Background: an optimization exercise with open tools, aiming at small area. Do not read the settings as production practice. Only simulation tests tie the RTL to the original design; equivalence was not proved. The series may have gaps, and a smaller design here may also do less where the tests do not look.

Run 1, floorplan with the power grid:
Pins as bars on the die edge.
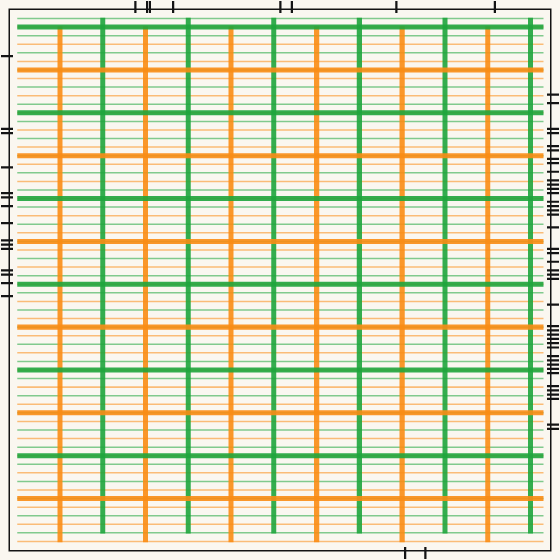
Run 1, placed cells, one colour a class:
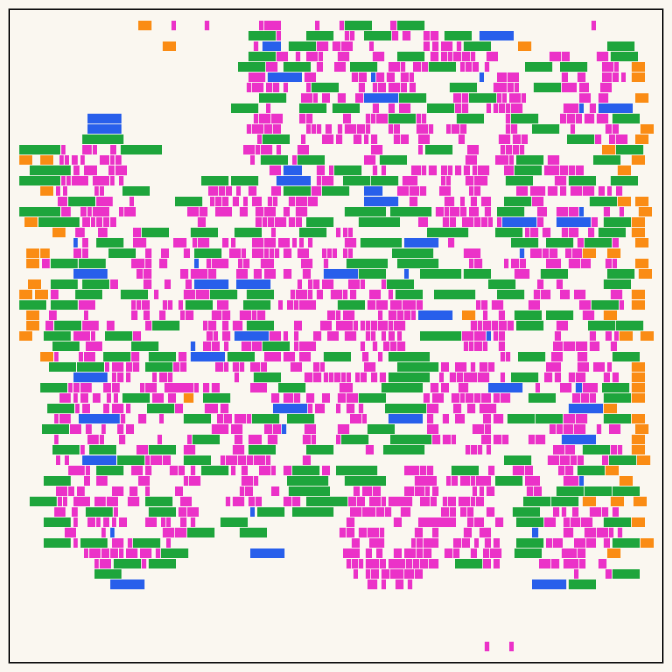
Run 1, clock network drawn from the DEF:
Scale bar: 50 um.
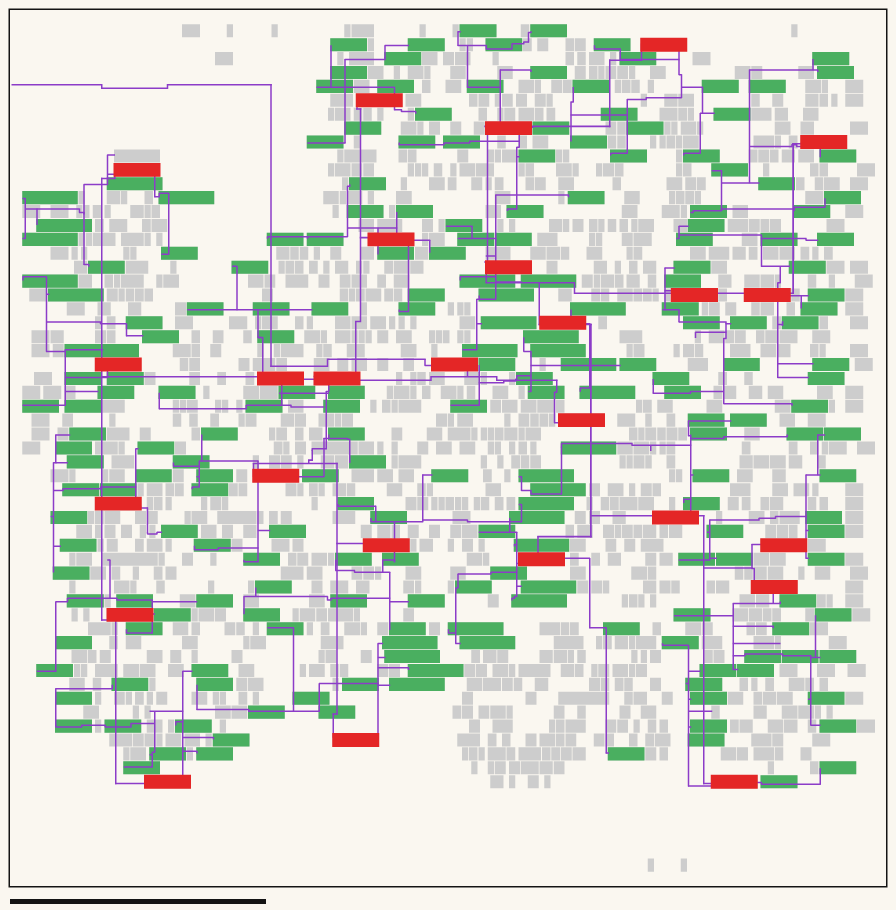
==> design/flow/config.mk <==
export PLATFORM = sky130hd
export DESIGN_NAME = Digital_clock
export DESIGN_NICKNAME = Digital_clock
export VERILOG_FILES = /design/flow/design.v
export SDC_FILE = /design/flow/constraint.sdc
export NUM_CORES = 4
export LEC_CHECK = 0
export CAP_MARGIN = 20
export CORE_MARGIN = 2
export CORE_UTILIZATION = 40
export PLACE_DENSITY = 0.6
export SLEW_MARGIN = 20
==> design/flow/constraint.sdc <==
create_clock -name core_clock -period 10.0 [get_ports {clk_50M}]
set_input_delay 2.0000 -clock core_clock [delete_from_list [all_inputs] [get_ports {clk_50M}]]
set_output_delay 2.0000 -clock core_clock [all_outputs]
set_load 0.01 [all_outputs]
==> design/flow/design.v <==
module fenping(
input clk_50M,
input rst,
output reg clk_1Hz
);
reg [31:0] time_count;
always@(posedge clk_50M)
	if(rst)begin
		time_count<=32'd0;
		clk_1Hz<=0;
		end
	else if(time_count==32'd1000)begin
		time_count<=32'd0;
		clk_1Hz<=1;
		end
	else begin
		time_count<=time_count+32'd1;
		clk_1Hz<=0;
		end
endmodule
module set_mode(
input clk_50M,
input rst,
input alarm_SW,
input MODE_SW,
output reg [3:0] led_mode,
output [3:0] state_mode
);
reg [3:0] mode_state;
always@(posedge clk_50M)
	if(rst)
		mode_state<=4'd0;
	else
	case({alarm_SW,MODE_SW})
		2'b00:mode_state<=4'd0;
		2'b01:mode_state<=4'd1;
		2'b10:mode_state<=4'd2;
		2'b11:mode_state<=4'd3;
		default:;
	endcase
always@(posedge clk_50M)
	case(mode_state)
		4'd0:led_mode<=4'b0001;
		4'd1:led_mode<=4'b0010;
		4'd2:led_mode<=4'b0100;
		4'd3:led_mode<=4'b1000;
		default:;
	endcase
assign state_mode=mode_state;
endmodule
module jishi(
input clk_50M,
input rst,
input clk_1Hz,
input [3:0] state_mode,
input AH_key,
input AM_key,
output [3:0] week_day,
output [7:0] hour_time,
output [7:0] minute_time,
output [7:0] second_time
);
wire AH_key_negedge;
wire AM_key_negedge;
reg AH_key_buf0;
reg AH_key_buf1;
reg AM_key_buf0;
reg AM_key_buf1;
always@(posedge clk_50M)
if(rst)begin
	AH_key_buf0<=1'b0;
	AH_key_buf1<=1'b0;
end
else
begin
	AH_key_buf0<=AH_key;
	AH_key_buf1<=AH_key_buf0;
end
always@(posedge clk_50M)
if(rst)begin
	AM_key_buf0<=1'b0;
	AM_key_buf1<=1'b0;
end
else
begin
	AM_key_buf0<=AM_key;
	AM_key_buf1<=AM_key_buf0;
end
assign AH_key_negedge=~AH_key_buf0 & AH_key_buf1;
assign AM_key_negedge=~AM_key_buf0 & AM_key_buf1; 
reg [7:0] hour;
reg [7:0] minute;
reg [7:0] second;
reg [3:0] week;
always@(posedge clk_50M)
	if(rst)
		week<=4'd1;
	else
	case(state_mode)
		4'd0,4'd2,4'd3:
			if(clk_1Hz)
				if(hour==8'd23 && minute==8'd59 && second==8'd59)
					if(week==4'd7)
						week<=4'd1;
					else
						week<=week+4'd1;
				else
					week<=week;
		default:;
	endcase
assign week_day=week;						
always@(posedge clk_50M)
	if(rst)begin
		hour<=8'd12;
		minute<=8'd59;
		second<=8'd00;
		end
	else
	case(state_mode)
		4'd0,4'd2,4'd3:
			if(clk_1Hz)
				if(hour==8'd23 && minute==8'd59 && second==8'd59)begin
					hour<=8'd0;  
					minute<=8'd0;  
					second<=8'd0;
					end
				else if(minute==8'd59 && second==8'd59)begin  
				   hour<=hour+8'd1;
					minute<=8'd0;  
					second<=8'd0;				
					end
				else if(second==8'd59)begin  
				   hour<=hour;
					minute<=minute+8'd1;  
					second<=8'd0;				
					end	
				else begin  
				   hour<=hour;
					minute<=minute;  
					second<=second+8'd1;				
					end
		4'd1:begin
			if(AH_key_negedge)
				if(hour==8'd23)
					hour<=8'd0;
				else
					hour<=hour+8'd1;
			else
				;
			if(AM_key_negedge)
				if(minute==8'd59)
					minute<=8'd0;
				else
					minute<=minute+8'd1;
			else
				;
			end
		default:;
	endcase
assign hour_time=hour;
assign minute_time=minute;
assign second_time=second;
endmodule
module alarm_clock(
input clk_50M,
input rst,
input [3:0] state_mode,
input AH_key,
input AM_key,
output [7:0] alarm_hour_time,
output [7:0] alarm_minute_time,
output [7:0] alarm_second_time
);
wire AH_key_negedge;
wire AM_key_negedge;
reg AH_key_buf0;
reg AH_key_buf1;
reg AM_key_buf0;
reg AM_key_buf1;
always@(posedge clk_50M)
if(rst)begin
	AH_key_buf0<=1'b0;
	AH_key_buf1<=1'b0;
end
else
begin
	AH_key_buf0<=AH_key;
	AH_key_buf1<=AH_key_buf0;
end
always@(posedge clk_50M)
if(rst)begin
	AM_key_buf0<=1'b0;
	AM_key_buf1<=1'b0;
end
else
begin
	AM_key_buf0<=AM_key;
	AM_key_buf1<=AM_key_buf0;
end
assign AH_key_negedge=~AH_key_buf0 & AH_key_buf1;
assign AM_key_negedge=~AM_key_buf0 & AM_key_buf1;
reg [7:0] hour;
reg [7:0] minute;
wire [7:0] second=8'd00;
always@(posedge clk_50M)
	if(rst)begin
		hour<=8'd21;
		minute<=8'd59;
		end
	else if(state_mode==4'd3)begin	
			if(AH_key_negedge)
				if(hour==8'd23)
					hour<=8'd0;
				else
					hour<=hour+8'd1;
			else
				hour<=hour;
			if(AM_key_negedge)
				if(minute==8'd59)
					minute<=8'd0;
				else
					minute<=minute+8'd1;
			else
				minute<=minute;
		end
assign alarm_hour_time=hour;
assign alarm_minute_time=minute;
assign alarm_second_time=second;
endmodule
module Bell(
input clk_50M,
input rst,
input [7:0] alarm_hour_time,
input [7:0] alarm_minute_time,
input [7:0] alarm_second_time,
input [7:0] hour_time,
input [7:0] minute_time,
input [7:0] second_time,
output bell_out
);
reg alarm_bell;
always@(posedge clk_50M)
	if(rst)
		alarm_bell<=0;
	else if(alarm_hour_time==hour_time && alarm_minute_time==minute_time && second_time<8'd6)
		alarm_bell<=1;
	else if(minute_time==8'd0 && second_time<8'd6)
		alarm_bell<=1;
	else	
		alarm_bell<=0;
assign bell_out=alarm_bell;
endmodule
module display(
	input clk,
	input rst,
	input SW_hour,
	input bell_en,
	input [3:0] state_mode,
	input [7:0] alarm_hour_time,
   input [7:0] alarm_minute_time,
   input [7:0] alarm_second_time,
	input [7:0] hour_time,
	input [7:0] minute_time,
	input [7:0] second_time,
	input [3:0] week_day,
	output  reg [7:0] HEX0,
	output  reg [7:0] HEX1,
	output  reg [7:0] HEX2,
	output  reg [7:0] HEX3,
	output  reg [7:0] HEX4,
	output  reg [7:0] HEX5,
	output  reg [7:0] HEX6 
);
reg [7:0] display_hour_time;
reg [7:0] display_minute_time;
reg [7:0] display_second_time;
always@(posedge clk)
	case(state_mode)
		4'd0,4'd1:
			if(SW_hour==1)
				begin
					if(hour_time>=12)
						display_hour_time<=hour_time-12;
					else
						display_hour_time<=hour_time;
				display_minute_time<=minute_time;
				display_second_time<=second_time;		
				end
			else
				begin
				display_hour_time<=hour_time;
				display_minute_time<=minute_time;
				display_second_time<=second_time;
				end
		4'd2,4'd3:
			begin
			display_hour_time<=alarm_hour_time;
			display_minute_time<=alarm_minute_time;
			display_second_time<=alarm_second_time;
			end
	default:;
endcase
reg [3:0] second_time_one;
reg [3:0] second_time_ten;
reg [3:0] minute_time_one;
reg [3:0] minute_time_ten;
reg [3:0] hour_time_one;
reg [3:0] hour_time_ten;
always @(posedge clk ) 
begin
		second_time_one <= display_second_time %8'd10;
		second_time_ten <= display_second_time /8'd10;
		minute_time_one <= display_minute_time %8'd10;
		minute_time_ten <= display_minute_time /8'd10;
		hour_time_one <= display_hour_time %8'd10;
		hour_time_ten <= display_hour_time /8'd10;
end
reg [31:0] time_count;
reg clk_bell;
always@(posedge clk)
	if(rst)begin
		time_count<=32'd0;
		clk_bell<=0;
		end
	else if(time_count==32'd250)begin
		time_count<=32'd0;
		clk_bell<=~clk_bell;
		end
	else begin
		time_count<=time_count+32'd1;
		end
always @(posedge clk)
begin
	if(bell_en==1 && clk_bell)
		HEX0<= 8'b1111_1111;
	else
		case (second_time_one)  
		8'd0: HEX0<= 8'b1100_0000;
		8'd1: HEX0<= 8'b1111_1001;
		8'd2: HEX0<= 8'b1010_0100;
		8'd3: HEX0<= 8'b1011_0000;
		8'd4: HEX0<= 8'b1001_1001;
		8'd5: HEX0<= 8'b1001_0010;
		8'd6: HEX0<= 8'b1000_0010;
		8'd7: HEX0<= 8'b1111_1000;
		8'd8: HEX0<= 8'b1000_0000;
		8'd9: HEX0<= 8'b1001_0000;
		default:;
		endcase
end
always @(posedge clk)
begin
	if(bell_en==1 && clk_bell)
		HEX1<= 8'b1111_1111;
	else
		case (second_time_ten)  
		8'd0: HEX1<= 8'b1100_0000;
		8'd1: HEX1<= 8'b1111_1001;
		8'd2: HEX1<= 8'b1010_0100;
		8'd3: HEX1<= 8'b1011_0000;
		8'd4: HEX1<= 8'b1001_1001;
		8'd5: HEX1<= 8'b1001_0010;
		8'd6: HEX1<= 8'b1000_0010;
		8'd7: HEX1<= 8'b1111_1000;
		8'd8: HEX1<= 8'b1000_0000;
		8'd9: HEX1<= 8'b1001_0000;
		default:;
		endcase
end
always @(posedge clk)
begin
	if(bell_en==1 && clk_bell)
		HEX2<= 8'b1111_1111;
	else
		case (minute_time_one)  
		8'd0: HEX2<= 8'b1100_0000;
		8'd1: HEX2<= 8'b1111_1001;
		8'd2: HEX2<= 8'b1010_0100;
		8'd3: HEX2<= 8'b1011_0000;
		8'd4: HEX2<= 8'b1001_1001;
		8'd5: HEX2<= 8'b1001_0010;
		8'd6: HEX2<= 8'b1000_0010;
		8'd7: HEX2<= 8'b1111_1000;
		8'd8: HEX2<= 8'b1000_0000;
		8'd9: HEX2<= 8'b1001_0000;
		default:;
		endcase
end
always @(posedge clk)
begin
	if(bell_en==1 && clk_bell)
		HEX3<= 8'b1111_1111;
	else
		case (minute_time_ten)  
		8'd0: HEX3<= 8'b1100_0000;
		8'd1: HEX3<= 8'b1111_1001;
		8'd2: HEX3<= 8'b1010_0100;
		8'd3: HEX3<= 8'b1011_0000;
		8'd4: HEX3<= 8'b1001_1001;
		8'd5: HEX3<= 8'b1001_0010;
		8'd6: HEX3<= 8'b1000_0010;
		8'd7: HEX3<= 8'b1111_1000;
		8'd8: HEX3<= 8'b1000_0000;
		8'd9: HEX3<= 8'b1001_0000;
		default:;
		endcase
end
always @(posedge clk)
begin
	if(bell_en==1 && clk_bell)
		HEX4<= 8'b1111_1111;
	else
		case (hour_time_one)  
		8'd0: HEX4<= 8'b1100_0000;
		8'd1: HEX4<= 8'b1111_1001;
		8'd2: HEX4<= 8'b1010_0100;
		8'd3: HEX4<= 8'b1011_0000;
		8'd4: HEX4<= 8'b1001_1001;
		8'd5: HEX4<= 8'b1001_0010;
		8'd6: HEX4<= 8'b1000_0010;
		8'd7: HEX4<= 8'b1111_1000;
		8'd8: HEX4<= 8'b1000_0000;
		8'd9: HEX4<= 8'b1001_0000;
		default:;
		endcase
end
always @(posedge clk)
begin
	if(bell_en==1 && clk_bell)
		HEX5<= 8'b1111_1111;
	else
		case (hour_time_ten)
		8'd0: HEX5<= 8'b1100_0000;
		8'd1: HEX5<= 8'b1111_1001;
		8'd2: HEX5<= 8'b1010_0100;
		8'd3: HEX5<= 8'b1011_0000;
		8'd4: HEX5<= 8'b1001_1001;
		8'd5: HEX5<= 8'b1001_0010;
		8'd6: HEX5<= 8'b1000_0010;
		8'd7: HEX5<= 8'b1111_1000;
		8'd8: HEX5<= 8'b1000_0000;
		8'd9: HEX5<= 8'b1001_0000;
		default:;
		endcase
end
always @(posedge clk)
begin
		case (week_day)  
		8'd0: HEX6<= 8'b1100_0000;
		8'd1: HEX6<= 8'b1111_1001;
		8'd2: HEX6<= 8'b1010_0100;
		8'd3: HEX6<= 8'b1011_0000;
		8'd4: HEX6<= 8'b1001_1001;
		8'd5: HEX6<= 8'b1001_0010;
		8'd6: HEX6<= 8'b1000_0010;
		8'd7: HEX6<= 8'b1111_1000;
		8'd8: HEX6<= 8'b1000_0000;
		8'd9: HEX6<= 8'b1001_0000;
		default:;
		endcase
end
endmodule
module Digital_clock(
input clk_50M,
input rst,
input alarm_SW,
input MODE_SW,
input AH_key,
input AM_key,
input SW_hour,
output [3:0] led_mode,
output  [7:0] HEX0,
output  [7:0] HEX1,
output  [7:0] HEX2,
output  [7:0] HEX3,
output  [7:0] HEX4,
output  [7:0] HEX5,
output  [7:0] HEX6
);
wire [3:0] state_mode;
wire [7:0] hour_time;
wire [7:0] minute_time;
wire [7:0] second_time;
wire [7:0] alarm_hour_time;
wire [7:0] alarm_minute_time;
wire [7:0] alarm_second_time;
wire clk_1Hz;
wire bell_out;
wire [3:0] week_day;
fenping fenping_Hz(
. clk_50M(clk_50M),
. rst(rst),
. clk_1Hz(clk_1Hz)
);
set_mode i_set_mode(
. clk_50M(clk_50M),
. rst(rst),
. alarm_SW(alarm_SW),
. MODE_SW(MODE_SW),
. led_mode(led_mode),
. state_mode(state_mode)
);
jishi i_jishi(
. clk_50M(clk_50M),
. rst(rst),
. clk_1Hz(clk_1Hz),
. state_mode(state_mode),
. AH_key(AH_key),
. AM_key(AM_key),
. week_day(week_day),
. hour_time(hour_time),
. minute_time(minute_time),
. second_time(second_time)
);
alarm_clock i_alarm_clock(
. clk_50M(clk_50M),
. rst(rst),
. state_mode(state_mode),
. AH_key(AH_key),
. AM_key(AM_key),
. alarm_hour_time(alarm_hour_time),
. alarm_minute_time(alarm_minute_time),
. alarm_second_time(alarm_second_time)
);
Bell i_Bell(
. clk_50M(clk_50M),
. rst(rst),
. alarm_hour_time(alarm_hour_time),
. alarm_minute_time(alarm_minute_time),
. alarm_second_time(alarm_second_time),
. hour_time(hour_time),
. minute_time(minute_time),
. second_time(second_time),
. bell_out(bell_out)
);
display i_display(
. clk(clk_50M),
. rst(rst),
. SW_hour(SW_hour),
. state_mode(state_mode),
. bell_en(bell_out),
. week_day(week_day),
. hour_time(hour_time),
. minute_time(minute_time),
. second_time(second_time),
. alarm_hour_time(alarm_hour_time),
. alarm_minute_time(alarm_minute_time),
. alarm_second_time(alarm_second_time),
. HEX0(HEX0),
. HEX1(HEX1),
. HEX2(HEX2),
. HEX3(HEX3),
. HEX4(HEX4),
. HEX5(HEX5),
. HEX6(HEX6) 
);
endmodule
==> design/flow/run.sh <==
#!/bin/bash
# synth_recipe.tcl (not shown) runs the flow's synth.tcl, then flattens the netlist and writes it again
# the make line also repeats each setting of config.mk as NAME=value (left out here)
make -C /OpenROAD-flow-scripts/flow DESIGN_CONFIG=/design/flow/config.mk WORK_HOME=/design/flow/orfs CLKGATE_MAP_FILE= SYNTH_SCRIPT=/design/flow/synth_recipe.tcl finish
==> run notes, run 1 <==
* Residual DRC at 0
* Biggest regs: fenping_Hz.time_count (32), i_display.time_count (32)
* CTS Buffer Depth at 3
* Core footprint at 0.02771 mm2
* Post-synth EDFFs at 31
* Clock slew at reported path FFs at about 60 ps
* Gr ovfl total at 0
* Synth Flop Type: dfxtp_1
* Outcome: timing/DRC/antenna clean
* Synth top area cells: dfxtp_1, edfxtp_1, xor2_1, nor2_1, nand2_1
* CTS H-tree lvls at 1
* Count leader, synth: dfxtp_1
* Worst-Skew Late Latency at roughly 520 ps
* Clock skew at 13.91 ps
* Total track usage at about 15%
* Via density at 5.164
* Seq cells post-synth at around 220
* Post-synth top area share at ~33%
* Die span in x at about 170 um
* Final setup margin at 6569 ps
* Max stage delay cell, worst path: clkdlybuf4s50_1
* Reg-to-Reg Start: i_display.display_second_time[5]
* Fin Setup TNS at 0 ps
* Maxcap violations at 0
* Critical Path Fanout Max at 2
* Crit path DAT at 1430 ps
* Setup Buffers After CTS at 0
* Fin. max-slew vios at 0
* Die area at a little under 0.03 mm2
* Ports at between 60 and 70
* YS warnings at 6
* Synth Instances at between 1000 and 1500
* Syn_area_per_cell at ~8.6 um2
* Initial core utilization at slightly above 40%
Back to the opening pictures, 'floorplan with the power grid':
net	colour
VDD	green
VSS	orange
rows	61
met5 straps	12
met4 straps	12
met1 rails	62

Back to the opening pictures, 'placed cells, one colour a class':
class	colour	cells	share of their area
remaining logic cells	magenta	1005	50%
registers	green	218	38%
clock drivers and dummy loads	blue	48	6.8%
remaining buffers and delay cells	orange	61	4.9%

Back to the opening pictures, 'clock network drawn from the DEF':
[clock-net drivers] red | count: 26
[clock wires] purple | length: 2950 um
[flip-flops] green | count: 218
routed clock nets	27

[run 1: how the worst max path moves through the flow]
stage | start | end | slack (ps) | cells past startpoint
finish | i_display.HEX2[2] | HEX2[2] | 6570 | 1
global route | i_display.HEX2[2] | HEX2[2] | 6520 | 1
CTS | i_display.HEX2[2] | HEX2[2] | 6520 | 1
detailed placement | rst | i_display.time_count[13] | 6280 | 4
global placement | rst | i_display.time_count[28] | 6300 | 4
floorplan | SW_hour | i_display.display_hour_time[7] | 7220 | 4
[run 1: logic make-up (layout without fill, tap and decap cells)]
kind of cell | Yosys count | after routing | share of synthesized area, %
flops | 218 | 218 | 41.73
fa+ha+maj | 25 | 25 | 2.736
buf+inv | 124 | 145 | 4.535
other cells | 1 | 7 | 0.03348
simple gates | 532 | 532 | 24.48
mux | 18 | 18 | 1.754
compound gates | 261 | 261 | 14.88
xor+xnor | 126 | 126 | 9.851
[run 1: layout by cell type (no fill, tap or decap), types with 17 or more instances in the layout]
cell and instances:
xor2_1 78, o21ai_0 82, nand2b_1 17, nor4_1 19
clkbuf_16 28, or3_1 17, nand4_1 22, inv_1 35
edfxtp_1 31, nor2_1 123, nand2_1 120, xnor2_1 48
a21oi_1 65, o22ai_1 21, ha_1 22, nor2b_1 26
nor3_1 21, nand3_1 59, and2_1 17, clkdlybuf4s50_1 59
dfxtp_1 187, and3_1 23
[run 1: stage by stage]
stage	util (%)	cells	cell area, um2
2_1_floorplan	-	1311	11220
3_3_place_gp	43.11	1662	11940
3_5_place_dp	43.11	1662	11940
4_1_cts	46.12	1710	12780
5_1_grt	46.13	1710	12780
6_report	46.13	1710	12780
[run 1: cell type report]
cell class	count	share of cell area, %
Tap cell	378	3.700
Clock buffer	42	6.128
Inverter	36	1.057
Timing Repair Buffer	61	4.738
Clock inverter	6	0.4014
Multi-Input combinational cell	969	47.40
Sequential cell	218	36.57
[run 1: metal layers]
layer | global-route usage [%] | up-vias | part of all wire, % | wire length, um
li1 | - | 4590 | - | -
met1 | 22.63 | 4066 | 52 | 11790
met2 | 23.53 | 145 | 42 | 9530
met3 | 2.209 | 30 | 3.8 | 865
met4 | 3.464 | 0 | 2.0 | 445
met5 | 0 | - | 0 | 0
Run 1, signal wires by layer:
Two of the layers only.
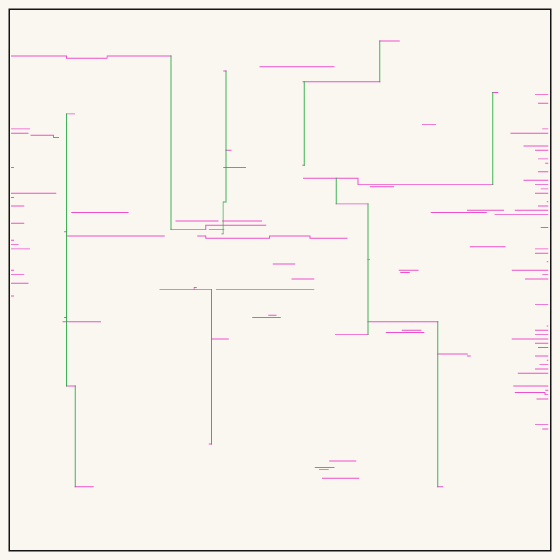

## Run 2: files that changed since run 1, shown whole
==> design/flow/design.v <==
module seg4(
	input [3:0] D,
	output [6:0] S
);
assign S[0] = (~D[3] & ~D[2] & ~D[1] & D[0]) | (D[2] & ~D[1] & ~D[0]);
assign S[1] = (D[2] & D[1] & ~D[0]) | (D[2] & ~D[1] & D[0]);
assign S[2] = (~D[2] & D[1] & ~D[0]);
assign S[3] = (D[2] & ~D[1] & ~D[0]) | (~D[3] & ~D[2] & ~D[1] & D[0]) | (D[2] & D[1] & D[0]);
assign S[4] = (D[2] & ~D[1]) | (D[0]);
assign S[5] = (~D[2] & D[1]) | (~D[3] & ~D[2] & D[0]) | (D[1] & D[0]);
assign S[6] = (~D[3] & ~D[2] & ~D[1]) | (D[2] & D[1] & D[0]);
endmodule
module seg3(
	input [2:0] D,
	output [6:0] S
);
assign S[0] = (~D[2] & ~D[1] & D[0]) | (D[2] & ~D[0]);
assign S[1] = (D[2] & D[0]);
assign S[2] = (D[1] & ~D[0]);
assign S[3] = (~D[2] & ~D[1] & D[0]) | (D[2] & ~D[0]);
assign S[4] = (D[0]) | (D[2]);
assign S[5] = (~D[2] & D[0]) | (D[1]);
assign S[6] = (~D[2] & ~D[1]);
endmodule
module seg2(
	input [1:0] D,
	output [6:0] S
);
assign S[0] = (D[0]);
assign S[1] = 1'b0;
assign S[2] = (D[1]);
assign S[3] = (D[0]);
assign S[4] = (D[0]);
assign S[5] = (D[0]) | (D[1]);
assign S[6] = (~D[1]);
endmodule
module segw(
	input [2:0] D,
	output [6:0] S
);
assign S[0] = (~D[2] & ~D[1]) | (~D[1] & ~D[0]);
assign S[1] = (D[2] & ~D[1] & D[0]) | (D[2] & D[1] & ~D[0]);
assign S[2] = (~D[2] & ~D[0]);
assign S[3] = (~D[2] & ~D[1]) | (D[2] & D[1] & D[0]) | (~D[1] & ~D[0]);
assign S[4] = (D[0]) | (~D[1]);
assign S[5] = (~D[2]) | (D[1] & D[0]);
assign S[6] = (~D[2] & ~D[1]) | (D[2] & D[1] & D[0]);
endmodule
module Digital_clock(
input clk_50M,
input rst,
input alarm_SW,
input MODE_SW,
input AH_key,
input AM_key,
input SW_hour,
output [3:0] led_mode,
output  [7:0] HEX0,
output  [7:0] HEX1,
output  [7:0] HEX2,
output  [7:0] HEX3,
output  [7:0] HEX4,
output  [7:0] HEX5,
output  [7:0] HEX6
);
reg [9:0] cnt;
always @(posedge clk_50M)
	if (rst)
		cnt <= 10'd0;
	else if (cnt == 10'd1005)
		cnt <= 10'd5;
	else
		cnt <= cnt + 10'd1;
wire hold  = (cnt < 10'd5);
wire tick3 = (cnt == 10'd1004);	 
wire tick1 = (cnt == 10'd1002);	 
reg [1:0] m0, m1, m2, m3;
always @(posedge clk_50M) begin
	if (rst)
		m0 <= 2'd0;
	else
		m0 <= {alarm_SW, MODE_SW};
	m1 <= m0;
	m2 <= m1;
	m3 <= m2;
end
assign led_mode = {m1 == 2'd3, m1 == 2'd2, m1 == 2'd1, m1 == 2'd0};
reg [4:0] kh, km;
reg [2:0] sw;
always @(posedge clk_50M) begin
	kh <= {kh[3:0], AH_key};
	km <= {km[3:0], AM_key};
	sw <= {sw[1:0], SW_hour};
end
wire eh3 = ~kh[3] & kh[4];
wire em3 = ~km[3] & km[4];
wire eh2 = ~kh[2] & kh[3];
wire em2 = ~km[2] & km[3];
reg [3:0] s_o, m_o, h_o, am_o, ah_o;
reg [2:0] s_t, m_t;
reg [1:0] h_t, ah_t;
reg [2:0] am_t;
wire run  = tick3 & (m3 != 2'd1);
wire sett = (m3 == 2'd1);
wire seta = (m3 == 2'd3);
wire s59 = (s_t == 3'd5) & (s_o == 4'd9);
wire m59 = (m_t == 3'd5) & (m_o == 4'd9);
wire h23 = (h_t == 2'd2) & (h_o == 4'd3);
wire am59 = (am_t == 3'd5) & (am_o == 4'd9);
wire ah23 = (ah_t == 2'd2) & (ah_o == 4'd3);
wire s_inc = run;
wire m_inc = (run & s59) | (sett & em3);
wire h_inc = (run & s59 & m59) | (sett & eh3);
wire am_inc = seta & em3;
wire ah_inc = seta & eh3;
reg [3:0] ns_o, nm_o, nh_o, nam_o, nah_o;
reg [2:0] ns_t, nm_t, nam_t;
reg [1:0] nh_t, nah_t;
always @* begin
	ns_o = s_o; ns_t = s_t;
	if (s_inc) begin
		if (s_o == 4'd9) begin
			ns_o = 4'd0;
			ns_t = (s_t == 3'd5) ? 3'd0 : s_t + 3'd1;
		end else
			ns_o = s_o + 4'd1;
	end
	nm_o = m_o; nm_t = m_t;
	if (m_inc) begin
		if (m_o == 4'd9) begin
			nm_o = 4'd0;
			nm_t = (m_t == 3'd5) ? 3'd0 : m_t + 3'd1;
		end else
			nm_o = m_o + 4'd1;
	end
	nh_o = h_o; nh_t = h_t;
	if (h_inc) begin
		if (h23) begin
			nh_o = 4'd0; nh_t = 2'd0;
		end else if (h_o == 4'd9) begin
			nh_o = 4'd0; nh_t = h_t + 2'd1;
		end else
			nh_o = h_o + 4'd1;
	end
	nam_o = am_o; nam_t = am_t;
	if (am_inc) begin
		if (am_o == 4'd9) begin
			nam_o = 4'd0;
			nam_t = (am_t == 3'd5) ? 3'd0 : am_t + 3'd1;
		end else
			nam_o = am_o + 4'd1;
	end
	nah_o = ah_o; nah_t = ah_t;
	if (ah_inc) begin
		if (ah23) begin
			nah_o = 4'd0; nah_t = 2'd0;
		end else if (ah_o == 4'd9) begin
			nah_o = 4'd0; nah_t = ah_t + 2'd1;
		end else
			nah_o = ah_o + 4'd1;
	end
	if (hold) begin
		ns_o = 4'd0; ns_t = 3'd0;
		nm_o = 4'd9; nm_t = 3'd5;
		nh_o = 4'd2; nh_t = 2'd1;
		nam_o = 4'd9; nam_t = 3'd5;
		nah_o = 4'd1; nah_t = 2'd2;
	end
end
always @(posedge clk_50M) begin
	s_o <= ns_o; s_t <= ns_t;
	m_o <= nm_o; m_t <= nm_t;
	h_o <= nh_o; h_t <= nh_t;
	am_o <= nam_o; am_t <= nam_t;
	ah_o <= nah_o; ah_t <= nah_t;
end
wire ih = ((m3 == 2'd1) & eh3) | ((m2 == 2'd1) & eh2);
wire im = ((m3 == 2'd1) & em3) | ((m2 == 2'd1) & em2);
wire m58 = (m_t == 3'd5) & (m_o == 4'd8);
wire h22 = (h_t == 2'd2) & (h_o == 4'd2);
wire mok = im ? m58 : m59;
wire hok = ih ? h22 : h23;
wire wcarry = tick1 & (m1 != 2'd1) & s59 & mok & hok;
reg [2:0] wk;
always @(posedge clk_50M)
	if (hold)
		wk <= 3'd1;
	else if (wcarry)
		wk <= (wk == 3'd7) ? 3'd1 : wk + 3'd1;
reg [7:0] bc;
reg bl;
always @(posedge clk_50M)
	if (rst) begin
		bc <= 8'd0;
		bl <= 1'b0;
	end else if (bc == 8'd251) begin
		bc <= 8'd1;
		bl <= ~bl;
	end else
		bc <= bc + 8'd1;
wire ns_lt6 = (ns_t == 3'd0) & (ns_o < 4'd6);
wire nm0 = (nm_t == 3'd0) & (nm_o == 4'd0);
wire nal = (nah_t == nh_t) & (nah_o == nh_o) & (nam_t == nm_t) & (nam_o == nm_o);
wire blank = bl & ns_lt6 & (nal | nm0);
wire show_alarm = m3[1];
wire h12 = sw[2] & ((h_t == 2'd2) | ((h_t == 2'd1) & (h_o >= 4'd2)));
reg [3:0] dh_o;
reg [1:0] dh_t;
always @* begin
	if (show_alarm) begin
		dh_o = ah_o; dh_t = ah_t;
	end else if (h12) begin
		if (h_t == 2'd1) begin
			dh_o = h_o - 4'd2; dh_t = 2'd0;
		end else if (h_o >= 4'd2) begin
			dh_o = h_o - 4'd2; dh_t = 2'd1;
		end else begin
			dh_o = h_o + 4'd8; dh_t = 2'd0;
		end
	end else begin
		dh_o = h_o; dh_t = h_t;
	end
end
wire [3:0] d0 = show_alarm ? 4'd0 : s_o;
wire [3:0] d1 = show_alarm ? 4'd0 : {1'b0, s_t};
wire [3:0] d2 = show_alarm ? am_o : m_o;
wire [3:0] d3 = {1'b0, show_alarm ? am_t : m_t};
wire [3:0] d4 = dh_o;
wire [3:0] d5 = {2'b00, dh_t};
wire [6:0] g0, g1, g2, g3, g4, g5, g6;
seg4 u_g0(.D(d0), .S(g0));
seg3 u_g1(.D(d1[2:0]), .S(g1));
seg4 u_g2(.D(d2), .S(g2));
seg3 u_g3(.D(d3[2:0]), .S(g3));
seg4 u_g4(.D(d4), .S(g4));
seg2 u_g5(.D(d5[1:0]), .S(g5));
segw u_g6(.D(wk), .S(g6));
assign HEX0 = {1'b1, g0 | {7{blank}}};
assign HEX1 = {1'b1, g1 | {7{blank}}};
assign HEX2 = {1'b1, g2 | {7{blank}}};
assign HEX3 = {1'b1, g3 | {7{blank}}};
assign HEX4 = {1'b1, g4 | {7{blank}}};
assign HEX5 = {1'b1, g5 | {7{blank}}};
assign HEX6 = {1'b1, g6};
endmodule
==> design/flow/config.mk <==
export PLATFORM = sky130hd
export DESIGN_NAME = Digital_clock
export DESIGN_NICKNAME = Digital_clock
export VERILOG_FILES = /design/flow/design.v
export SDC_FILE = /design/flow/constraint.sdc
export NUM_CORES = 4
export LEC_CHECK = 0
export ABC_AREA = 1
export CAP_MARGIN = 20
export CORE_MARGIN = 2
export CORE_UTILIZATION = 70
export PLACE_DENSITY = 0.8
export SLEW_MARGIN = 20
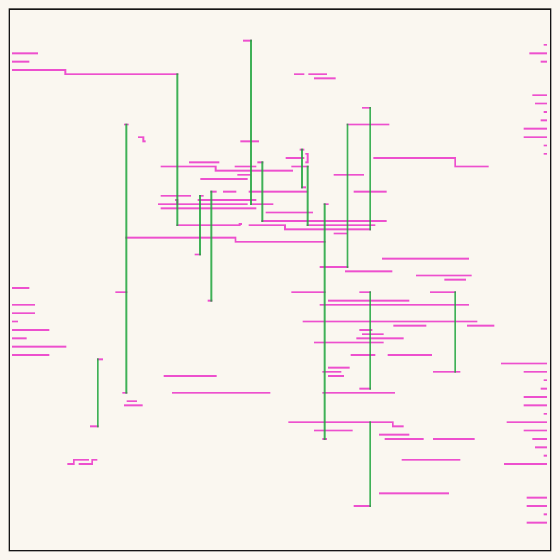
Run 2: signal wires by layer
Two of the layers only.
layer	colour	wire length
M3	magenta	677 um
M4	green	281 um
WL per Instance: 12.69 um
DRT Wirelength: 11.59 mm
total number of vias: 4942

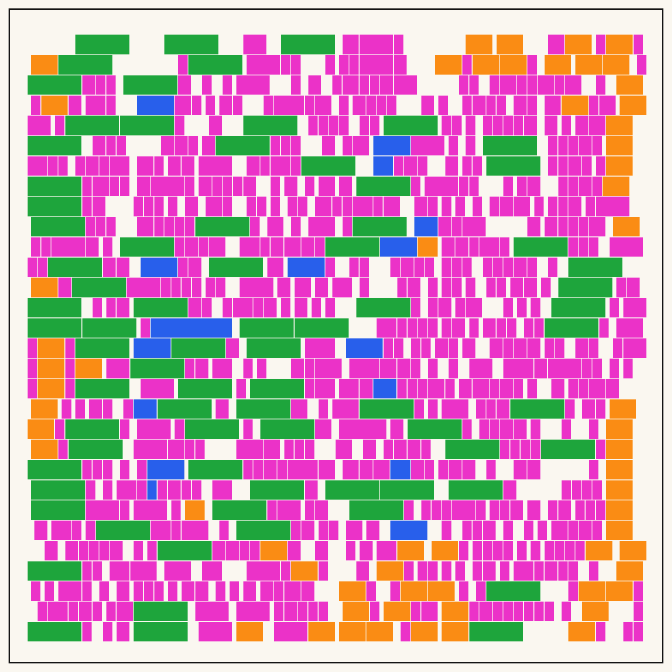
Run 2: placed cells, one colour a class
class	colour	cells	share of their area
registers	green	76	27%
remaining logic cells	magenta	664	58%
clock drivers and dummy loads	blue	16	3.6%
remaining buffers and delay cells	orange	61	11%
core footprint: 0.006794 mm2
row count: 30

==> run notes, run 2 <==
* Outcome: timing/DRC/antenna clean
* Non-Filler Instances at 913 (-47%)
* Fin Setup TNS at 0 ps (unchanged)
* Final ANT Viol Nets at 0
* Gr ovfl total at 0 (unchanged)
* Placed cell count at 897 (-46%)
* Synth top area cells: dfxtp_1, nand2_1, inv_1, nand3_1, ha_1
* Commonest non-fill, non-tap cells in the layout: nand2_1, inv_1, dfxtp_1
* CTS Buffer Depth at 2 (-1)
* Reg with most FFs: cnt
* Yosys cell types at 45
* Ports at 67 (unchanged)
* Post-synth EDFFs at 0 (-100%)
* Residual DRC at 0 (unchanged)
* Post-synth top area share at 31.10% (-2.3 points)
* Worst setup path end: HEX5[3]
* Crit path DAT at 4270 ps (+2840 ps)
* Tightest Pin Transition at 1067 ps
* Syn_area_per_cell at 6.454 um2 (-25%)
* Total track usage at 31.25% (+16 points)
* Reg-to-Reg Start: m3[1]
* Clock skew at 13.10 ps (-0.8075 ps)
* CP Launch Point: m3[1]
* Initial core utilization at 72.01% (+32 points)
* Synth Flop Type: dfxtp_1
* YS warnings at 1 (-5)
* Worst-Skew Late Latency at 360 ps (-160 ps)
* CTS H-tree lvls at 3 (+2)
* Die area at 0.007674 mm2 (-74%)
* Maxcap violations at 0 (unchanged)
* FFs w/ async S/R, synth at 0%
* Period utilization at between 60 and 70%
* Die span in x at 87.60 um (-49%)
* Seq cells post-synth at 76 (-65%)
* Count leader, synth: nand2_1
* Setup Buffers After CTS at 0 (unchanged)
* Gates resized, CTS repair at 0
* Most common cell after layout, fill and taps aside: nand2_1
* Hold Crit Class: reg -> reg
* Worst reg2reg endpoint: wk[0]
* Via density at 5.413 (+4.8%)
* Port Buffer Count at 59
* Biggest regs: cnt (10), bc (8)
* Post-synthesis sequential area ratio at a little under a third
* Synth Instances at 758 (-42%)
* Clock slew at reported path FFs at 90 ps (+30 ps)
* # diodes at 0
* Commonest cells post-synth: nand2_1, inv_1, dfxtp_1
* Final setup margin at 3727 ps (-2842 ps)
* Fin. max-slew vios at 0 (unchanged)
* Critical Path Fanout Max at 38 (+36)
run 2: cell count changes in the layout (fill, tap and decap cells not counted), moves of 26 or more:
cell | previous run | this run
o21ai_0 | 82 | 30
a21oi_1 | 65 | 29
xnor2_1 | 48 | 1
clkbuf_16 | 28 | 0
inv_1 | 35 | 126
nand2_1 | 120 | 191
dfxtp_1 | 187 | 76
xor2_1 | 78 | 9
nor2_1 | 123 | 73
nor2b_1 | 26 | 0
edfxtp_1 | 31 | 0
run 2: cells by family (layout without fill, tap and decap cells):
family                   count (synthesis)  in the layout  synth area share [%]
XOR/XNOR                                10             10                 1.790
AND/OR/NAND/NOR                        397            397                 37.06
adder cells (fa/ha/maj)                 23             23                 5.882
buffers and inverters                  167            220                 14.40
other                                    1              7               0.07665
flip-flops                              76             76                 31.10
AO/OA/AOI/OAI                           84             84                 9.693
run 2: area by class of cell:
type,instances,area share [%]
Tap cell,96,2.118
Inverter,143,9.464
Clock buffer,10,2.250
Sequential cell,76,26.83
Multi-Input combinational cell,521,47.41
Timing Repair Buffer,61,10.68
Clock inverter,6,1.257
run 2: worst min-delay path by stage:
| stage | startpoint | to | slack, ps | depth (start not counted) |
|---|---|---|---|---|
| final | km[0] | km[1] | 330 | 0 |
| after global routing | m0[0] | m1[0] | 330 | 0 |
| after CTS | km[0] | km[1] | 330 | 0 |
| after detailed placement | km[0] | km[1] | 310 | 0 |
| after global placement | sw[1] | sw[2] | 310 | 0 |
| after floorplan | kh[0] | kh[1] | 310 | 0 |
run 2: worst max-delay path: stages (launching register included):
cell             delay (ps)
dfxtp_1                1030
inv_2                   250
nand2_2                 180
nand3_2                 110
nor2_4                  170
inv_2                    70
nor2_2                  160
nand2_1                 140
nand2_1                 100
inv_2                    40
o21ai_0                 110
nand3_1                 130
nor4_1                  360
nand2_1                 100
buf_4                   270
nand2_1                 140
clkdlybuf4s50_1         540
run 2: per-layer routing:
| metal | track usage, % | part of all wire (%) |
|---|---|---|
| met3 | 5.184 | 5.8 |
| met1 | 36.98 | 43 |
| met4 | 13.29 | 2.4 |
| met5 | 0 | 0 |
| met2 | 55.79 | 49 |
run 2: stage by stage:
step	area (um2)	util, %
after global placement	5473	80.55
after CTS	5672	83.48
after detailed placement	5473	80.55
after floorplan	4915	-
final	5672	83.48
after global routing	5672	83.48
Run 2, full-chip view from the flow's report step:
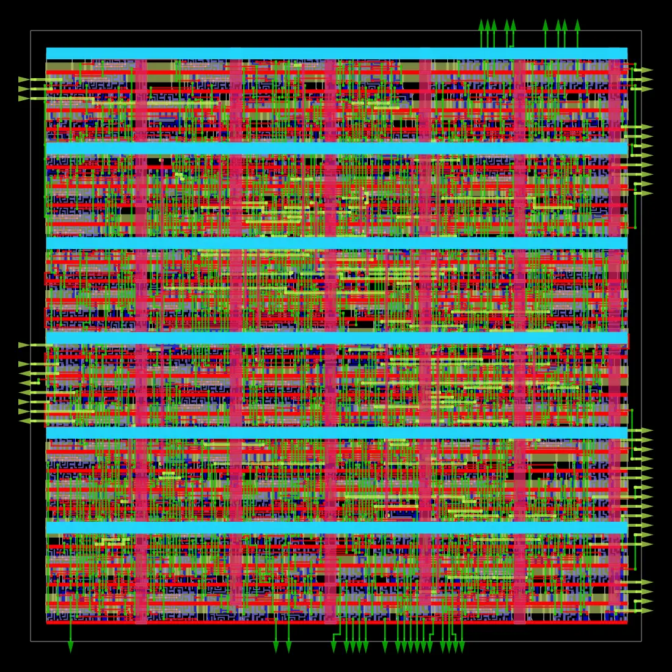

==> run 2 -> run 3 <==
--- a/design/flow/config.mk
+++ b/design/flow/config.mk
@@ -9,5 +9,7 @@
 export CAP_MARGIN = 20
 export CORE_MARGIN = 2
 export CORE_UTILIZATION = 70
+export CTS_BUF_LIST = sky130_fd_sc_hd__clkbuf_4 sky130_fd_sc_hd__clkbuf_8
+export CTS_CLUSTER_SIZE = 30
 export PLACE_DENSITY = 0.8
 export SLEW_MARGIN = 20
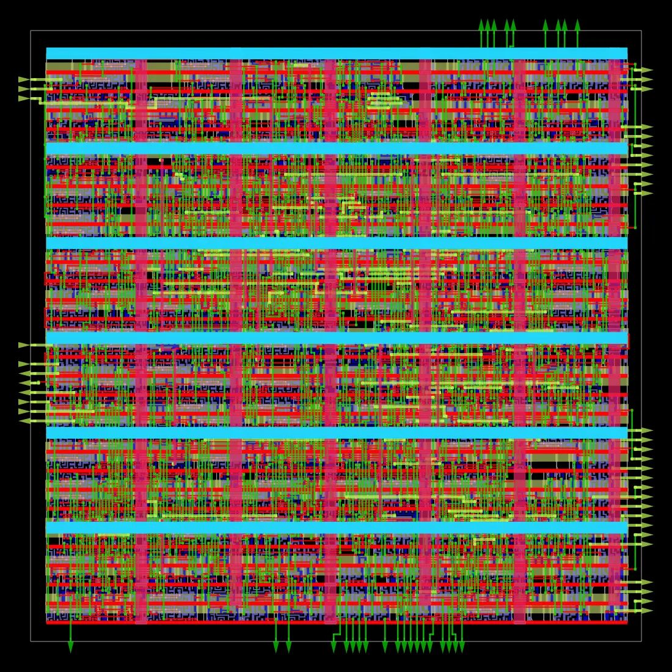
Run 3: full-chip view from the flow's report step
die area: 0.007674 mm2
Non-Filler Instances: 913
Ports: 67
die span in x: 87.60 um

==> run notes, run 3 <==
* Tightest Pin Transition at 1080 ps (+13.36 ps)
* CTS H-tree lvls at 3 (unchanged)
* Post-synthesis simple-gate area fraction at 37.06% (unchanged)
* Maxcap violations at 0 (unchanged)
* FFs w/ async S/R, synth at 0% (unchanged)
* Largest family of logic cells by synthesized area: simple AND/OR/NAND/NOR gates
* Yosys cell types at 45 (unchanged)
* Outcome: timing/DRC/antenna clean
* Placed cell count at 897 (unchanged)
* Via density at 5.401 (-0.22%)
* Clock slew at reported path FFs at 90 ps (about the same)
* Setup Buffers After CTS at 0 (unchanged)
* Routed wire length on met3 at 687 um (+1.5%)
* YS warnings at 1 (unchanged)
* Fin. max-slew vios at 0 (unchanged)
* Met1 Wirelength at 4.991 mm (+0.73%)
* Gates resized, CTS repair at 0 (unchanged)
* # diodes at 0 (unchanged)
* CP peak stage delay at 1040 ps (about the same)
* Reg with most FFs: cnt
* CTS Buffer Depth at 2 (unchanged)
* Met2 WL post-DR at 5.706 mm (+0.62%)
* Post-synth top area share at 31.10% (unchanged)
* Clock skew at 17.74 ps (+4.643 ps)
* Most common cell after layout, fill and taps aside: nand2_1
* Syn_area_per_cell at 6.454 um2 (unchanged)
* Period utilization at 62.61% (-0.12 points)
* Gr ovfl total at 0 (unchanged)
* Crit path DAT at 4260 ps (about the same)
* Max stage delay cell, worst path: dfxtp_1
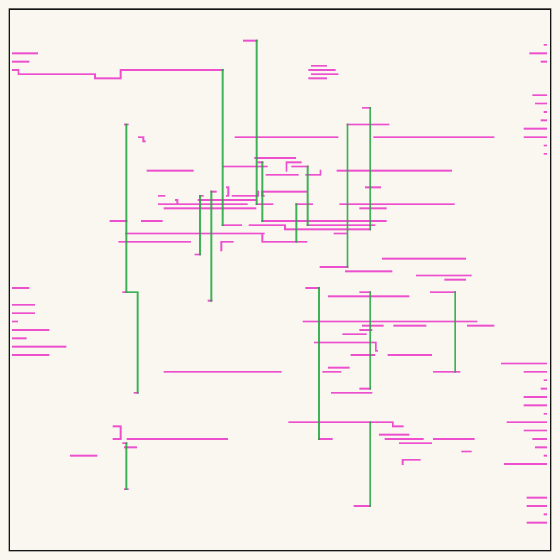
Run 3: signal wires by layer
Two of the layers only.
layer	colour	wire length
M4	green	266 um
M3	magenta	688 um
WL per Instance: 12.76 um
DRT Wirelength: 11.65 mm
total number of vias: 4931

==> run 3: cell counts after synthesis <==
Identical to the previous run, type by type.
==> run 3: path summary, 6_finish.rpt <==
path                             from      end  slack, ps
worst max-delay path            m3[1]  HEX5[3]       3740
worst min register to register  km[0]    km[1]        320
worst max register to register  m3[1]    wk[2]       7290
worst min-delay path            km[0]    km[1]        320
==> run 3: cell families (layout without fill, tap and decap cells) <==
logic type                 after synthesis  after routing
adders and majority gates               23             23
xor gates and xnor gates                10             10
DFF                                     76             76
and+or+nand+nor                        397            397
buffers and inverters                  167            220
other                                    1              7
AOI/OAI and AO/OA                       84             84
==> run 3: layer usage <==
metal	global-route usage (%)	up-vias
li1	-	2472
met5	0	-
met2	56.06	192
met1	36.86	2234
met4	13.43	0
met3	5.184	33
==> run 3: final cells by class <==
class	instances	area (um2)	area share (%)
clock buffer	10	131.4	2.315
clock inverter	6	71.32	1.257
inverter	143	536.8	9.458
multi-input combinational	521	2689	47.38
sequential	76	1521	26.81
tap	96	120.1	2.116
timing repair buffer	61	605.6	10.67
==> run 3: worst max-delay path, delay by kind of cell, from the launching register on <==
| family | cells | cell delay [ps] |
|---|---|---|
| flops | 1 | 1040 |
| simple gates | 10 | 1560 |
| buf+inv | 5 | 1170 |
| compound gates | 1 | 110 |
==> run 3: through the flow <==
step | hold WS [ps] | utilization, % | setup slack, ps
6_report | 323.1 | 83.54 | 3739
5_1_grt | 334.4 | 83.54 | 3491
4_1_cts | 327.7 | 83.54 | 3810
3_5_place_dp | 312.1 | 80.55 | 4203
3_3_place_gp | 310.0 | 80.55 | 4423
2_1_floorplan | 309.6 | - | 5802
Run 3, placed cells, one colour a class:
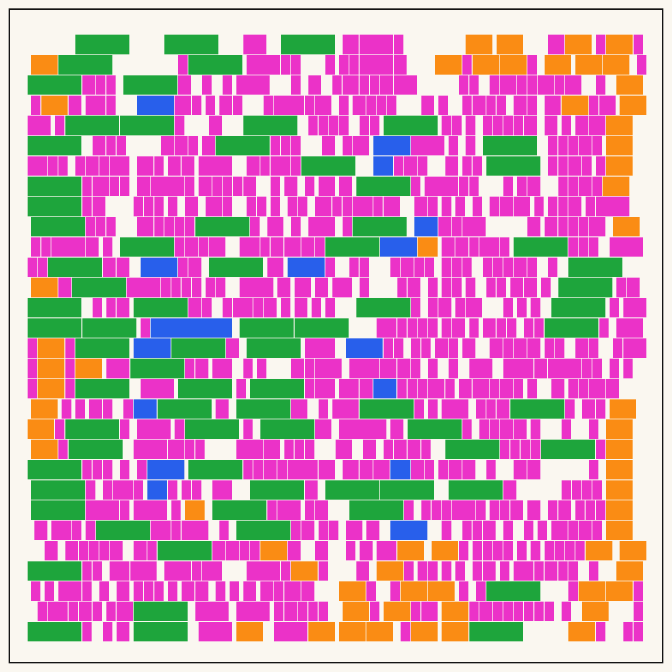

==> run 3 -> run 4 <==
==> design/flow/flow/run.sh (new file) <==
#!/bin/bash
# Own layout flow: the standard synthesis, then its combinational logic
# re-mapped for area (registers, their names and cell types unchanged), then
# the standard ORFS layout from floorplan on.
set -euo pipefail
here=$(pwd)
R=$here/orfs/results/$FLOW_PLATFORM/Digital_clock/base

# 1. standard synthesis
bash standard.sh synth > "$here/log_synth.txt" 2>&1

# 2. area re-mapping of the combinational logic
cp "$R/1_2_yosys.v" "$here/std_1_2_yosys.v"
RS_KEEP=$(grep -oE 'sky130_fd_sc_hd__(df|edf|sdf|dl)[a-z0-9_]*' "$here/std_1_2_yosys.v" | sort -u | tr '\n' ' ') \
RS_DONTUSE="$here/flow/dont_use.txt" RS_IN="$here/std_1_2_yosys.v" RS_OUT="$here/resynth.v" RS_TOP="$FLOW_TOP" \
RS_SCRIPT="$here/flow/area.abc" \
  yosys -c "$here/flow/resynth.tcl" > "$here/log_resynth.txt" 2>&1
cp "$here/resynth.v" "$R/1_2_yosys.v"
rm -f "$R/1_synth.odb" "$R/1_synth.sdc"

# 3. the rest of the standard flow, with small port buffers and a clock tree
#    of small buffers
bash standard.sh finish \
  "BUFFER_PORTS_ARGS=-buffer_cell sky130_fd_sc_hd__buf_1" \
  > "$here/log_layout.txt" 2>&1
==> design/flow/flow/area.abc (new file) <==
strash
&get -n
&deepsyn -J 100
&put
strash
&get -n
&dch -f
&nf -R 1000
&put
==> design/flow/flow/dont_use.txt (new file) <==
sky130_fd_sc_hd__lpflow_bleeder_1
sky130_fd_sc_hd__lpflow_clkbufkapwr_1
sky130_fd_sc_hd__lpflow_clkbufkapwr_16
sky130_fd_sc_hd__lpflow_clkbufkapwr_2
sky130_fd_sc_hd__lpflow_clkbufkapwr_4
sky130_fd_sc_hd__lpflow_clkbufkapwr_8
sky130_fd_sc_hd__lpflow_clkinvkapwr_1
sky130_fd_sc_hd__lpflow_clkinvkapwr_16
sky130_fd_sc_hd__lpflow_clkinvkapwr_2
sky130_fd_sc_hd__lpflow_clkinvkapwr_4
sky130_fd_sc_hd__lpflow_clkinvkapwr_8
sky130_fd_sc_hd__lpflow_decapkapwr_12
sky130_fd_sc_hd__lpflow_decapkapwr_3
sky130_fd_sc_hd__lpflow_decapkapwr_4
sky130_fd_sc_hd__lpflow_decapkapwr_6
sky130_fd_sc_hd__lpflow_decapkapwr_8
sky130_fd_sc_hd__lpflow_inputiso0n_1
sky130_fd_sc_hd__lpflow_inputiso0p_1
sky130_fd_sc_hd__lpflow_inputiso1n_1
sky130_fd_sc_hd__lpflow_inputiso1p_1
sky130_fd_sc_hd__lpflow_inputisolatch_1
sky130_fd_sc_hd__lpflow_isobufsrc_1
sky130_fd_sc_hd__lpflow_isobufsrc_16
sky130_fd_sc_hd__lpflow_isobufsrc_2
sky130_fd_sc_hd__lpflow_isobufsrc_4
sky130_fd_sc_hd__lpflow_isobufsrc_8
sky130_fd_sc_hd__lpflow_isobufsrckapwr_16
sky130_fd_sc_hd__lpflow_lsbuf_lh_hl_isowell_tap_1
sky130_fd_sc_hd__lpflow_lsbuf_lh_hl_isowell_tap_2
sky130_fd_sc_hd__lpflow_lsbuf_lh_hl_isowell_tap_4
sky130_fd_sc_hd__lpflow_lsbuf_lh_isowell_4
sky130_fd_sc_hd__lpflow_lsbuf_lh_isowell_tap_1
sky130_fd_sc_hd__lpflow_lsbuf_lh_isowell_tap_2
sky130_fd_sc_hd__lpflow_lsbuf_lh_isowell_tap_4
sky130_fd_sc_hd__probe_p_8
sky130_fd_sc_hd__probec_p_8
==> design/flow/flow/resynth.tcl (new file) <==
# Re-map the combinational logic of the standard synthesis for area.
# The flip-flops stay the cells (and names) the standard synthesis gave them.
yosys -import
set lib $::env(FLOW_HOME)/platforms/sky130hd/lib/sky130_fd_sc_hd__tt_025C_1v80.lib
read_liberty -overwrite -setattr liberty_cell -ignore_miss_func $lib
read_verilog $::env(RS_IN)
hierarchy -top $::env(RS_TOP)
setattr -mod -set keep_hierarchy 1 {*}$::env(RS_KEEP)
flatten
opt_clean -purge
set du {}
set f [open $::env(RS_DONTUSE)]
foreach c [split [string trim [read $f]] "\n"] { lappend du -dont_use $c }
close $f
abc -script $::env(RS_SCRIPT) -liberty $lib {*}$du
opt_clean -purge
hilomap -hicell sky130_fd_sc_hd__conb_1 HI -locell sky130_fd_sc_hd__conb_1 LO
splitnets
opt_clean -purge
insbuf -buf sky130_fd_sc_hd__buf_1 A X
check
stat -liberty $lib
blackbox =A:liberty_cell
write_verilog -noattr -nohex -nodec $::env(RS_OUT)
==> design/flow/standard.sh (new file) <==
#!/bin/bash
# synth_recipe.tcl (not shown) runs the flow's synth.tcl, then flattens the netlist and writes it again
# the make line also repeats each setting of config.mk as NAME=value (left out here)
make -C /OpenROAD-flow-scripts/flow DESIGN_CONFIG=/design/flow/config.mk WORK_HOME=/design/flow/orfs CLKGATE_MAP_FILE= SYNTH_SCRIPT=/design/flow/synth_recipe.tcl "${@:-finish}"
--- a/design/flow/config.mk
+++ b/design/flow/config.mk
@@ -9,7 +9,5 @@
 export CAP_MARGIN = 20
 export CORE_MARGIN = 2
 export CORE_UTILIZATION = 70
-export CTS_BUF_LIST = sky130_fd_sc_hd__clkbuf_4 sky130_fd_sc_hd__clkbuf_8
-export CTS_CLUSTER_SIZE = 30
 export PLACE_DENSITY = 0.8
 export SLEW_MARGIN = 20
removed: design/flow/run.sh
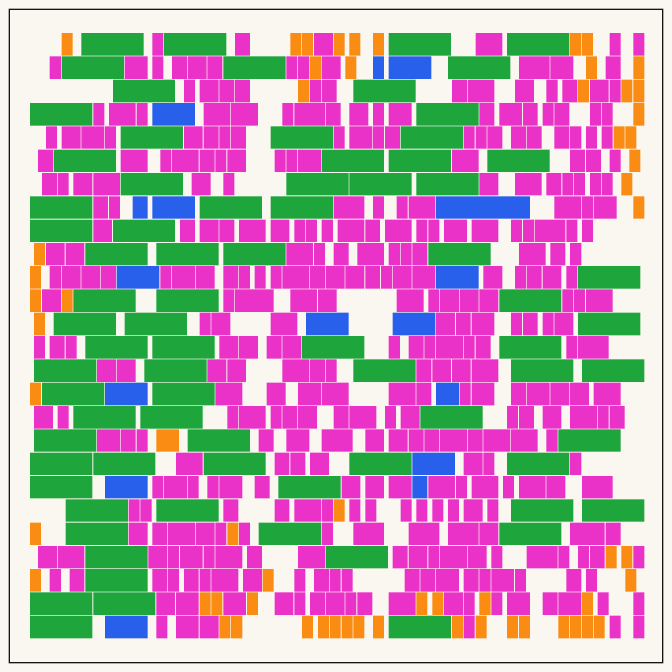
Run 4: placed cells, one colour a class
class	colour	cells	share of their area
remaining buffers and delay cells	orange	60	5.6%
remaining logic cells	magenta	372	52%
registers	green	76	37%
clock drivers and dummy loads	blue	16	5.0%

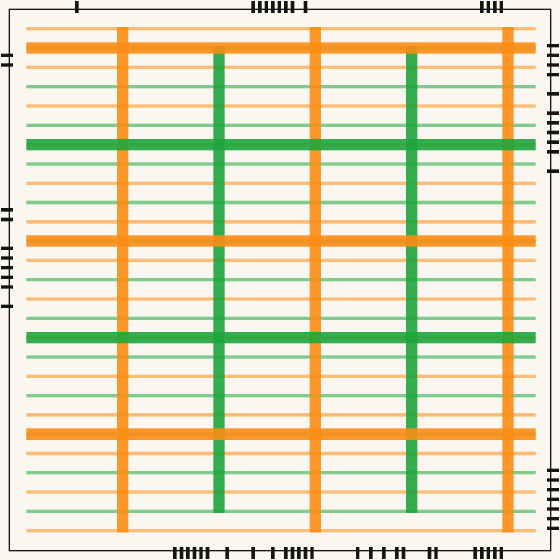
Run 4: floorplan with the power grid
Pins as bars on the die edge.
net	colour
VDD	green
VSS	orange
met4 straps	5
met5 straps	5
rows	26
signal pins	67
met1 rails	27
core footprint: 0.005075 mm2

==> run notes, run 4 <==
* Tightest Pin Transition at 888.3 ps (-192.1 ps)
* Met1 Wirelength at 3.575 mm (-28%)
* Sequential cell area at 0.001521 mm2 (unchanged)
* Die span in x at 76.09 um (-13%)
* Root Driver: clkbuf_8
* Biggest regs: cnt (10), bc (8)
* Gr ovfl total at 0 (unchanged)
* Via density at 5.892 (+9.1%)
* Drt first pass iters at 5
* Ports at 67 (unchanged)
* Period utilization at 75.75% (+13 points)
* Die area at 0.005789 mm2 (-25%)
* Critical Path Start Type: flip-flop
* Final HPWL DP at ~6 mm
* Hold buffers post-CTS at 0
* Clock skew at 7.024 ps (-10.72 ps)
* Worst reg2reg endpoint: m_o[1]
* Max Used Layer: met4
* Crit path DAT at 5570 ps (+1310 ps)
* Reg with most FFs: cnt
* Reg2Reg Setup Slack at 6950 ps (-340 ps)
* Share of cells above drive strength 1 at under 10%
* Setup Viol. Count Final at 0
* Setup Buffers After CTS at 0 (unchanged)
* CTS H-tree lvls at 3 (unchanged)
* Most common cell after layout, fill and taps aside: dfxtp_1
* Largest register FFs at 10
* CP Launch Point: m3[1]
* Row count at 26
* Die H at roughly 76 um
* Outcome: timing/DRC/antenna clean
* Area of the multi-input gates at 0.002039 mm2 (-24%)
* Fin. max-slew vios at 0 (unchanged)
* YS warnings at 1 (unchanged)
* Maxcap violations at 0 (unchanged)
* Initial core utilization at around 72%
* Clock slew at reported path FFs at 70 ps (-20 ps)
* # diodes at 0 (unchanged)
* Syn_area_per_cell at 8.047 um2 (+25%)
* P&R area growth vs syn at 14.04%
* Initial antenna violation count at 0
* Total number of vias at 3500 (-29%)
* Routed wire length on met3 at 400 um (-42%)
* Depth of the most critical reg-to-reg path at 8
* Layout Nets at between 500 and 600
* Port Buffer Count at 59
* Syn Std Cell Area at about 0.0036 mm2
* WL per Instance at 14.27 um (+12%)
* Met2 WL post-DR at 4.325 mm (-24%)
* CTS Buffer Depth at 2 (unchanged)
* Worst setup path end: HEX0[3]
* Gates resized, CTS repair at 0 (unchanged)
* Reg-to-Reg Start: m3[1]
* DRT Wirelength at 8.475 mm (-27%)
-- run 4: metal layers --
layer | vias up | global-route usage, %
met1 | 1655 | 36.55
met2 | 118 | 53.39
met4 | 0 | 10.73
met5 | - | 0
li1 | 1709 | -
met3 | 18 | 5.687
-- run 4: how the worst min path moves through the flow --
stage / slack [ps] / start / endpoint / cells past startpoint
after floorplan: 310 / kh[0] / kh[1] / 0
after CTS: 340 / kh[0] / kh[1] / 0
after global placement: 310 / sw[1] / sw[2] / 0
after detailed placement: 310 / sw[0] / sw[1] / 0
final: 330 / kh[0] / kh[1] / 0
after global routing: 340 / km[0] / km[1] / 0
-- run 4: area by class of cell --
class | instances | share of cell area [%]
Timing Repair Buffer | 60 | 5.520
Sequential cell | 76 | 36.68
Inverter | 18 | 1.629
Clock buffer | 12 | 3.741
Multi-Input combinational cell | 354 | 49.17
Clock inverter | 4 | 1.146
Tap cell | 70 | 2.112
-- run 4: worst max-delay path: stages (launching register included) --
cell and delay, ps:
dfxtp_1 320, buf_4 340, nor2b_1 130, nor4_2 660
a41oi_1 250, nor2b_1 470, a21oi_1 130, nor2_1 130
a21boi_0 260, nand2_1 120, o22ai_1 210, a211oi_1 70
nand4_1 110, a21oi_1 50, o2111ai_1 90, o31ai_1 120
nand3_1 590, clkinv_1 500, nor2_1 250, o31ai_1 110
o21bai_1 170, buf_1 130
-- run 4: metrics by stage --
step | util [%] | instance area (um2) | setup WS (ps) | instances | hold slack, ps
after floorplan | - | 3637 | 3277 | 452 | 309.6
after global placement | 77.61 | 3939 | 2843 | 578 | 309.7
after detailed placement | 77.61 | 3939 | 2480 | 578 | 313.9
after CTS | 81.61 | 4141 | 2089 | 594 | 336.7
after global routing | 81.73 | 4148 | 1796 | 594 | 340.6
final | 81.73 | 4148 | 2425 | 594 | 333.2
Run 4, full-chip view from the flow's report step:
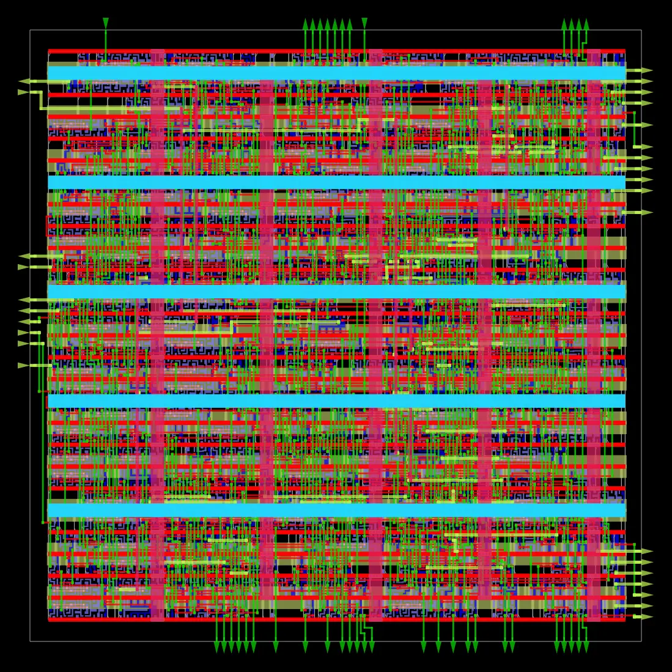

--- run 5 (changed files replaced; the others as in run 4) ---
==> design/flow/design.v <==
module seg4(
	input [3:0] D,
	output [6:0] S
);
assign S[0] = (~D[3] & ~D[2] & ~D[1] & D[0]) | (D[2] & ~D[1] & ~D[0]);
assign S[1] = (D[2] & D[1] & ~D[0]) | (D[2] & ~D[1] & D[0]);
assign S[2] = (~D[2] & D[1] & ~D[0]);
assign S[3] = (D[2] & ~D[1] & ~D[0]) | (~D[3] & ~D[2] & ~D[1] & D[0]) | (D[2] & D[1] & D[0]);
assign S[4] = (D[2] & ~D[1]) | (D[0]);
assign S[5] = (~D[2] & D[1]) | (~D[3] & ~D[2] & D[0]) | (D[1] & D[0]);
assign S[6] = (~D[3] & ~D[2] & ~D[1]) | (D[2] & D[1] & D[0]);
endmodule
module seg3(
	input [2:0] D,
	output [6:0] S
);
assign S[0] = (~D[2] & ~D[1] & D[0]) | (D[2] & ~D[0]);
assign S[1] = (D[2] & D[0]);
assign S[2] = (D[1] & ~D[0]);
assign S[3] = (~D[2] & ~D[1] & D[0]) | (D[2] & ~D[0]);
assign S[4] = (D[0]) | (D[2]);
assign S[5] = (~D[2] & D[0]) | (D[1]);
assign S[6] = (~D[2] & ~D[1]);
endmodule
module seg2(
	input [1:0] D,
	output [6:0] S
);
assign S[0] = (D[0]);
assign S[1] = 1'b0;
assign S[2] = (D[1]);
assign S[3] = (D[0]);
assign S[4] = (D[0]);
assign S[5] = (D[0]) | (D[1]);
assign S[6] = (~D[1]);
endmodule
module segw(
	input [2:0] D,
	output [6:0] S
);
assign S[0] = (~D[2] & ~D[1]) | (~D[1] & ~D[0]);
assign S[1] = (D[2] & ~D[1] & D[0]) | (D[2] & D[1] & ~D[0]);
assign S[2] = (~D[2] & ~D[0]);
assign S[3] = (~D[2] & ~D[1]) | (D[2] & D[1] & D[0]) | (~D[1] & ~D[0]);
assign S[4] = (D[0]) | (~D[1]);
assign S[5] = (~D[2]) | (D[1] & D[0]);
assign S[6] = (~D[2] & ~D[1]) | (D[2] & D[1] & D[0]);
endmodule
module hour12(
	input [5:0] D,
	output [4:0] C
);
assign C[0] = (D[0]);
assign C[1] = (D[4] & D[3]) | (~D[5] & ~D[4] & D[1]) | (D[4] & D[2] & ~D[1]);
assign C[2] = (D[2] & D[1]) | (D[4] & D[3]) | (~D[4] & D[2]);
assign C[3] = (D[5] & ~D[1]) | (~D[4] & D[3]);
assign C[4] = (D[5] & D[1]) | (D[4] & ~D[3] & ~D[2] & ~D[1]);
endmodule
module inc10(
	input [3:0] D,
	output [3:0] N
);
assign N[0] = ~D[0];
assign N[1] = (D[1] ^ D[0]) & ~D[3];
assign N[2] = D[2] ^ (D[1] & D[0]);
assign N[3] = (D[3] & ~D[0]) | (D[2] & D[1] & D[0]);
endmodule
module inc6(
	input [2:0] D,
	output [2:0] N
);
assign N[0] = ~D[0];
assign N[1] = (D[1] ^ D[0]) & ~D[2];
assign N[2] = (D[2] & ~D[0]) | (D[1] & D[0]);
endmodule
module Digital_clock(
input clk_50M,
input rst,
input alarm_SW,
input MODE_SW,
input AH_key,
input AM_key,
input SW_hour,
output [3:0] led_mode,
output  [7:0] HEX0,
output  [7:0] HEX1,
output  [7:0] HEX2,
output  [7:0] HEX3,
output  [7:0] HEX4,
output  [7:0] HEX5,
output  [7:0] HEX6
);
reg [9:0] cnt;
wire [10:0] cnt_inc = {1'b0, cnt} + 11'd1;
always @(posedge clk_50M)
	if (rst)
		cnt <= 10'd0;
	else
		cnt <= cnt_inc[9:0] | {5'd0, cnt_inc[10], 1'b0, {3{cnt_inc[10]}}};
wire hold  = (cnt[9:3] == 7'd0) & ~(cnt[2] & (cnt[1] | cnt[0]));
wire tick3 = (cnt == 10'd1004);	 
wire tick1 = (cnt == 10'd1002);	 
reg [1:0] m0, m1, m2, m3;
always @(posedge clk_50M) begin
	if (rst)
		m0 <= 2'd0;
	else
		m0 <= {alarm_SW, MODE_SW};
	m1 <= m0;
	m2 <= m1;
	m3 <= m2;
end
assign led_mode = {m1[1] & m1[0], m1[1] & ~m1[0], ~m1[1] & m1[0], ~m1[1] & ~m1[0]};
reg [4:0] kh, km;
reg [2:0] sw;
always @(posedge clk_50M) begin
	kh <= {kh[3:0], AH_key};
	km <= {km[3:0], AM_key};
	sw <= {sw[1:0], SW_hour};
end
wire eh3 = ~kh[3] & kh[4];	 
wire em3 = ~km[3] & km[4];
wire eh2 = ~kh[2] & kh[3];	 
wire em2 = ~km[2] & km[3];
reg [3:0] s_o, m_o, h_o, am_o, ah_o;
reg [2:0] s_t, m_t, am_t;
reg [1:0] h_t, ah_t;
wire set3 = ~m3[1] & m3[0];	 
wire run  = tick3 & ~set3;
wire seta = m3[1] & m3[0];	 
wire s9   = s_o[3] & s_o[0];
wire s59  = s9 & s_t[2] & s_t[0];
wire m9   = m_o[3] & m_o[0];
wire m59  = m9 & m_t[2] & m_t[0];
wire h23  = h_t[1] & h_o[1] & h_o[0];
wire am9  = am_o[3] & am_o[0];
wire ah23 = ah_t[1] & ah_o[1] & ah_o[0];
wire s_inc  = run;
wire m_inc  = (run & s59) | (set3 & em3);
wire h_inc  = (run & s59 & m59) | (set3 & eh3);
wire am_inc = seta & em3;
wire ah_inc = seta & eh3;
wire [3:0] s_o1, m_o1, h_o1, am_o1, ah_o1;
wire [2:0] s_t1, m_t1, am_t1;
inc10 u_is(.D(s_o), .N(s_o1));
inc6  u_its(.D(s_t), .N(s_t1));
inc10 u_im(.D(m_o), .N(m_o1));
inc6  u_itm(.D(m_t), .N(m_t1));
inc10 u_ih(.D(h_o), .N(h_o1));
inc10 u_iam(.D(am_o), .N(am_o1));
inc6  u_itam(.D(am_t), .N(am_t1));
inc10 u_iah(.D(ah_o), .N(ah_o1));
reg [3:0] ns_o, nm_o, nh_o, nam_o, nah_o;
reg [2:0] ns_t, nm_t, nam_t;
reg [1:0] nh_t, nah_t;
always @* begin
	ns_o = s_inc ? s_o1 : s_o;
	ns_t = (s_inc & s9) ? s_t1 : s_t;
	nm_o = m_inc ? m_o1 : m_o;
	nm_t = (m_inc & m9) ? m_t1 : m_t;
	nh_o = h_inc ? (h23 ? 4'd0 : h_o1) : h_o;
	nh_t = h_inc ? (h23 ? 2'd0 : ((h_o[3] & h_o[0]) ? {h_t[0], ~h_t[0]} : h_t)) : h_t;
	nam_o = am_inc ? am_o1 : am_o;
	nam_t = (am_inc & am9) ? am_t1 : am_t;
	nah_o = ah_inc ? (ah23 ? 4'd0 : ah_o1) : ah_o;
	nah_t = ah_inc ? (ah23 ? 2'd0 : ((ah_o[3] & ah_o[0]) ? {ah_t[0], ~ah_t[0]} : ah_t)) : ah_t;
	if (hold) begin
		ns_o = 4'd0; ns_t = 3'd0;
		nm_o = 4'd9; nm_t = 3'd5;
		nh_o = 4'd2; nh_t = 2'd1;
		nam_o = 4'd9; nam_t = 3'd5;
		nah_o = 4'd1; nah_t = 2'd2;
	end
end
always @(posedge clk_50M) begin
	s_o <= ns_o; s_t <= ns_t;
	m_o <= nm_o; m_t <= nm_t;
	h_o <= nh_o; h_t <= nh_t;
	am_o <= nam_o; am_t <= nam_t;
	ah_o <= nah_o; ah_t <= nah_t;
end
wire ih = (set3 & eh3) | (~m2[1] & m2[0] & eh2);
wire im = (set3 & em3) | (~m2[1] & m2[0] & em2);
wire m58 = m_t[2] & m_t[0] & m_o[3] & ~m_o[0];
wire h22 = h_t[1] & h_o[1] & ~h_o[0];
wire mok = im ? m58 : m59;
wire hok = ih ? h22 : h23;
wire wcarry = tick1 & ~(~m1[1] & m1[0]) & s59 & mok & hok;
reg [2:0] wk;
always @(posedge clk_50M)
	if (hold)
		wk <= 3'd1;
	else if (wcarry)
		wk <= (wk == 3'd7) ? 3'd1 : wk + 3'd1;
reg [7:0] bc;
reg bl;
wire bwrap = (bc[7:2] == 6'b111110) & bc[1] & bc[0];	 
always @(posedge clk_50M)
	if (rst) begin
		bc <= 8'd0;
		bl <= 1'b0;
	end else if (bwrap) begin
		bc <= 8'd1;
		bl <= ~bl;
	end else
		bc <= bc + 8'd1;
wire ns_lt6 = (ns_t == 3'd0) & ~ns_o[3] & ~(ns_o[2] & ns_o[1]);
wire nm0 = (nm_t == 3'd0) & (nm_o == 4'd0);
wire nal = (nah_t == nh_t) & (nah_o == nh_o) & (nam_t == nm_t) & (nam_o == nm_o);
wire blank = bl & ns_lt6 & (nal | nm0);
wire show_alarm = m3[1];
wire [4:0] h12;
hour12 u_h12(.D({h_t, h_o}), .C(h12));
wire [5:0] th = sw[2] ? {1'b0, h12} : {h_t, h_o};
wire [3:0] d0 = show_alarm ? 4'd0 : s_o;
wire [2:0] d1 = show_alarm ? 3'd0 : s_t;
wire [3:0] d2 = show_alarm ? am_o : m_o;
wire [2:0] d3 = show_alarm ? am_t : m_t;
wire [3:0] d4 = show_alarm ? ah_o : th[3:0];
wire [1:0] d5 = show_alarm ? ah_t : th[5:4];
wire [6:0] g0, g1, g2, g3, g4, g5, g6;
seg4 u_g0(.D(d0), .S(g0));
seg3 u_g1(.D(d1), .S(g1));
seg4 u_g2(.D(d2), .S(g2));
seg3 u_g3(.D(d3), .S(g3));
seg4 u_g4(.D(d4), .S(g4));
seg2 u_g5(.D(d5), .S(g5));
segw u_g6(.D(wk), .S(g6));
assign HEX0 = {1'b1, g0 | {7{blank}}};
assign HEX1 = {1'b1, g1 | {7{blank}}};
assign HEX2 = {1'b1, g2 | {7{blank}}};
assign HEX3 = {1'b1, g3 | {7{blank}}};
assign HEX4 = {1'b1, g4 | {7{blank}}};
assign HEX5 = {1'b1, g5 | {7{blank}}};
assign HEX6 = {1'b1, g6};
endmodule
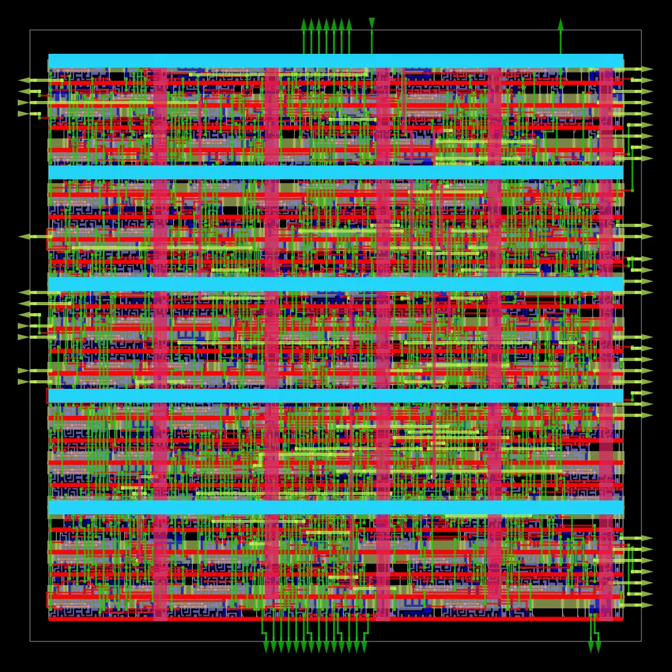
Run 5: full-chip view from the flow's report step
row count: 25
Non-Filler Instances: 564
DRT Wirelength: 8.003 mm
die span in x: 74.47 um
Die H: 74.47 um

==> run notes, run 5 <==
* Clock skew at 11.27 ps (+4.247 ps)
* Share of cells above drive strength 1 at 3.421% (+0.18 points)
* Area of the multi-input gates at 0.001887 mm2 (-7.5%)
* Hold endpoint: km[2]
* Syn Std Cell Area at 0.003476 mm2 (-4.4%)
* Final HPWL DP at 5.696 mm (-7.4%)
* Syn_area_per_cell at 8.198 um2 (+1.9%)
* WL per Instance at 14.19 um (-0.55%)
* Most common cell after layout, fill and taps aside: dfxtp_1
* Outcome: timing/DRC/antenna clean
* Min-Delay Startpoint: km[1]
* Placed cell count at 548 (-5.2%)
* Layout Nets at 499 (-5.1%)
* CTS Buffer Depth at 2 (unchanged)
* P&R area growth vs syn at 14.22%
* Setup Viol. Count Final at 0 (unchanged)
* Ports at 67 (unchanged)
* Critical Path Start Type: flip-flop
* Largest register FFs at 10 (unchanged)
* Sequential cell area at 0.001521 mm2 (unchanged)
* Via density at 5.961 (+1.2%)
* CTS H-tree lvls at 3 (unchanged)
* Maxcap violations at 0 (unchanged)
* Initial core utilization at 73.11% (+1.4 points)
* Reg2Reg Setup Slack at 5680 ps (-1270 ps)
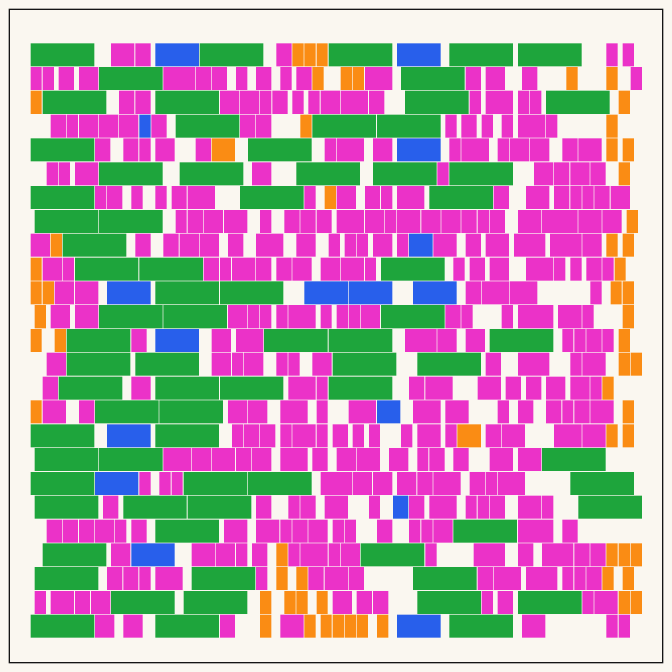
Run 5: placed cells, one colour a class
class	colour	cells	share of their area
remaining logic cells	magenta	344	50%
registers	green	76	39%
remaining buffers and delay cells	orange	61	6.1%
clock drivers and dummy loads	blue	16	4.9%
Seq/total area: 38.32%
core footprint: 0.004755 mm2

## run 5: cell types whose count changed in the layout (fill, tap and decap cells not counted), moves of 5 or more
cell | before | now
nand2_1 | 57 | 44
nor2_1 | 51 | 40
o21ai_0 | 21 | 32
xnor2_1 | 18 | 9
xor2_1 | 13 | 6
a21o_1 | 1 | 6
nor2b_1 | 15 | 10
nor3b_1 | 5 | 0
## run 5: final cells by class
| cell class | instances | share of cell area (%) |
|---|---|---|
| inverters | 14 | 1.324 |
| repair buffers | 61 | 5.957 |
| clock buffers | 13 | 4.255 |
| flip-flops and latches | 76 | 38.32 |
| well taps | 67 | 2.112 |
| multi-input cells | 330 | 47.53 |
| clock inverters | 3 | 0.5043 |
## run 5: worst max-delay path: stages (launching register included)
cell and delay, ps:
dfxtp_1 960, clkinv_1 550, nand2_1 230, nand2_1 70
nor4_1 580, and2_0 310, and3_1 280, a21o_1 260
and2_0 280, nor2_1 60, a2111oi_0 590, xor2_1 130
a2111oi_0 330, o211ai_1 160, nor4_1 360, o211ai_1 130
buf_4 270, clkinv_1 160, nor2_1 80, o21ai_0 170
o21a_1 160, buf_1 160
## run 5: through the flow
step	hold WS, ps	instance area, um2
detailed placement	312.1	3781
global route	338.3	3970
floorplan	309.6	3476
global placement	311.1	3781
CTS	328.4	3970
finish	330.8	3970
## run 5: routing by layer
layer / GRT usage, % / wire length (um) / part of all wire [%] / vias up
met5: 0 / 0 / 0 / -
met4: 11.90 / 161 / 2.0 / 0
met3: 6.233 / 528 / 6.6 / 15
met2: 51.82 / 3916 / 49 / 138
met1: 36.81 / 3396 / 42 / 1558
li1: - / - / - / 1651
## run 5: how the worst max path moves through the flow
stage | startpoint | cells after the start | end | slack (ps)
floorplan | m3[1] | 20 | HEX1[3] | 2230
global placement | m3[1] | 21 | HEX1[3] | 2400
detailed placement | m3[1] | 21 | HEX1[3] | 1950
CTS | m3[1] | 21 | HEX1[3] | 1540
global route | m3[1] | 21 | HEX1[3] | 700
finish | m3[1] | 21 | HEX1[3] | 1380
Run 5, signal wires by layer:
Two of the layers only.
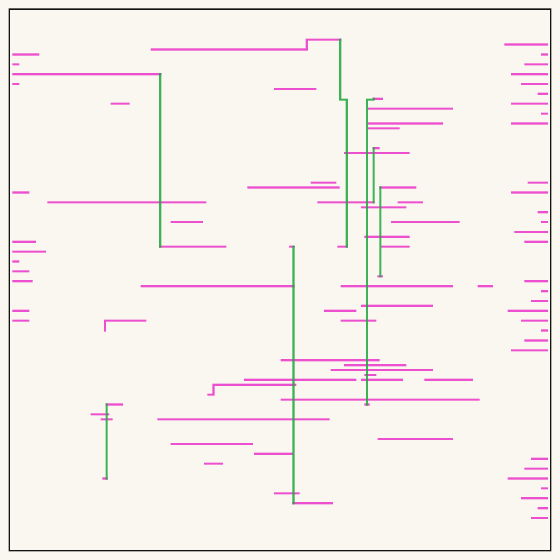

==> run 5 -> run 6 <==
--- a/design/flow/design.v
+++ b/design/flow/design.v
@@ -194,16 +194,15 @@
 		wk <= (wk == 3'd7) ? 3'd1 : wk + 3'd1;
 reg [7:0] bc;
 reg bl;
-wire bwrap = (bc[7:2] == 6'b111110) & bc[1] & bc[0];	 
+wire [8:0] bc_inc = {1'b0, bc} + 9'd1;
 always @(posedge clk_50M)
 	if (rst) begin
-		bc <= 8'd0;
+		bc <= 8'd4;
 		bl <= 1'b0;
-	end else if (bwrap) begin
-		bc <= 8'd1;
-		bl <= ~bl;
-	end else
-		bc <= bc + 8'd1;
+	end else begin
+		bc <= bc_inc[7:0] | {5'd0, bc_inc[8], 1'b0, bc_inc[8]};
+		bl <= bl ^ bc_inc[8];
+	end
 wire ns_lt6 = (ns_t == 3'd0) & ~ns_o[3] & ~(ns_o[2] & ns_o[1]);
 wire nm0 = (nm_t == 3'd0) & (nm_o == 4'd0);
 wire nal = (nah_t == nh_t) & (nah_o == nh_o) & (nam_t == nm_t) & (nam_o == nm_o);
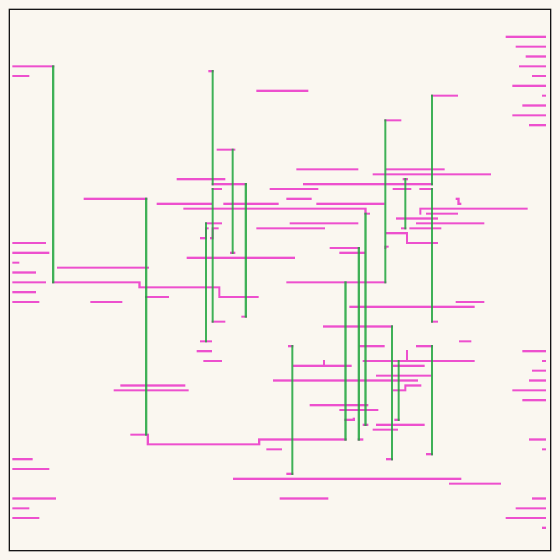
Run 6: signal wires by layer
Two of the layers only.
layer	colour	wire length
M3	magenta	646 um
M4	green	342 um
total track usage: 31.48%
DRT Wirelength: 8.446 mm
total number of vias: 3463
WL per Instance: 14.71 um

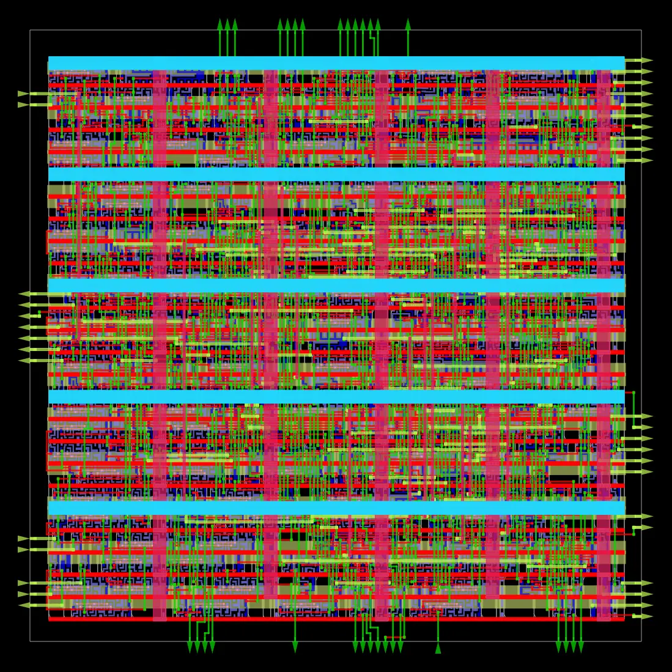
Run 6: full-chip view from the flow's report step
Non-Filler Instances: 574
Core Util, Final: 84.24%
fin area: 0.004031 mm2

==> run notes, run 6 <==
* Largest register FFs at 10 (unchanged)
* Syn Std Cell Area at 0.003506 mm2 (+0.86%)
* Ports at 67 (unchanged)
* Final HPWL DP at 6.043 mm (+6.1%)
* Clock skew at 9.450 ps (-1.821 ps)
* Die span in x at 74.77 um (+0.41%)
* Total clock sinks at 76
* Row count at 25 (unchanged)
* Via density at 6.033 (+1.2%)
* Reg2Reg Setup Slack at 6240 ps (+560 ps)
* Clock slew at reported path FFs at 70 ps
* Hold endpoint: km[1]
* Hold_ws at 329.0 ps (-1.827 ps)
* P&R area growth vs syn at 14.99%
* Share of cells above drive strength 1 at 3.156% (-0.26 points)
* Initial core utilization at 73.25% (+0.15 points)
* CP Launch Point: m3[1]
* Setup Viol. Count Final at 0 (unchanged)
* Fill cells at 308
* Critical Path Start Type: flip-flop
* Syn_area_per_cell at 8.041 um2 (-1.9%)
* Most common cell after layout, fill and taps aside: dfxtp_1
* CTS H-tree lvls at 3 (unchanged)
* Die H at 74.77 um (+0.41%)
* Outcome: timing/DRC/antenna clean
* CTS Buffer Depth at 2 (unchanged)
* Core footprint at 0.004786 mm2 (+0.66%)
* Layout Nets at 510 (+2.2%)
* Placed cell count at 558 (+1.8%)
* Min-Delay Startpoint: km[0]
run 6: changes by cell type in the layout (fill, tap and decap cells not counted), moves of 5 or more:
cell      delta
a21oi_1      +5
clkinv_1     +9
nand2_1     +14
o211ai_1     -5
o21ai_0      -7
run 6: worst max path at each step:
stage,to,slack [ps],depth (start not counted)
after floorplan,HEX4[5],3100,22
after global placement,HEX4[5],2310,23
after detailed placement,HEX4[5],1850,23
after CTS,HEX4[5],1420,23
after global routing,HEX4[5],1040,23
final,HEX4[5],1580,23
run 6: metal layers:
layer / wire length [um] / up-vias / part of all wire, % / GRT usage (%)
met1: 3477 / 1578 / 41 / 39.49
li1: - / 1670 / - / -
met5: 0 / - / 0 / 0
met3: 645 / 39 / 7.6 / 5.087
met2: 3980 / 176 / 47 / 51.62
met4: 342 / 0 / 4.0 / 18.06
run 6: worst max-delay path, stage by stage (launching register included):
cell       delay (ps)
dfxtp_1           860
clkinv_1          540
nand2_1           260
nand3_1           130
nor2_1            170
and2_0            350
a21oi_1           190
nor2b_1           330
and2_0            250
a21oi_1            50
o21ai_0           180
nor3_1            100
a21oi_1           180
nand4_1           110
a2111oi_0         480
nand2_1           110
o22ai_1           140
nand4bb_1         540
clkinv_1          350
nor2_1            120
a22oi_1           240
a21oi_1           100
o22ai_1           120
buf_1             160
run 6: area by class of cell:
| type | instances | area, um2 | area share (%) |
|---|---|---|---|
| Multi-Input combinational cell | 333 | 1883 | 46.71 |
| Sequential cell | 76 | 1521 | 37.74 |
| Timing Repair Buffer | 60 | 232.7 | 5.773 |
| Clock buffer | 11 | 151.4 | 3.755 |
| Inverter | 23 | 86.33 | 2.142 |
| Tap cell | 67 | 83.83 | 2.079 |
| Clock inverter | 4 | 72.57 | 1.800 |
Run 6, placed cells, one colour a class:
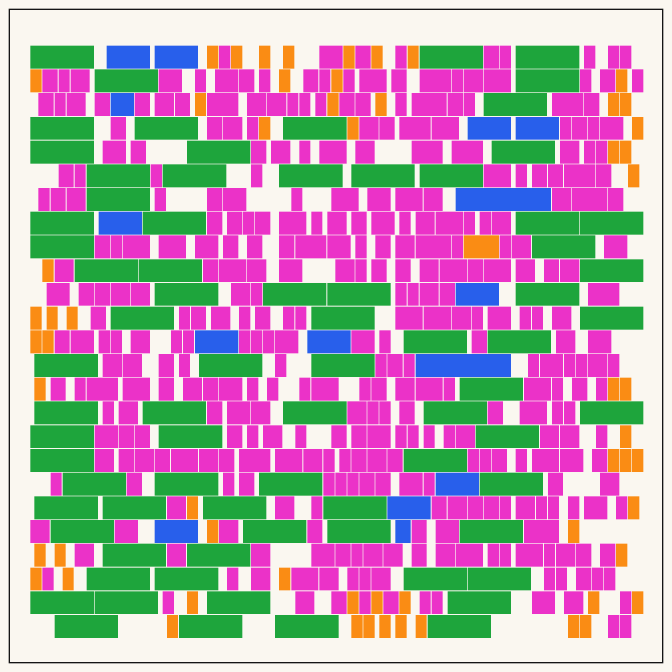

==> run 6 -> run 7 <==
--- a/design/flow/flow/run.sh
+++ b/design/flow/flow/run.sh
@@ -22,4 +22,5 @@
 #    of small buffers
 bash standard.sh finish \
   "BUFFER_PORTS_ARGS=-buffer_cell sky130_fd_sc_hd__buf_1" \
+  "CTS_ARGS=-sink_clustering_enable -repair_clock_nets -dont_use_dummy_load -buf_list sky130_fd_sc_hd__clkbuf_4 -sink_clustering_size 20" \
   > "$here/log_layout.txt" 2>&1
--- a/design/flow/config.mk
+++ b/design/flow/config.mk
@@ -8,6 +8,6 @@
 export ABC_AREA = 1
 export CAP_MARGIN = 20
 export CORE_MARGIN = 2
-export CORE_UTILIZATION = 70
-export PLACE_DENSITY = 0.8
+export CORE_UTILIZATION = 80
+export PLACE_DENSITY = 0.85
 export SLEW_MARGIN = 20
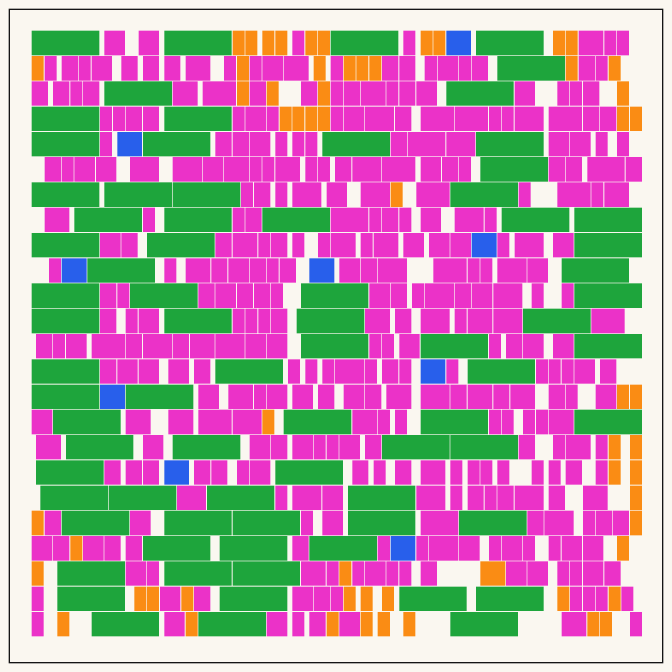
Run 7: placed cells, one colour a class
class	colour	cells	share of their area
remaining logic cells	magenta	356	52%
registers	green	76	40%
clock-net drivers	blue	9	1.8%
remaining buffers and delay cells	orange	60	6.0%
fin area: 0.003852 mm2
core footprint: 0.004294 mm2

==> run notes, run 7 <==
* Ports at 67 (unchanged)
* Min-Delay Startpoint: kh[1]
* Initial core utilization at 81.64% (+8.4 points)
* Hold endpoint: kh[2]
* Final HPWL DP at 6.594 mm (+9.1%)
* Total track usage at 36.78% (+5.3 points)
* Reg2Reg Setup Slack at 6370 ps (+130 ps)
* Clock skew at 30.62 ps (+21.17 ps)
* Syn Std Cell Area at 0.003506 mm2 (unchanged)
* Critical Path Start Type: flip-flop
* Core Util, Final at 89.71% (+5.5 points)
* CTS H-tree lvls at 3 (unchanged)
* Clock slew at reported path FFs at 120 ps (+50 ps)
* Layout Nets at 510 (unchanged)
* Delay-heaviest family, CP: simple AND/OR/NAND/NOR gates
* Cell Chain, Critical Path: clkinv_1 -> nand2_1 -> nand3_1 -> nor3_1 -> a31oi_1 -> nor2b_1 -> nand2_1 -> nor2_1 -> o21ai_0 -> a31oi_1 -> xor2_1 -> a2111oi_0 -> o221ai_1 -> o22ai_1 -> nand4bb_1 -> clkinv_1 -> nor2_1 -> a22oi_1 -> a21oi_1 -> o22ai_1 -> buf_1
* Max stage delay cell, worst path: dfxtp_1
* WL per Instance at 15.99 um (+8.6%)
* CTS Buffer Depth at 2 (unchanged)
* Share of cells above drive strength 1 at 1.996% (-1.2 points)
* Total clock sinks at 76 (unchanged)
* CP bufs+invs at 3 (unchanged)
* Outcome: timing/DRC/antenna clean
* P&R area growth vs syn at 9.886%
* Row count at 24 (-4.0%)
* Total number of vias at 3496 (+0.95%)
* Via density at 6.322 (+4.8%)
* Largest register FFs at 10 (unchanged)
* Setup Viol. Count Final at 0 (unchanged)
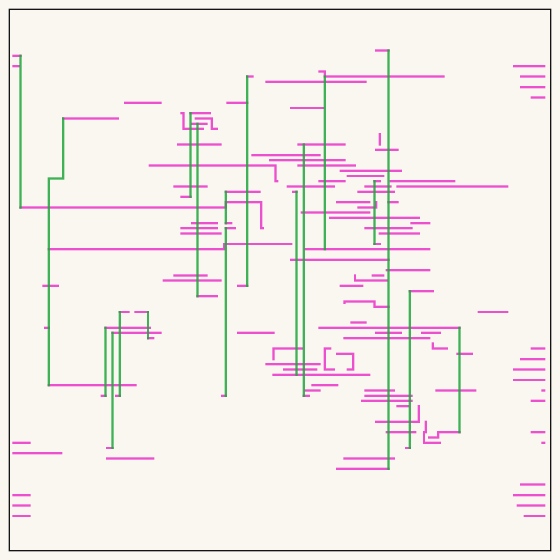
Run 7: signal wires by layer
Two of the layers only.
layer	colour	wire length
M3	magenta	622 um
M4	green	356 um

[run 7: area by class of cell]
class / instances / area [um2]
Multi-Input combinational cell: 333 / 1883
Sequential cell: 76 / 1521
Fill cell: 222 / 441.7
Tap cell: 52 / 65.06
Inverter: 23 / 86.33
Timing Repair Buffer: 60 / 229.0
Clock buffer: 9 / 67.56
[run 7: stage by stage]
step	instances	setup WS, ps	hold slack [ps]	area, um2
5_1_grt	553	571.7	314.3	3852
6_report	553	1146	321.5	3852
3_3_place_gp	544	2430	309.7	3785
3_5_place_dp	544	1885	314.3	3785
2_1_floorplan	436	3100	309.6	3506
4_1_cts	553	1442	321.2	3852
[run 7: worst max-delay path by stage]
stage | cells past startpoint | to | from
6_report | 21 | HEX4[5] | m3[1]
5_1_grt | 21 | HEX4[5] | m3[1]
4_1_cts | 21 | HEX4[5] | m3[1]
3_5_place_dp | 21 | HEX4[5] | m3[1]
3_3_place_gp | 23 | HEX4[5] | m3[1]
2_1_floorplan | 22 | HEX4[5] | m3[1]
[run 7: worst register-to-register path: cells and delay by family (launching register included)]
kind	cells	cell delay [ps]
simple gates	7	1590
flops	1	860
buf+inv	1	520
compound gates	2	430
xor+xnor	1	190
[run 7: metal layers]
metal / global-route usage, % / vias up / part of all wire (%)
met2: 63.07 / 203 / 50
met1: 41.88 / 1583 / 39
met3: 8.225 / 42 / 7.0
met4: 21.37 / 0 / 4.0
li1: - / 1668 / -
met5: 0 / - / 0
Run 7, floorplan with the power grid:
Pins as bars on the die edge.
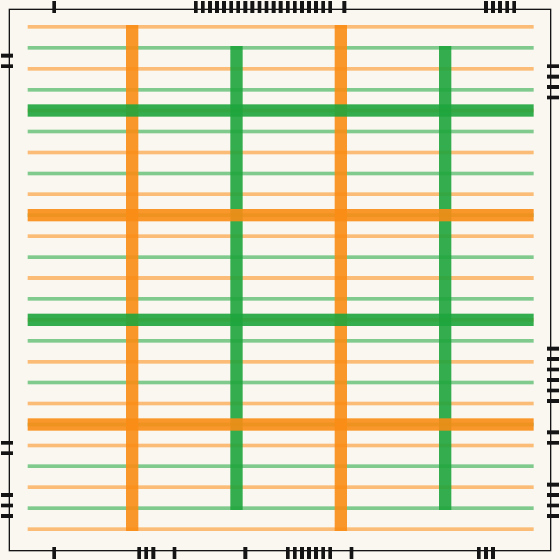

==> run 7 -> run 8 <==
--- a/design/flow/design.v
+++ b/design/flow/design.v
@@ -47,14 +47,24 @@
 assign S[6] = (~D[2] & ~D[1]) | (D[2] & D[1] & D[0]);
 endmodule
 module hour12(
-	input [5:0] D,
-	output [4:0] C
-);
-assign C[0] = (D[0]);
-assign C[1] = (D[4] & D[3]) | (~D[5] & ~D[4] & D[1]) | (D[4] & D[2] & ~D[1]);
-assign C[2] = (D[2] & D[1]) | (D[4] & D[3]) | (~D[4] & D[2]);
-assign C[3] = (D[5] & ~D[1]) | (~D[4] & D[3]);
-assign C[4] = (D[5] & D[1]) | (D[4] & ~D[3] & ~D[2] & ~D[1]);
+	input [4:0] D,
+	output [3:0] T
+);
+assign T[0] = (D[0]);
+assign T[1] = (D[1]);
+assign T[2] = (D[4] & ~D[2]) | (~D[4] & ~D[3] & D[2]);
+assign T[3] = (D[4] & D[2]) | (D[3] & ~D[2]);
+endmodule
+module hourbcd(
+	input [4:0] D,
+	output [5:0] B
+);
+assign B[0] = (D[0]);
+assign B[1] = (D[3] & D[2] & ~D[1]) | (~D[4] & ~D[3] & D[1]) | (D[4] & ~D[2] & ~D[1]) | (D[4] & D[2] & D[1]);
+assign B[2] = (~D[4] & ~D[3] & D[2]) | (D[4] & ~D[2] & ~D[1]) | (~D[4] & D[2] & D[1]);
+assign B[3] = (D[4] & ~D[2] & D[1]) | (D[3] & ~D[2] & ~D[1]);
+assign B[4] = (D[3] & D[1]) | (D[4] & ~D[2]) | (D[3] & D[2]);
+assign B[5] = (D[4] & D[2]);
 endmodule
 module inc10(
 	input [3:0] D,
@@ -122,9 +132,9 @@
 wire em3 = ~km[3] & km[4];
 wire eh2 = ~kh[2] & kh[3];	 
 wire em2 = ~km[2] & km[3];
-reg [3:0] s_o, m_o, h_o, am_o, ah_o;
+reg [3:0] s_o, m_o, am_o;
 reg [2:0] s_t, m_t, am_t;
-reg [1:0] h_t, ah_t;
+reg [4:0] h, ah;
 wire set3 = ~m3[1] & m3[0];	 
 wire run  = tick3 & ~set3;
 wire seta = m3[1] & m3[0];	 
@@ -132,57 +142,53 @@
 wire s59  = s9 & s_t[2] & s_t[0];
 wire m9   = m_o[3] & m_o[0];
 wire m59  = m9 & m_t[2] & m_t[0];
-wire h23  = h_t[1] & h_o[1] & h_o[0];
+wire h23  = h[4] & h[2] & h[1] & h[0];
 wire am9  = am_o[3] & am_o[0];
-wire ah23 = ah_t[1] & ah_o[1] & ah_o[0];
+wire ah23 = ah[4] & ah[2] & ah[1] & ah[0];
 wire s_inc  = run;
 wire m_inc  = (run & s59) | (set3 & em3);
 wire h_inc  = (run & s59 & m59) | (set3 & eh3);
 wire am_inc = seta & em3;
 wire ah_inc = seta & eh3;
-wire [3:0] s_o1, m_o1, h_o1, am_o1, ah_o1;
+wire [3:0] s_o1, m_o1, am_o1;
 wire [2:0] s_t1, m_t1, am_t1;
 inc10 u_is(.D(s_o), .N(s_o1));
 inc6  u_its(.D(s_t), .N(s_t1));
 inc10 u_im(.D(m_o), .N(m_o1));
 inc6  u_itm(.D(m_t), .N(m_t1));
-inc10 u_ih(.D(h_o), .N(h_o1));
 inc10 u_iam(.D(am_o), .N(am_o1));
 inc6  u_itam(.D(am_t), .N(am_t1));
-inc10 u_iah(.D(ah_o), .N(ah_o1));
-reg [3:0] ns_o, nm_o, nh_o, nam_o, nah_o;
+reg [3:0] ns_o, nm_o, nam_o;
 reg [2:0] ns_t, nm_t, nam_t;
-reg [1:0] nh_t, nah_t;
+reg [4:0] nh, nah;
 always @* begin
 	ns_o = s_inc ? s_o1 : s_o;
 	ns_t = (s_inc & s9) ? s_t1 : s_t;
 	nm_o = m_inc ? m_o1 : m_o;
 	nm_t = (m_inc & m9) ? m_t1 : m_t;
-	nh_o = h_inc ? (h23 ? 4'd0 : h_o1) : h_o;
-	nh_t = h_inc ? (h23 ? 2'd0 : ((h_o[3] & h_o[0]) ? {h_t[0], ~h_t[0]} : h_t)) : h_t;
+	nh = h_inc ? (h23 ? 5'd0 : h + 5'd1) : h;
 	nam_o = am_inc ? am_o1 : am_o;
 	nam_t = (am_inc & am9) ? am_t1 : am_t;
-	nah_o = ah_inc ? (ah23 ? 4'd0 : ah_o1) : ah_o;
-	nah_t = ah_inc ? (ah23 ? 2'd0 : ((ah_o[3] & ah_o[0]) ? {ah_t[0], ~ah_t[0]} : ah_t)) : ah_t;
+	nah = ah_inc ? (ah23 ? 5'd0 : ah + 5'd1) : ah;
 	if (hold) begin
 		ns_o = 4'd0; ns_t = 3'd0;
 		nm_o = 4'd9; nm_t = 3'd5;
-		nh_o = 4'd2; nh_t = 2'd1;
+		nh = 5'd12;
 		nam_o = 4'd9; nam_t = 3'd5;
-		nah_o = 4'd1; nah_t = 2'd2;
+		nah = 5'd21;
 	end
 end
 always @(posedge clk_50M) begin
 	s_o <= ns_o; s_t <= ns_t;
 	m_o <= nm_o; m_t <= nm_t;
-	h_o <= nh_o; h_t <= nh_t;
+	h <= nh;
 	am_o <= nam_o; am_t <= nam_t;
-	ah_o <= nah_o; ah_t <= nah_t;
+	ah <= nah;
 end
 wire ih = (set3 & eh3) | (~m2[1] & m2[0] & eh2);
 wire im = (set3 & em3) | (~m2[1] & m2[0] & em2);
 wire m58 = m_t[2] & m_t[0] & m_o[3] & ~m_o[0];
-wire h22 = h_t[1] & h_o[1] & ~h_o[0];
+wire h22 = h[4] & h[2] & h[1] & ~h[0];
 wire mok = im ? m58 : m59;
 wire hok = ih ? h22 : h23;
 wire wcarry = tick1 & ~(~m1[1] & m1[0]) & s59 & mok & hok;
@@ -205,18 +211,20 @@
 	end
 wire ns_lt6 = (ns_t == 3'd0) & ~ns_o[3] & ~(ns_o[2] & ns_o[1]);
 wire nm0 = (nm_t == 3'd0) & (nm_o == 4'd0);
-wire nal = (nah_t == nh_t) & (nah_o == nh_o) & (nam_t == nm_t) & (nam_o == nm_o);
+wire nal = (nah == nh) & (nam_t == nm_t) & (nam_o == nm_o);
 wire blank = bl & ns_lt6 & (nal | nm0);
 wire show_alarm = m3[1];
-wire [4:0] h12;
-hour12 u_h12(.D({h_t, h_o}), .C(h12));
-wire [5:0] th = sw[2] ? {1'b0, h12} : {h_t, h_o};
+wire [3:0] h12;
+hour12 u_h12(.D(h), .T(h12));
+wire [4:0] dh = show_alarm ? ah : (sw[2] ? {1'b0, h12} : h);
+wire [5:0] bh;
+hourbcd u_bh(.D(dh), .B(bh));
 wire [3:0] d0 = show_alarm ? 4'd0 : s_o;
 wire [2:0] d1 = show_alarm ? 3'd0 : s_t;
 wire [3:0] d2 = show_alarm ? am_o : m_o;
 wire [2:0] d3 = show_alarm ? am_t : m_t;
-wire [3:0] d4 = show_alarm ? ah_o : th[3:0];
-wire [1:0] d5 = show_alarm ? ah_t : th[5:4];
+wire [3:0] d4 = bh[3:0];
+wire [1:0] d5 = bh[5:4];
 wire [6:0] g0, g1, g2, g3, g4, g5, g6;
 seg4 u_g0(.D(d0), .S(g0));
 seg3 u_g1(.D(d1), .S(g1));
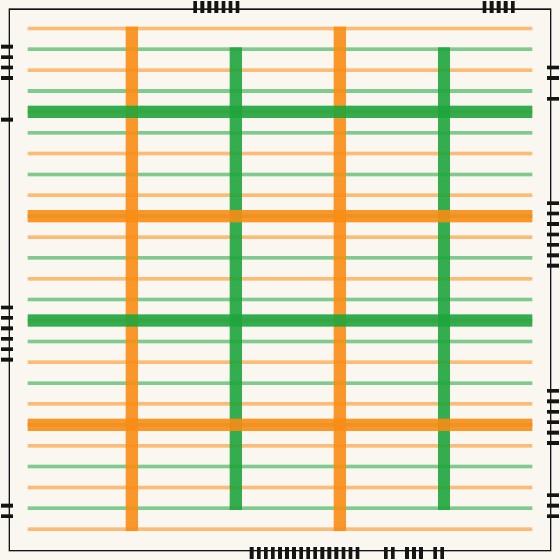
Run 8: floorplan with the power grid
Pins as bars on the die edge.
net	colour
VDD	green
VSS	orange
met1 rails	25
signal pins	67
met4 straps	4
rows	24

==> run notes, run 8 <==
* Row count at 24 (unchanged)
* Layout Nets at 521 (+2.2%)
* DP Worst Slack at 2656 ps (+771.1 ps)
* Outcome: timing/DRC/antenna clean
* Setup Viol. Count Final at 0 (unchanged)
* Ports at 67 (unchanged)
* Worst setup path end: HEX2[2]
* Final HPWL DP at 6.676 mm (+1.2%)
* Fill cells at 209 (-5.9%)
* Total track usage at 38.93% (+2.2 points)
* Total number of vias at 3650 (+4.4%)
* Via density at 6.472 (+2.4%)
* Critical Path Start Type: flip-flop
* WL per Instance at 16.82 um (+5.2%)
* Critical Path Stages at 22 (+4.8%)
* Syn Std Cell Area at 0.003527 mm2 (+0.61%)
* Total clock sinks at 74 (-2.6%)
* Clock slew at reported path FFs at 110 ps (about the same)
* CP bufs+invs at 2 (-1)
* Core footprint at 0.004294 mm2 (unchanged)
* Final setup margin at 1935 ps (+789.0 ps)
* Initial core utilization at 82.14% (+0.50 points)
* CP Launch Point: m3[1]
* Cell Chain, Critical Path: nand2b_1 -> and4_1 -> and2_0 -> and3_1 -> a21oi_1 -> nor2b_1 -> and2_0 -> a21oi_1 -> o21ai_0 -> xor2_1 -> nor4_1 -> nand4_1 -> nor4_1 -> o21ai_1 -> buf_4 -> nand2b_1 -> nand2b_1 -> a21boi_0 -> nand2b_1 -> nand2_1 -> a31oi_1 -> buf_1
* Reg2Reg Setup Slack at 6210 ps (-160 ps)
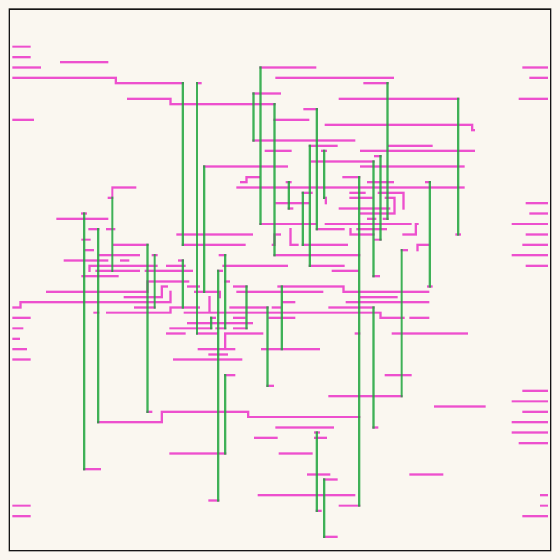
Run 8: signal wires by layer
Two of the layers only.
layer	colour	wire length
M4	green	511 um
M3	magenta	833 um

-- run 8: routing by layer --
| metal | part of all wire, % | global-route usage [%] | vias to the layer above |
|---|---|---|---|
| met5 | 0 | 0 | - |
| met2 | 50 | 71.17 | 246 |
| met1 | 36 | 41.39 | 1637 |
| met4 | 5.4 | 19.87 | 0 |
| li1 | - | - | 1692 |
| met3 | 8.8 | 8.658 | 75 |
-- run 8: worst min path at each step --
| stage | cells after the start | to | slack (ps) | startpoint |
|---|---|---|---|---|
| CTS | 0 | sw[1] | 330 | sw[0] |
| detailed placement | 0 | kh[2] | 310 | kh[1] |
| floorplan | 0 | kh[1] | 310 | kh[0] |
| global route | 0 | sw[1] | 340 | sw[0] |
| finish | 0 | sw[1] | 340 | sw[0] |
| global placement | 0 | m1[1] | 310 | m0[1] |
-- run 8: final cells by class --
type | instances | area (um2) | share of cell area (%)
multi-input combinational | 356 | 1982 | 51.16
sequential | 74 | 1481 | 38.24
timing repair buffer | 60 | 229.0 | 5.911
clock buffer | 9 | 67.56 | 1.744
tap | 52 | 65.06 | 1.680
inverter | 13 | 48.80 | 1.260
-- run 8: stage by stage --
stage / hold WS, ps / instances / area [um2] / util [%]
after floorplan: 309.6 / 447 / 3527 / -
after global placement: 310.1 / 555 / 3806 / 88.64
after detailed placement: 313.5 / 555 / 3806 / 88.64
after CTS: 334.2 / 564 / 3874 / 90.21
after global routing: 344.1 / 564 / 3874 / 90.21
final: 335.0 / 564 / 3874 / 90.21
==> run 8 -> run 9 <==
==> design/flow/flow/run.sh (replaced) <==
#!/bin/bash
# Own layout flow: the standard synthesis, then its combinational logic
# re-mapped for area (registers, their names and cell types unchanged), then
# the standard ORFS layout from floorplan on.
set -euo pipefail
here=$(pwd)
R=$here/orfs/results/$FLOW_PLATFORM/Digital_clock/base

# 1. standard synthesis
bash standard.sh synth > "$here/log_synth.txt" 2>&1

# 2. area re-mapping of the combinational logic: ABC's deep synthesis with
#    eight seeds, four at a time; the smallest netlist is kept.
cp "$R/1_2_yosys.v" "$here/std_1_2_yosys.v"
keep=$(grep -oE 'sky130_fd_sc_hd__(df|edf|sdf|dl)[a-z0-9_]*' "$here/std_1_2_yosys.v" | sort -u | tr '\n' ' ')
remap() {
  sed "s/&deepsyn -J 100/\&deepsyn -J 100 -S $1/" "$here/flow/area.abc" > "$here/area_$1.abc"
  RS_KEEP="$keep" RS_DONTUSE="$here/flow/dont_use.txt" RS_IN="$here/std_1_2_yosys.v" \
  RS_OUT="$here/resynth_$1.v" RS_TOP="$FLOW_TOP" RS_SCRIPT="$here/area_$1.abc" \
    yosys -c "$here/flow/resynth.tcl" > "$here/log_resynth_$1.txt" 2>&1
}
for s in 0 1 2 3; do remap $s & done; wait
for s in 4 5 6 7; do remap $s & done; wait
best=$(for s in 0 1 2 3 4 5 6 7; do
  a=$(grep 'Chip area for top module' "$here/log_resynth_$s.txt" | tail -1 | awk '{print $NF}')
  if [ -n "$a" ]; then echo "$a $s"; fi
done | sort -g | head -1 | awk '{print $2}')
echo "seed $best" > "$here/resynth_choice.txt"
cp "$here/resynth_$best.v" "$R/1_2_yosys.v"
rm -f "$R/1_synth.odb" "$R/1_synth.sdc"

# 3. the rest of the standard flow, with small port buffers and a clock tree
#    of small buffers without dummy loads
bash standard.sh finish \
  "BUFFER_PORTS_ARGS=-buffer_cell sky130_fd_sc_hd__buf_1" \
  "CTS_ARGS=-sink_clustering_enable -repair_clock_nets -dont_use_dummy_load -buf_list sky130_fd_sc_hd__clkbuf_4 -sink_clustering_size 20" \
  > "$here/log_layout.txt" 2>&1
==> run notes, run 9 <==
* Outcome: stopped before the end
* Failed at: 3_3_place_gp
* Stop err: [ERROR GPL-0301] Utilization 101.118 % exceeds 100%.
* Die H at between 60 and 70 um
* YS warnings at 1
* Synth Instances at between 400 and 500
* Die span in x at about 69 um
* Syn_area_per_cell at between 7 and 8 um2
* Port Buffer Count at 59
* Syn Std Cell Area at 0.003397 mm2 (-3.7%)
* Ports at 67 (unchanged)
* Row count at 23 (-4.2%)
* Initial core utilization at 83.72% (+1.6 points)
==> run 9 -> run 10 <==
--- a/design/flow/design.v
+++ b/design/flow/design.v
@@ -112,10 +112,8 @@
 wire tick1 = (cnt == 10'd1002);	 
 reg [1:0] m0, m1, m2, m3;
 always @(posedge clk_50M) begin
-	if (rst)
-		m0 <= 2'd0;
-	else
-		m0 <= {alarm_SW, MODE_SW};
+	m0[1] <= alarm_SW & ~rst;
+	m0[0] <= MODE_SW;
 	m1 <= m0;
 	m2 <= m1;
 	m3 <= m2;
--- a/design/flow/config.mk
+++ b/design/flow/config.mk
@@ -8,6 +8,6 @@
 export ABC_AREA = 1
 export CAP_MARGIN = 20
 export CORE_MARGIN = 2
-export CORE_UTILIZATION = 80
+export CORE_UTILIZATION = 75
 export PLACE_DENSITY = 0.85
 export SLEW_MARGIN = 20
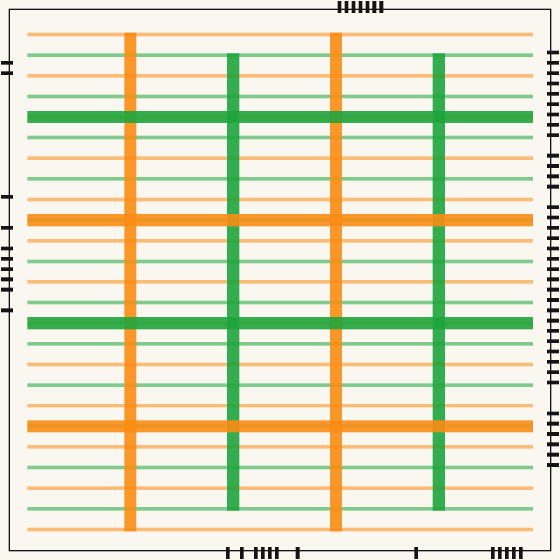
Run 10: floorplan with the power grid
Pins as bars on the die edge.
net	colour
VSS	orange
VDD	green
signal pins	67
met1 rails	25
rows	24
met5 straps	4
met4 straps	4
die span in x: 71.24 um
core footprint: 0.004354 mm2

==> run notes, run 10 <==
* Outcome: timing/DRC/antenna clean
* Hold buffers post-CTS at 0
* Gr ovfl total at 0
* CTS Buf Count at 9
* Final Hold Viols at 0
* Clock slew at reported path FFs at about 120 ps
* Share of cells above drive strength 1 at about 2.3%
* Fmax at roughly 150 MHz
* Most common cell after layout, fill and taps aside: dfxtp_1
* Syn Std Cell Area at 0.003391 mm2 (-0.18%)
* Ports at 67 (unchanged)
* YS warnings at 1 (unchanged)
* DRT iter0 DRCs at ~190
* Syn_area_per_cell at 8.131 um2 (+2.4%)
* Final ANT Viol Nets at 0
* # diodes at 0
* Via density at 6.174
* Initial antenna violation count at 0
* Crit-path most repeated cell: nand2b_1
* Synth Instances at 417 (-2.6%)
* Initial core utilization at 77.87% (-5.8 points)
* Port Buffer Count at 59 (unchanged)
* Vias in the first global route at 3023
* Residual DRC at 0
* DRT Wirelength at just over 8 mm
* Fin. max-slew vios at 0
* Setup Viol. Count Final at 0
* Setup Buffers After CTS at 0
* Slew HR at 39.91%
* Non-Filler Instances at ~530
* Total number of vias at 3297
* CTS Buffer Depth at 2
* Commonest non-fill, non-tap cells in the layout: dfxtp_1, buf_1, nand2_1, nor2_1, a21oi_1
* Final setup margin at 3358 ps
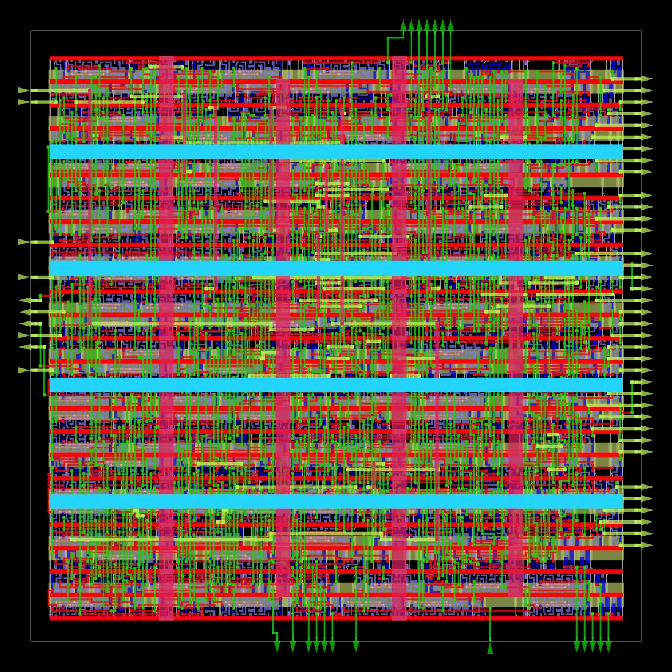
Run 10: full-chip view from the flow's report step
Core Util, Final: 85.86%
die area: 0.005075 mm2
fin area: 0.003739 mm2
row count: 24

-- run 10: metrics by stage --
stage	hold WS (ps)	util (%)
final	332.1	85.86
after floorplan	309.6	-
after detailed placement	315.0	84.28
after CTS	333.4	85.83
after global routing	332.9	85.86
after global placement	310.4	84.28
-- run 10: per-layer routing --
metal | share of wire, % | vias up | global-route usage [%] | wire (um)
met5 | 0 | - | 0 | 0
met4 | 2.0 | 0 | 13.84 | 161
met3 | 6.3 | 23 | 7.876 | 510
met2 | 51 | 148 | 58.95 | 4122
met1 | 41 | 1514 | 38.26 | 3304
li1 | - | 1612 | - | -
-- run 10: path summary, 6_finish.rpt --
path / startpoint / endpoint / cells past startpoint
hold reg to reg: km[0] / km[1] / 0
setup reg to reg: m3[1] / m_t[1] / 9
hold / removal: km[0] / km[1] / 0
setup / recovery: m3[1] / HEX2[3] / 19
-- run 10: cell type report --
type / count / share of cell area, %
Clock buffer: 9 / 1.807
Inverter: 16 / 1.606
Multi-Input combinational cell: 323 / 49.06
Sequential cell: 74 / 39.66
Tap cell: 52 / 1.740
Timing Repair Buffer: 60 / 6.125
-- run 10: worst max-delay path: cells and delay by family, from the launching register on --
kind	cells	cell delay [ps]
and+or+nand+nor	8	1710
AOI/OAI and AO/OA	8	1280
DFF	1	720
buffers and inverters	3	520
Run 10, signal wires by layer:
Two of the layers only.
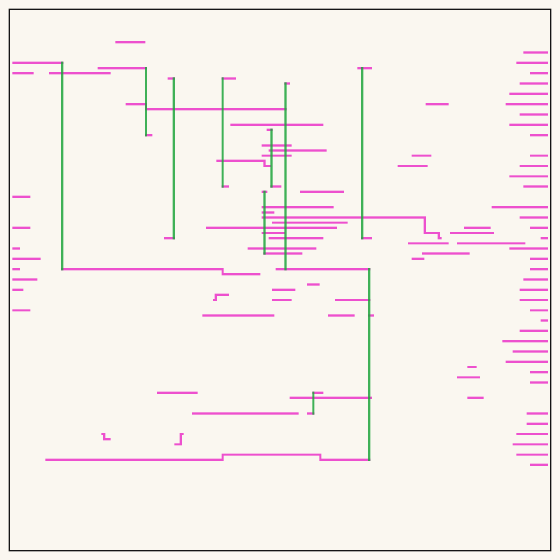

==> run 10 -> run 11 <==
--- a/design/flow/design.v
+++ b/design/flow/design.v
@@ -101,15 +101,26 @@
 output  [7:0] HEX6
 );
 reg [9:0] cnt;
-wire [10:0] cnt_inc = {1'b0, cnt} + 11'd1;
+wire tick3 = (cnt == 10'd814);	 
+wire tick1 = (cnt == 10'd971);	 
 always @(posedge clk_50M)
 	if (rst)
-		cnt <= 10'd0;
+		cnt <= 10'd421;
 	else
-		cnt <= cnt_inc[9:0] | {5'd0, cnt_inc[10], 1'b0, {3{cnt_inc[10]}}};
-wire hold  = (cnt[9:3] == 7'd0) & ~(cnt[2] & (cnt[1] | cnt[0]));
-wire tick3 = (cnt == 10'd1004);	 
-wire tick1 = (cnt == 10'd1002);	 
+		cnt <= {cnt[8:0], ~(cnt[9] ^ cnt[6] ^ tick3)};
+reg [7:0] bc;
+reg bl;
+wire [8:0] bc_inc = {1'b0, bc} + 9'd1;
+wire bwrap = (bc == 8'd251);
+wire hold = (bc[7:3] == 5'd0) & ~(bc[2] & (bc[1] | bc[0]));
+always @(posedge clk_50M)
+	if (rst) begin
+		bc <= 8'd0;
+		bl <= 1'b0;
+	end else begin
+		bc <= bc_inc[7:0] | {5'd0, bc_inc[8], 1'b0, bc_inc[8]};
+		bl <= bl ^ bwrap;
+	end
 reg [1:0] m0, m1, m2, m3;
 always @(posedge clk_50M) begin
 	m0[1] <= alarm_SW & ~rst;
@@ -196,17 +207,6 @@
 		wk <= 3'd1;
 	else if (wcarry)
 		wk <= (wk == 3'd7) ? 3'd1 : wk + 3'd1;
-reg [7:0] bc;
-reg bl;
-wire [8:0] bc_inc = {1'b0, bc} + 9'd1;
-always @(posedge clk_50M)
-	if (rst) begin
-		bc <= 8'd4;
-		bl <= 1'b0;
-	end else begin
-		bc <= bc_inc[7:0] | {5'd0, bc_inc[8], 1'b0, bc_inc[8]};
-		bl <= bl ^ bc_inc[8];
-	end
 wire ns_lt6 = (ns_t == 3'd0) & ~ns_o[3] & ~(ns_o[2] & ns_o[1]);
 wire nm0 = (nm_t == 3'd0) & (nm_o == 4'd0);
 wire nal = (nah == nh) & (nam_t == nm_t) & (nam_o == nm_o);
--- a/design/flow/flow/run.sh
+++ b/design/flow/flow/run.sh
@@ -10,7 +10,7 @@
 bash standard.sh synth > "$here/log_synth.txt" 2>&1
 
 # 2. area re-mapping of the combinational logic: ABC's deep synthesis with
-#    eight seeds, four at a time; the smallest netlist is kept.
+#    twelve seeds, four at a time; the smallest netlist is kept.
 cp "$R/1_2_yosys.v" "$here/std_1_2_yosys.v"
 keep=$(grep -oE 'sky130_fd_sc_hd__(df|edf|sdf|dl)[a-z0-9_]*' "$here/std_1_2_yosys.v" | sort -u | tr '\n' ' ')
 remap() {
@@ -21,7 +21,8 @@
 }
 for s in 0 1 2 3; do remap $s & done; wait
 for s in 4 5 6 7; do remap $s & done; wait
-best=$(for s in 0 1 2 3 4 5 6 7; do
+for s in 8 9 10 11; do remap $s & done; wait
+best=$(for s in 0 1 2 3 4 5 6 7 8 9 10 11; do
   a=$(grep 'Chip area for top module' "$here/log_resynth_$s.txt" | tail -1 | awk '{print $NF}')
   if [ -n "$a" ]; then echo "$a $s"; fi
 done | sort -g | head -1 | awk '{print $2}')
@@ -33,5 +34,5 @@
 #    of small buffers without dummy loads
 bash standard.sh finish \
   "BUFFER_PORTS_ARGS=-buffer_cell sky130_fd_sc_hd__buf_1" \
-  "CTS_ARGS=-sink_clustering_enable -repair_clock_nets -dont_use_dummy_load -buf_list sky130_fd_sc_hd__clkbuf_4 -sink_clustering_size 20" \
+  "CTS_ARGS=-sink_clustering_enable -repair_clock_nets -dont_use_dummy_load -buf_list sky130_fd_sc_hd__clkbuf_4 -sink_clustering_size 14" \
   > "$here/log_layout.txt" 2>&1
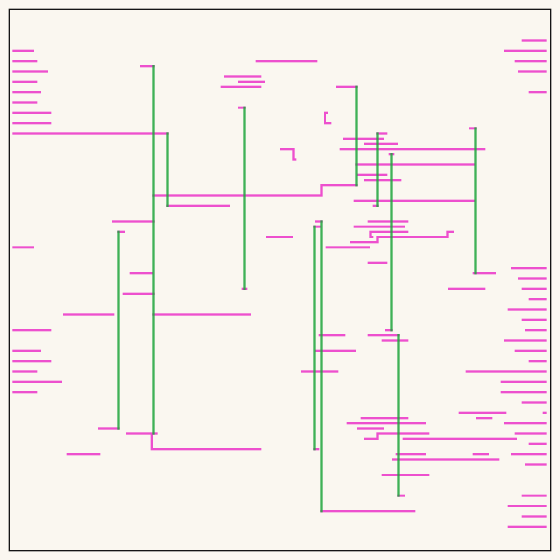
Run 11: signal wires by layer
Two of the layers only.
layer	colour	wire length
M4	green	260 um
M3	magenta	545 um

==> run notes, run 11 <==
* CTS Buffer Depth at 2 (unchanged)
* Fin. max-slew vios at 0 (unchanged)
* Share of cells above drive strength 1 at 1.875% (-0.41 points)
* Residual DRC at 0 (unchanged)
* Synth Instances at 416 (-0.24%)
* Fin area at 0.003704 mm2 (-0.94%)
* # diodes at 0 (unchanged)
* YS warnings at 1 (unchanged)
* Via density at 6.124 (-0.81%)
* Hold Path Depth at 0 (unchanged)
* DRT iter0 DRCs at 310 (+67%)
* Worst reg2reg endpoint: m_t[2]
* Most common cell after layout, fill and taps aside: dfxtp_1
* Vias in the first global route at 2905 (-3.9%)
* Core footprint at 0.004324 mm2 (-0.69%)
* Outcome: timing/DRC/antenna clean
* Syn Std Cell Area at 0.003364 mm2 (-0.77%)
* Min-Delay Startpoint: km[1]
* Clock slew at reported path FFs at 120 ps (about the same)
* Initial core utilization at 77.81% (about the same)
* Setup Buffers After CTS at 0 (unchanged)
* CTS Buf Count at 9 (unchanged)
* Initial antenna violation count at 0 (unchanged)
* Reg-to-Reg Start: m3[1]
* Final ANT Viol Nets at 0 (unchanged)
* Commonest non-fill, non-tap cells in the layout: dfxtp_1, buf_1, nand2_1
* Depth of the most critical reg-to-reg path at 9 (unchanged)
* Total number of vias at 3258 (-1.2%)
* DRT Wirelength at 7.670 mm (-5.3%)
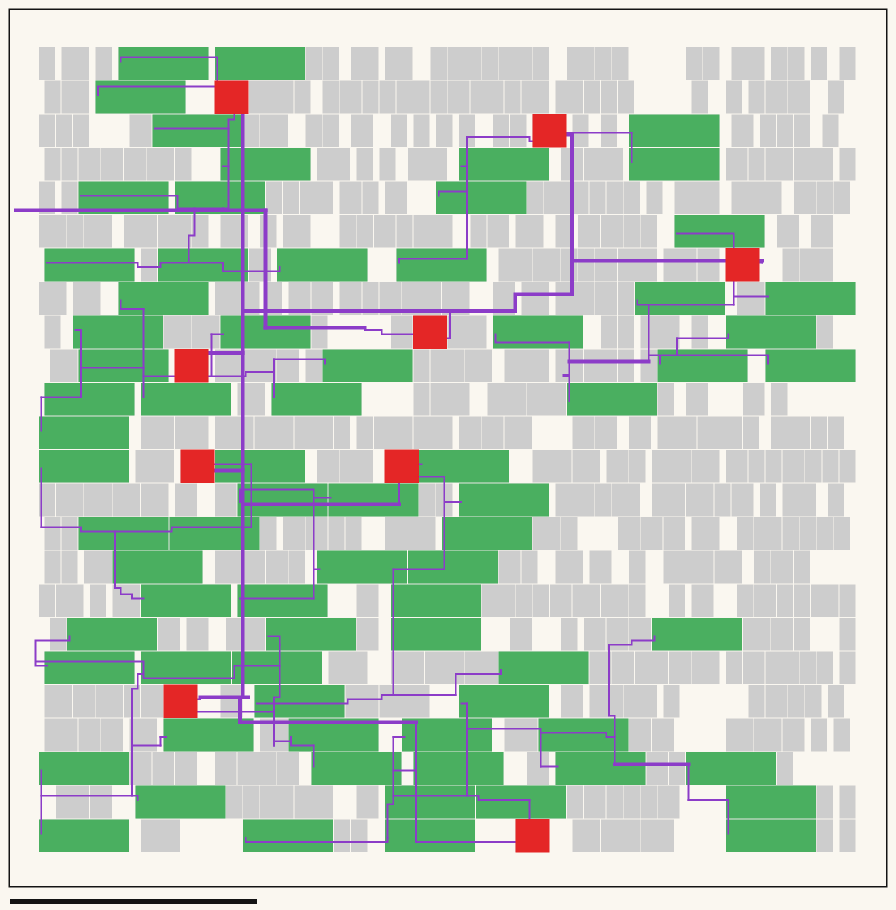
Run 11: clock network drawn from the DEF
Scale bar: 20 um.
[flip-flops] green | count: 74
[clock-net drivers] red | count: 9
[clock wires] purple | length: 731 um
routed clock nets	10
flops lie	spread over the die

[run 11: per-stage QoR]
step | util (%) | hold slack, ps | setup WS (ps) | instances
6_report | 85.65 | 314.5 | 1558 | 532
5_1_grt | 85.65 | 314.6 | 967.3 | 532
4_1_cts | 85.65 | 318.1 | 1731 | 532
3_5_place_dp | 84.09 | 312.8 | 2219 | 523
3_3_place_gp | 84.09 | 309.7 | 2649 | 523
2_1_floorplan | - | 309.6 | 3385 | 416
[run 11: how the worst max path moves through the flow]
stage	slack, ps	endpoint	from	cells past startpoint
6_report	1560	HEX0[3]	m3[1]	20
2_1_floorplan	3390	HEX3[3]	m3[1]	18
3_3_place_gp	2650	HEX0[3]	m3[1]	20
3_5_place_dp	2220	HEX0[3]	m3[1]	20
4_1_cts	1730	HEX0[3]	m3[1]	20
5_1_grt	970	HEX0[3]	m3[1]	20
[run 11: final cells by class]
type	instances	area, um2	area share (%)
multi-input combinational	326	1823	49.22
sequential	74	1481	40.00
timing repair buffer	59	221.5	5.980
clock buffer	9	67.56	1.824
tap	52	65.06	1.757
inverter	12	45.04	1.216
[run 11: worst max-delay path, stage by stage (launching register included)]
cell and delay [ps]:
dfxtp_1 1000, clkinv_1 490, a21oi_1 380, and2_0 470, and3_1 270, a21oi_1 130
nor2b_1 350, and2_0 280, a21oi_1 110, o21ai_0 200, xnor2_1 170, nand4_1 100
nor4_1 200, o311ai_0 210, o41ai_1 120, nand3_1 630, clkinv_1 430, nor2_1 100
o21ai_0 100, nand2b_1 130, buf_1 150
[run 11: routing by layer]
metal | up-vias | share of wire, % | global-route usage (%)
met2 | 151 | 46 | 51.71
met1 | 1478 | 43 | 40.68
met5 | - | 0 | 0
met4 | 0 | 3.4 | 14.88
li1 | 1602 | - | -
met3 | 27 | 7.1 | 8.689

what the ideal ports hide:
Ports are ideal in the flow. The routed layouts listed here were re-timed in OpenROAD. Step 1 (the two cells are an assumption about what drives the block):
set clk [get_ports {clk_50M}]
set_driving_cell -lib_cell sky130_fd_sc_hd__clkbuf_16 $clk
set_driving_cell -lib_cell sky130_fd_sc_hd__buf_2 [delete_from_list [all_inputs] $clk]
Step 2, shift: input delay + t, output delay - t, t = (earliest + latest rising clock arrival at the registers) / 2. This alone moves slack from input paths to output paths. a / b / c = ideal / step 1 / step 2; a / b = the first two.
run | t, ns | setup slack, ns | worst hold slack (ns) | worst setup path after step 2 | worst slew at a driven data input, ns
run 1 | 0.561 | 6.569 / 6.524 / 6.273 | 0.340 / 0.340 / 0.340 | input to register | 0.07
run 2 | 0.378 | 3.727 / 3.699 / 4.077 | 0.329 / 0.329 / 0.329 | register to output | 0.03
run 3 | 0.376 | 3.739 / 3.710 / 4.086 | 0.323 / 0.323 / 0.323 | register to output | 0.04
run 4 | 0.371 | 2.425 / 2.398 / 2.770 | 0.333 / 0.333 / 0.333 | register to output | 0.04
run 5 | 0.371 | 1.377 / 1.349 / 1.720 | 0.331 / 0.331 / 0.331 | register to output | 0.03
run 6 | 0.376 | 1.575 / 1.545 / 1.921 | 0.329 / 0.329 / 0.329 | register to output | 0.03
run 7 | 0.447 | 1.146 / 1.121 / 1.568 | 0.322 / 0.322 / 0.322 | register to output | 0.03
run 8 | 0.440 | 1.935 / 1.910 / 2.350 | 0.335 / 0.335 / 0.335 | register to output | 0.04
run 10 | 0.414 | 3.358 / 3.331 / 3.745 | 0.332 / 0.332 / 0.332 | register to output | 0.03
run 11 | 0.434 | 1.558 / 1.535 / 1.969 | 0.315 / 0.315 / 0.315 | register to output | 0.03
After both steps setup and hold are still met in every run listed. For run 1, which loses most, drivers alone change the setup slack by -0.045 ns; drivers and shift together by -0.296 ns.
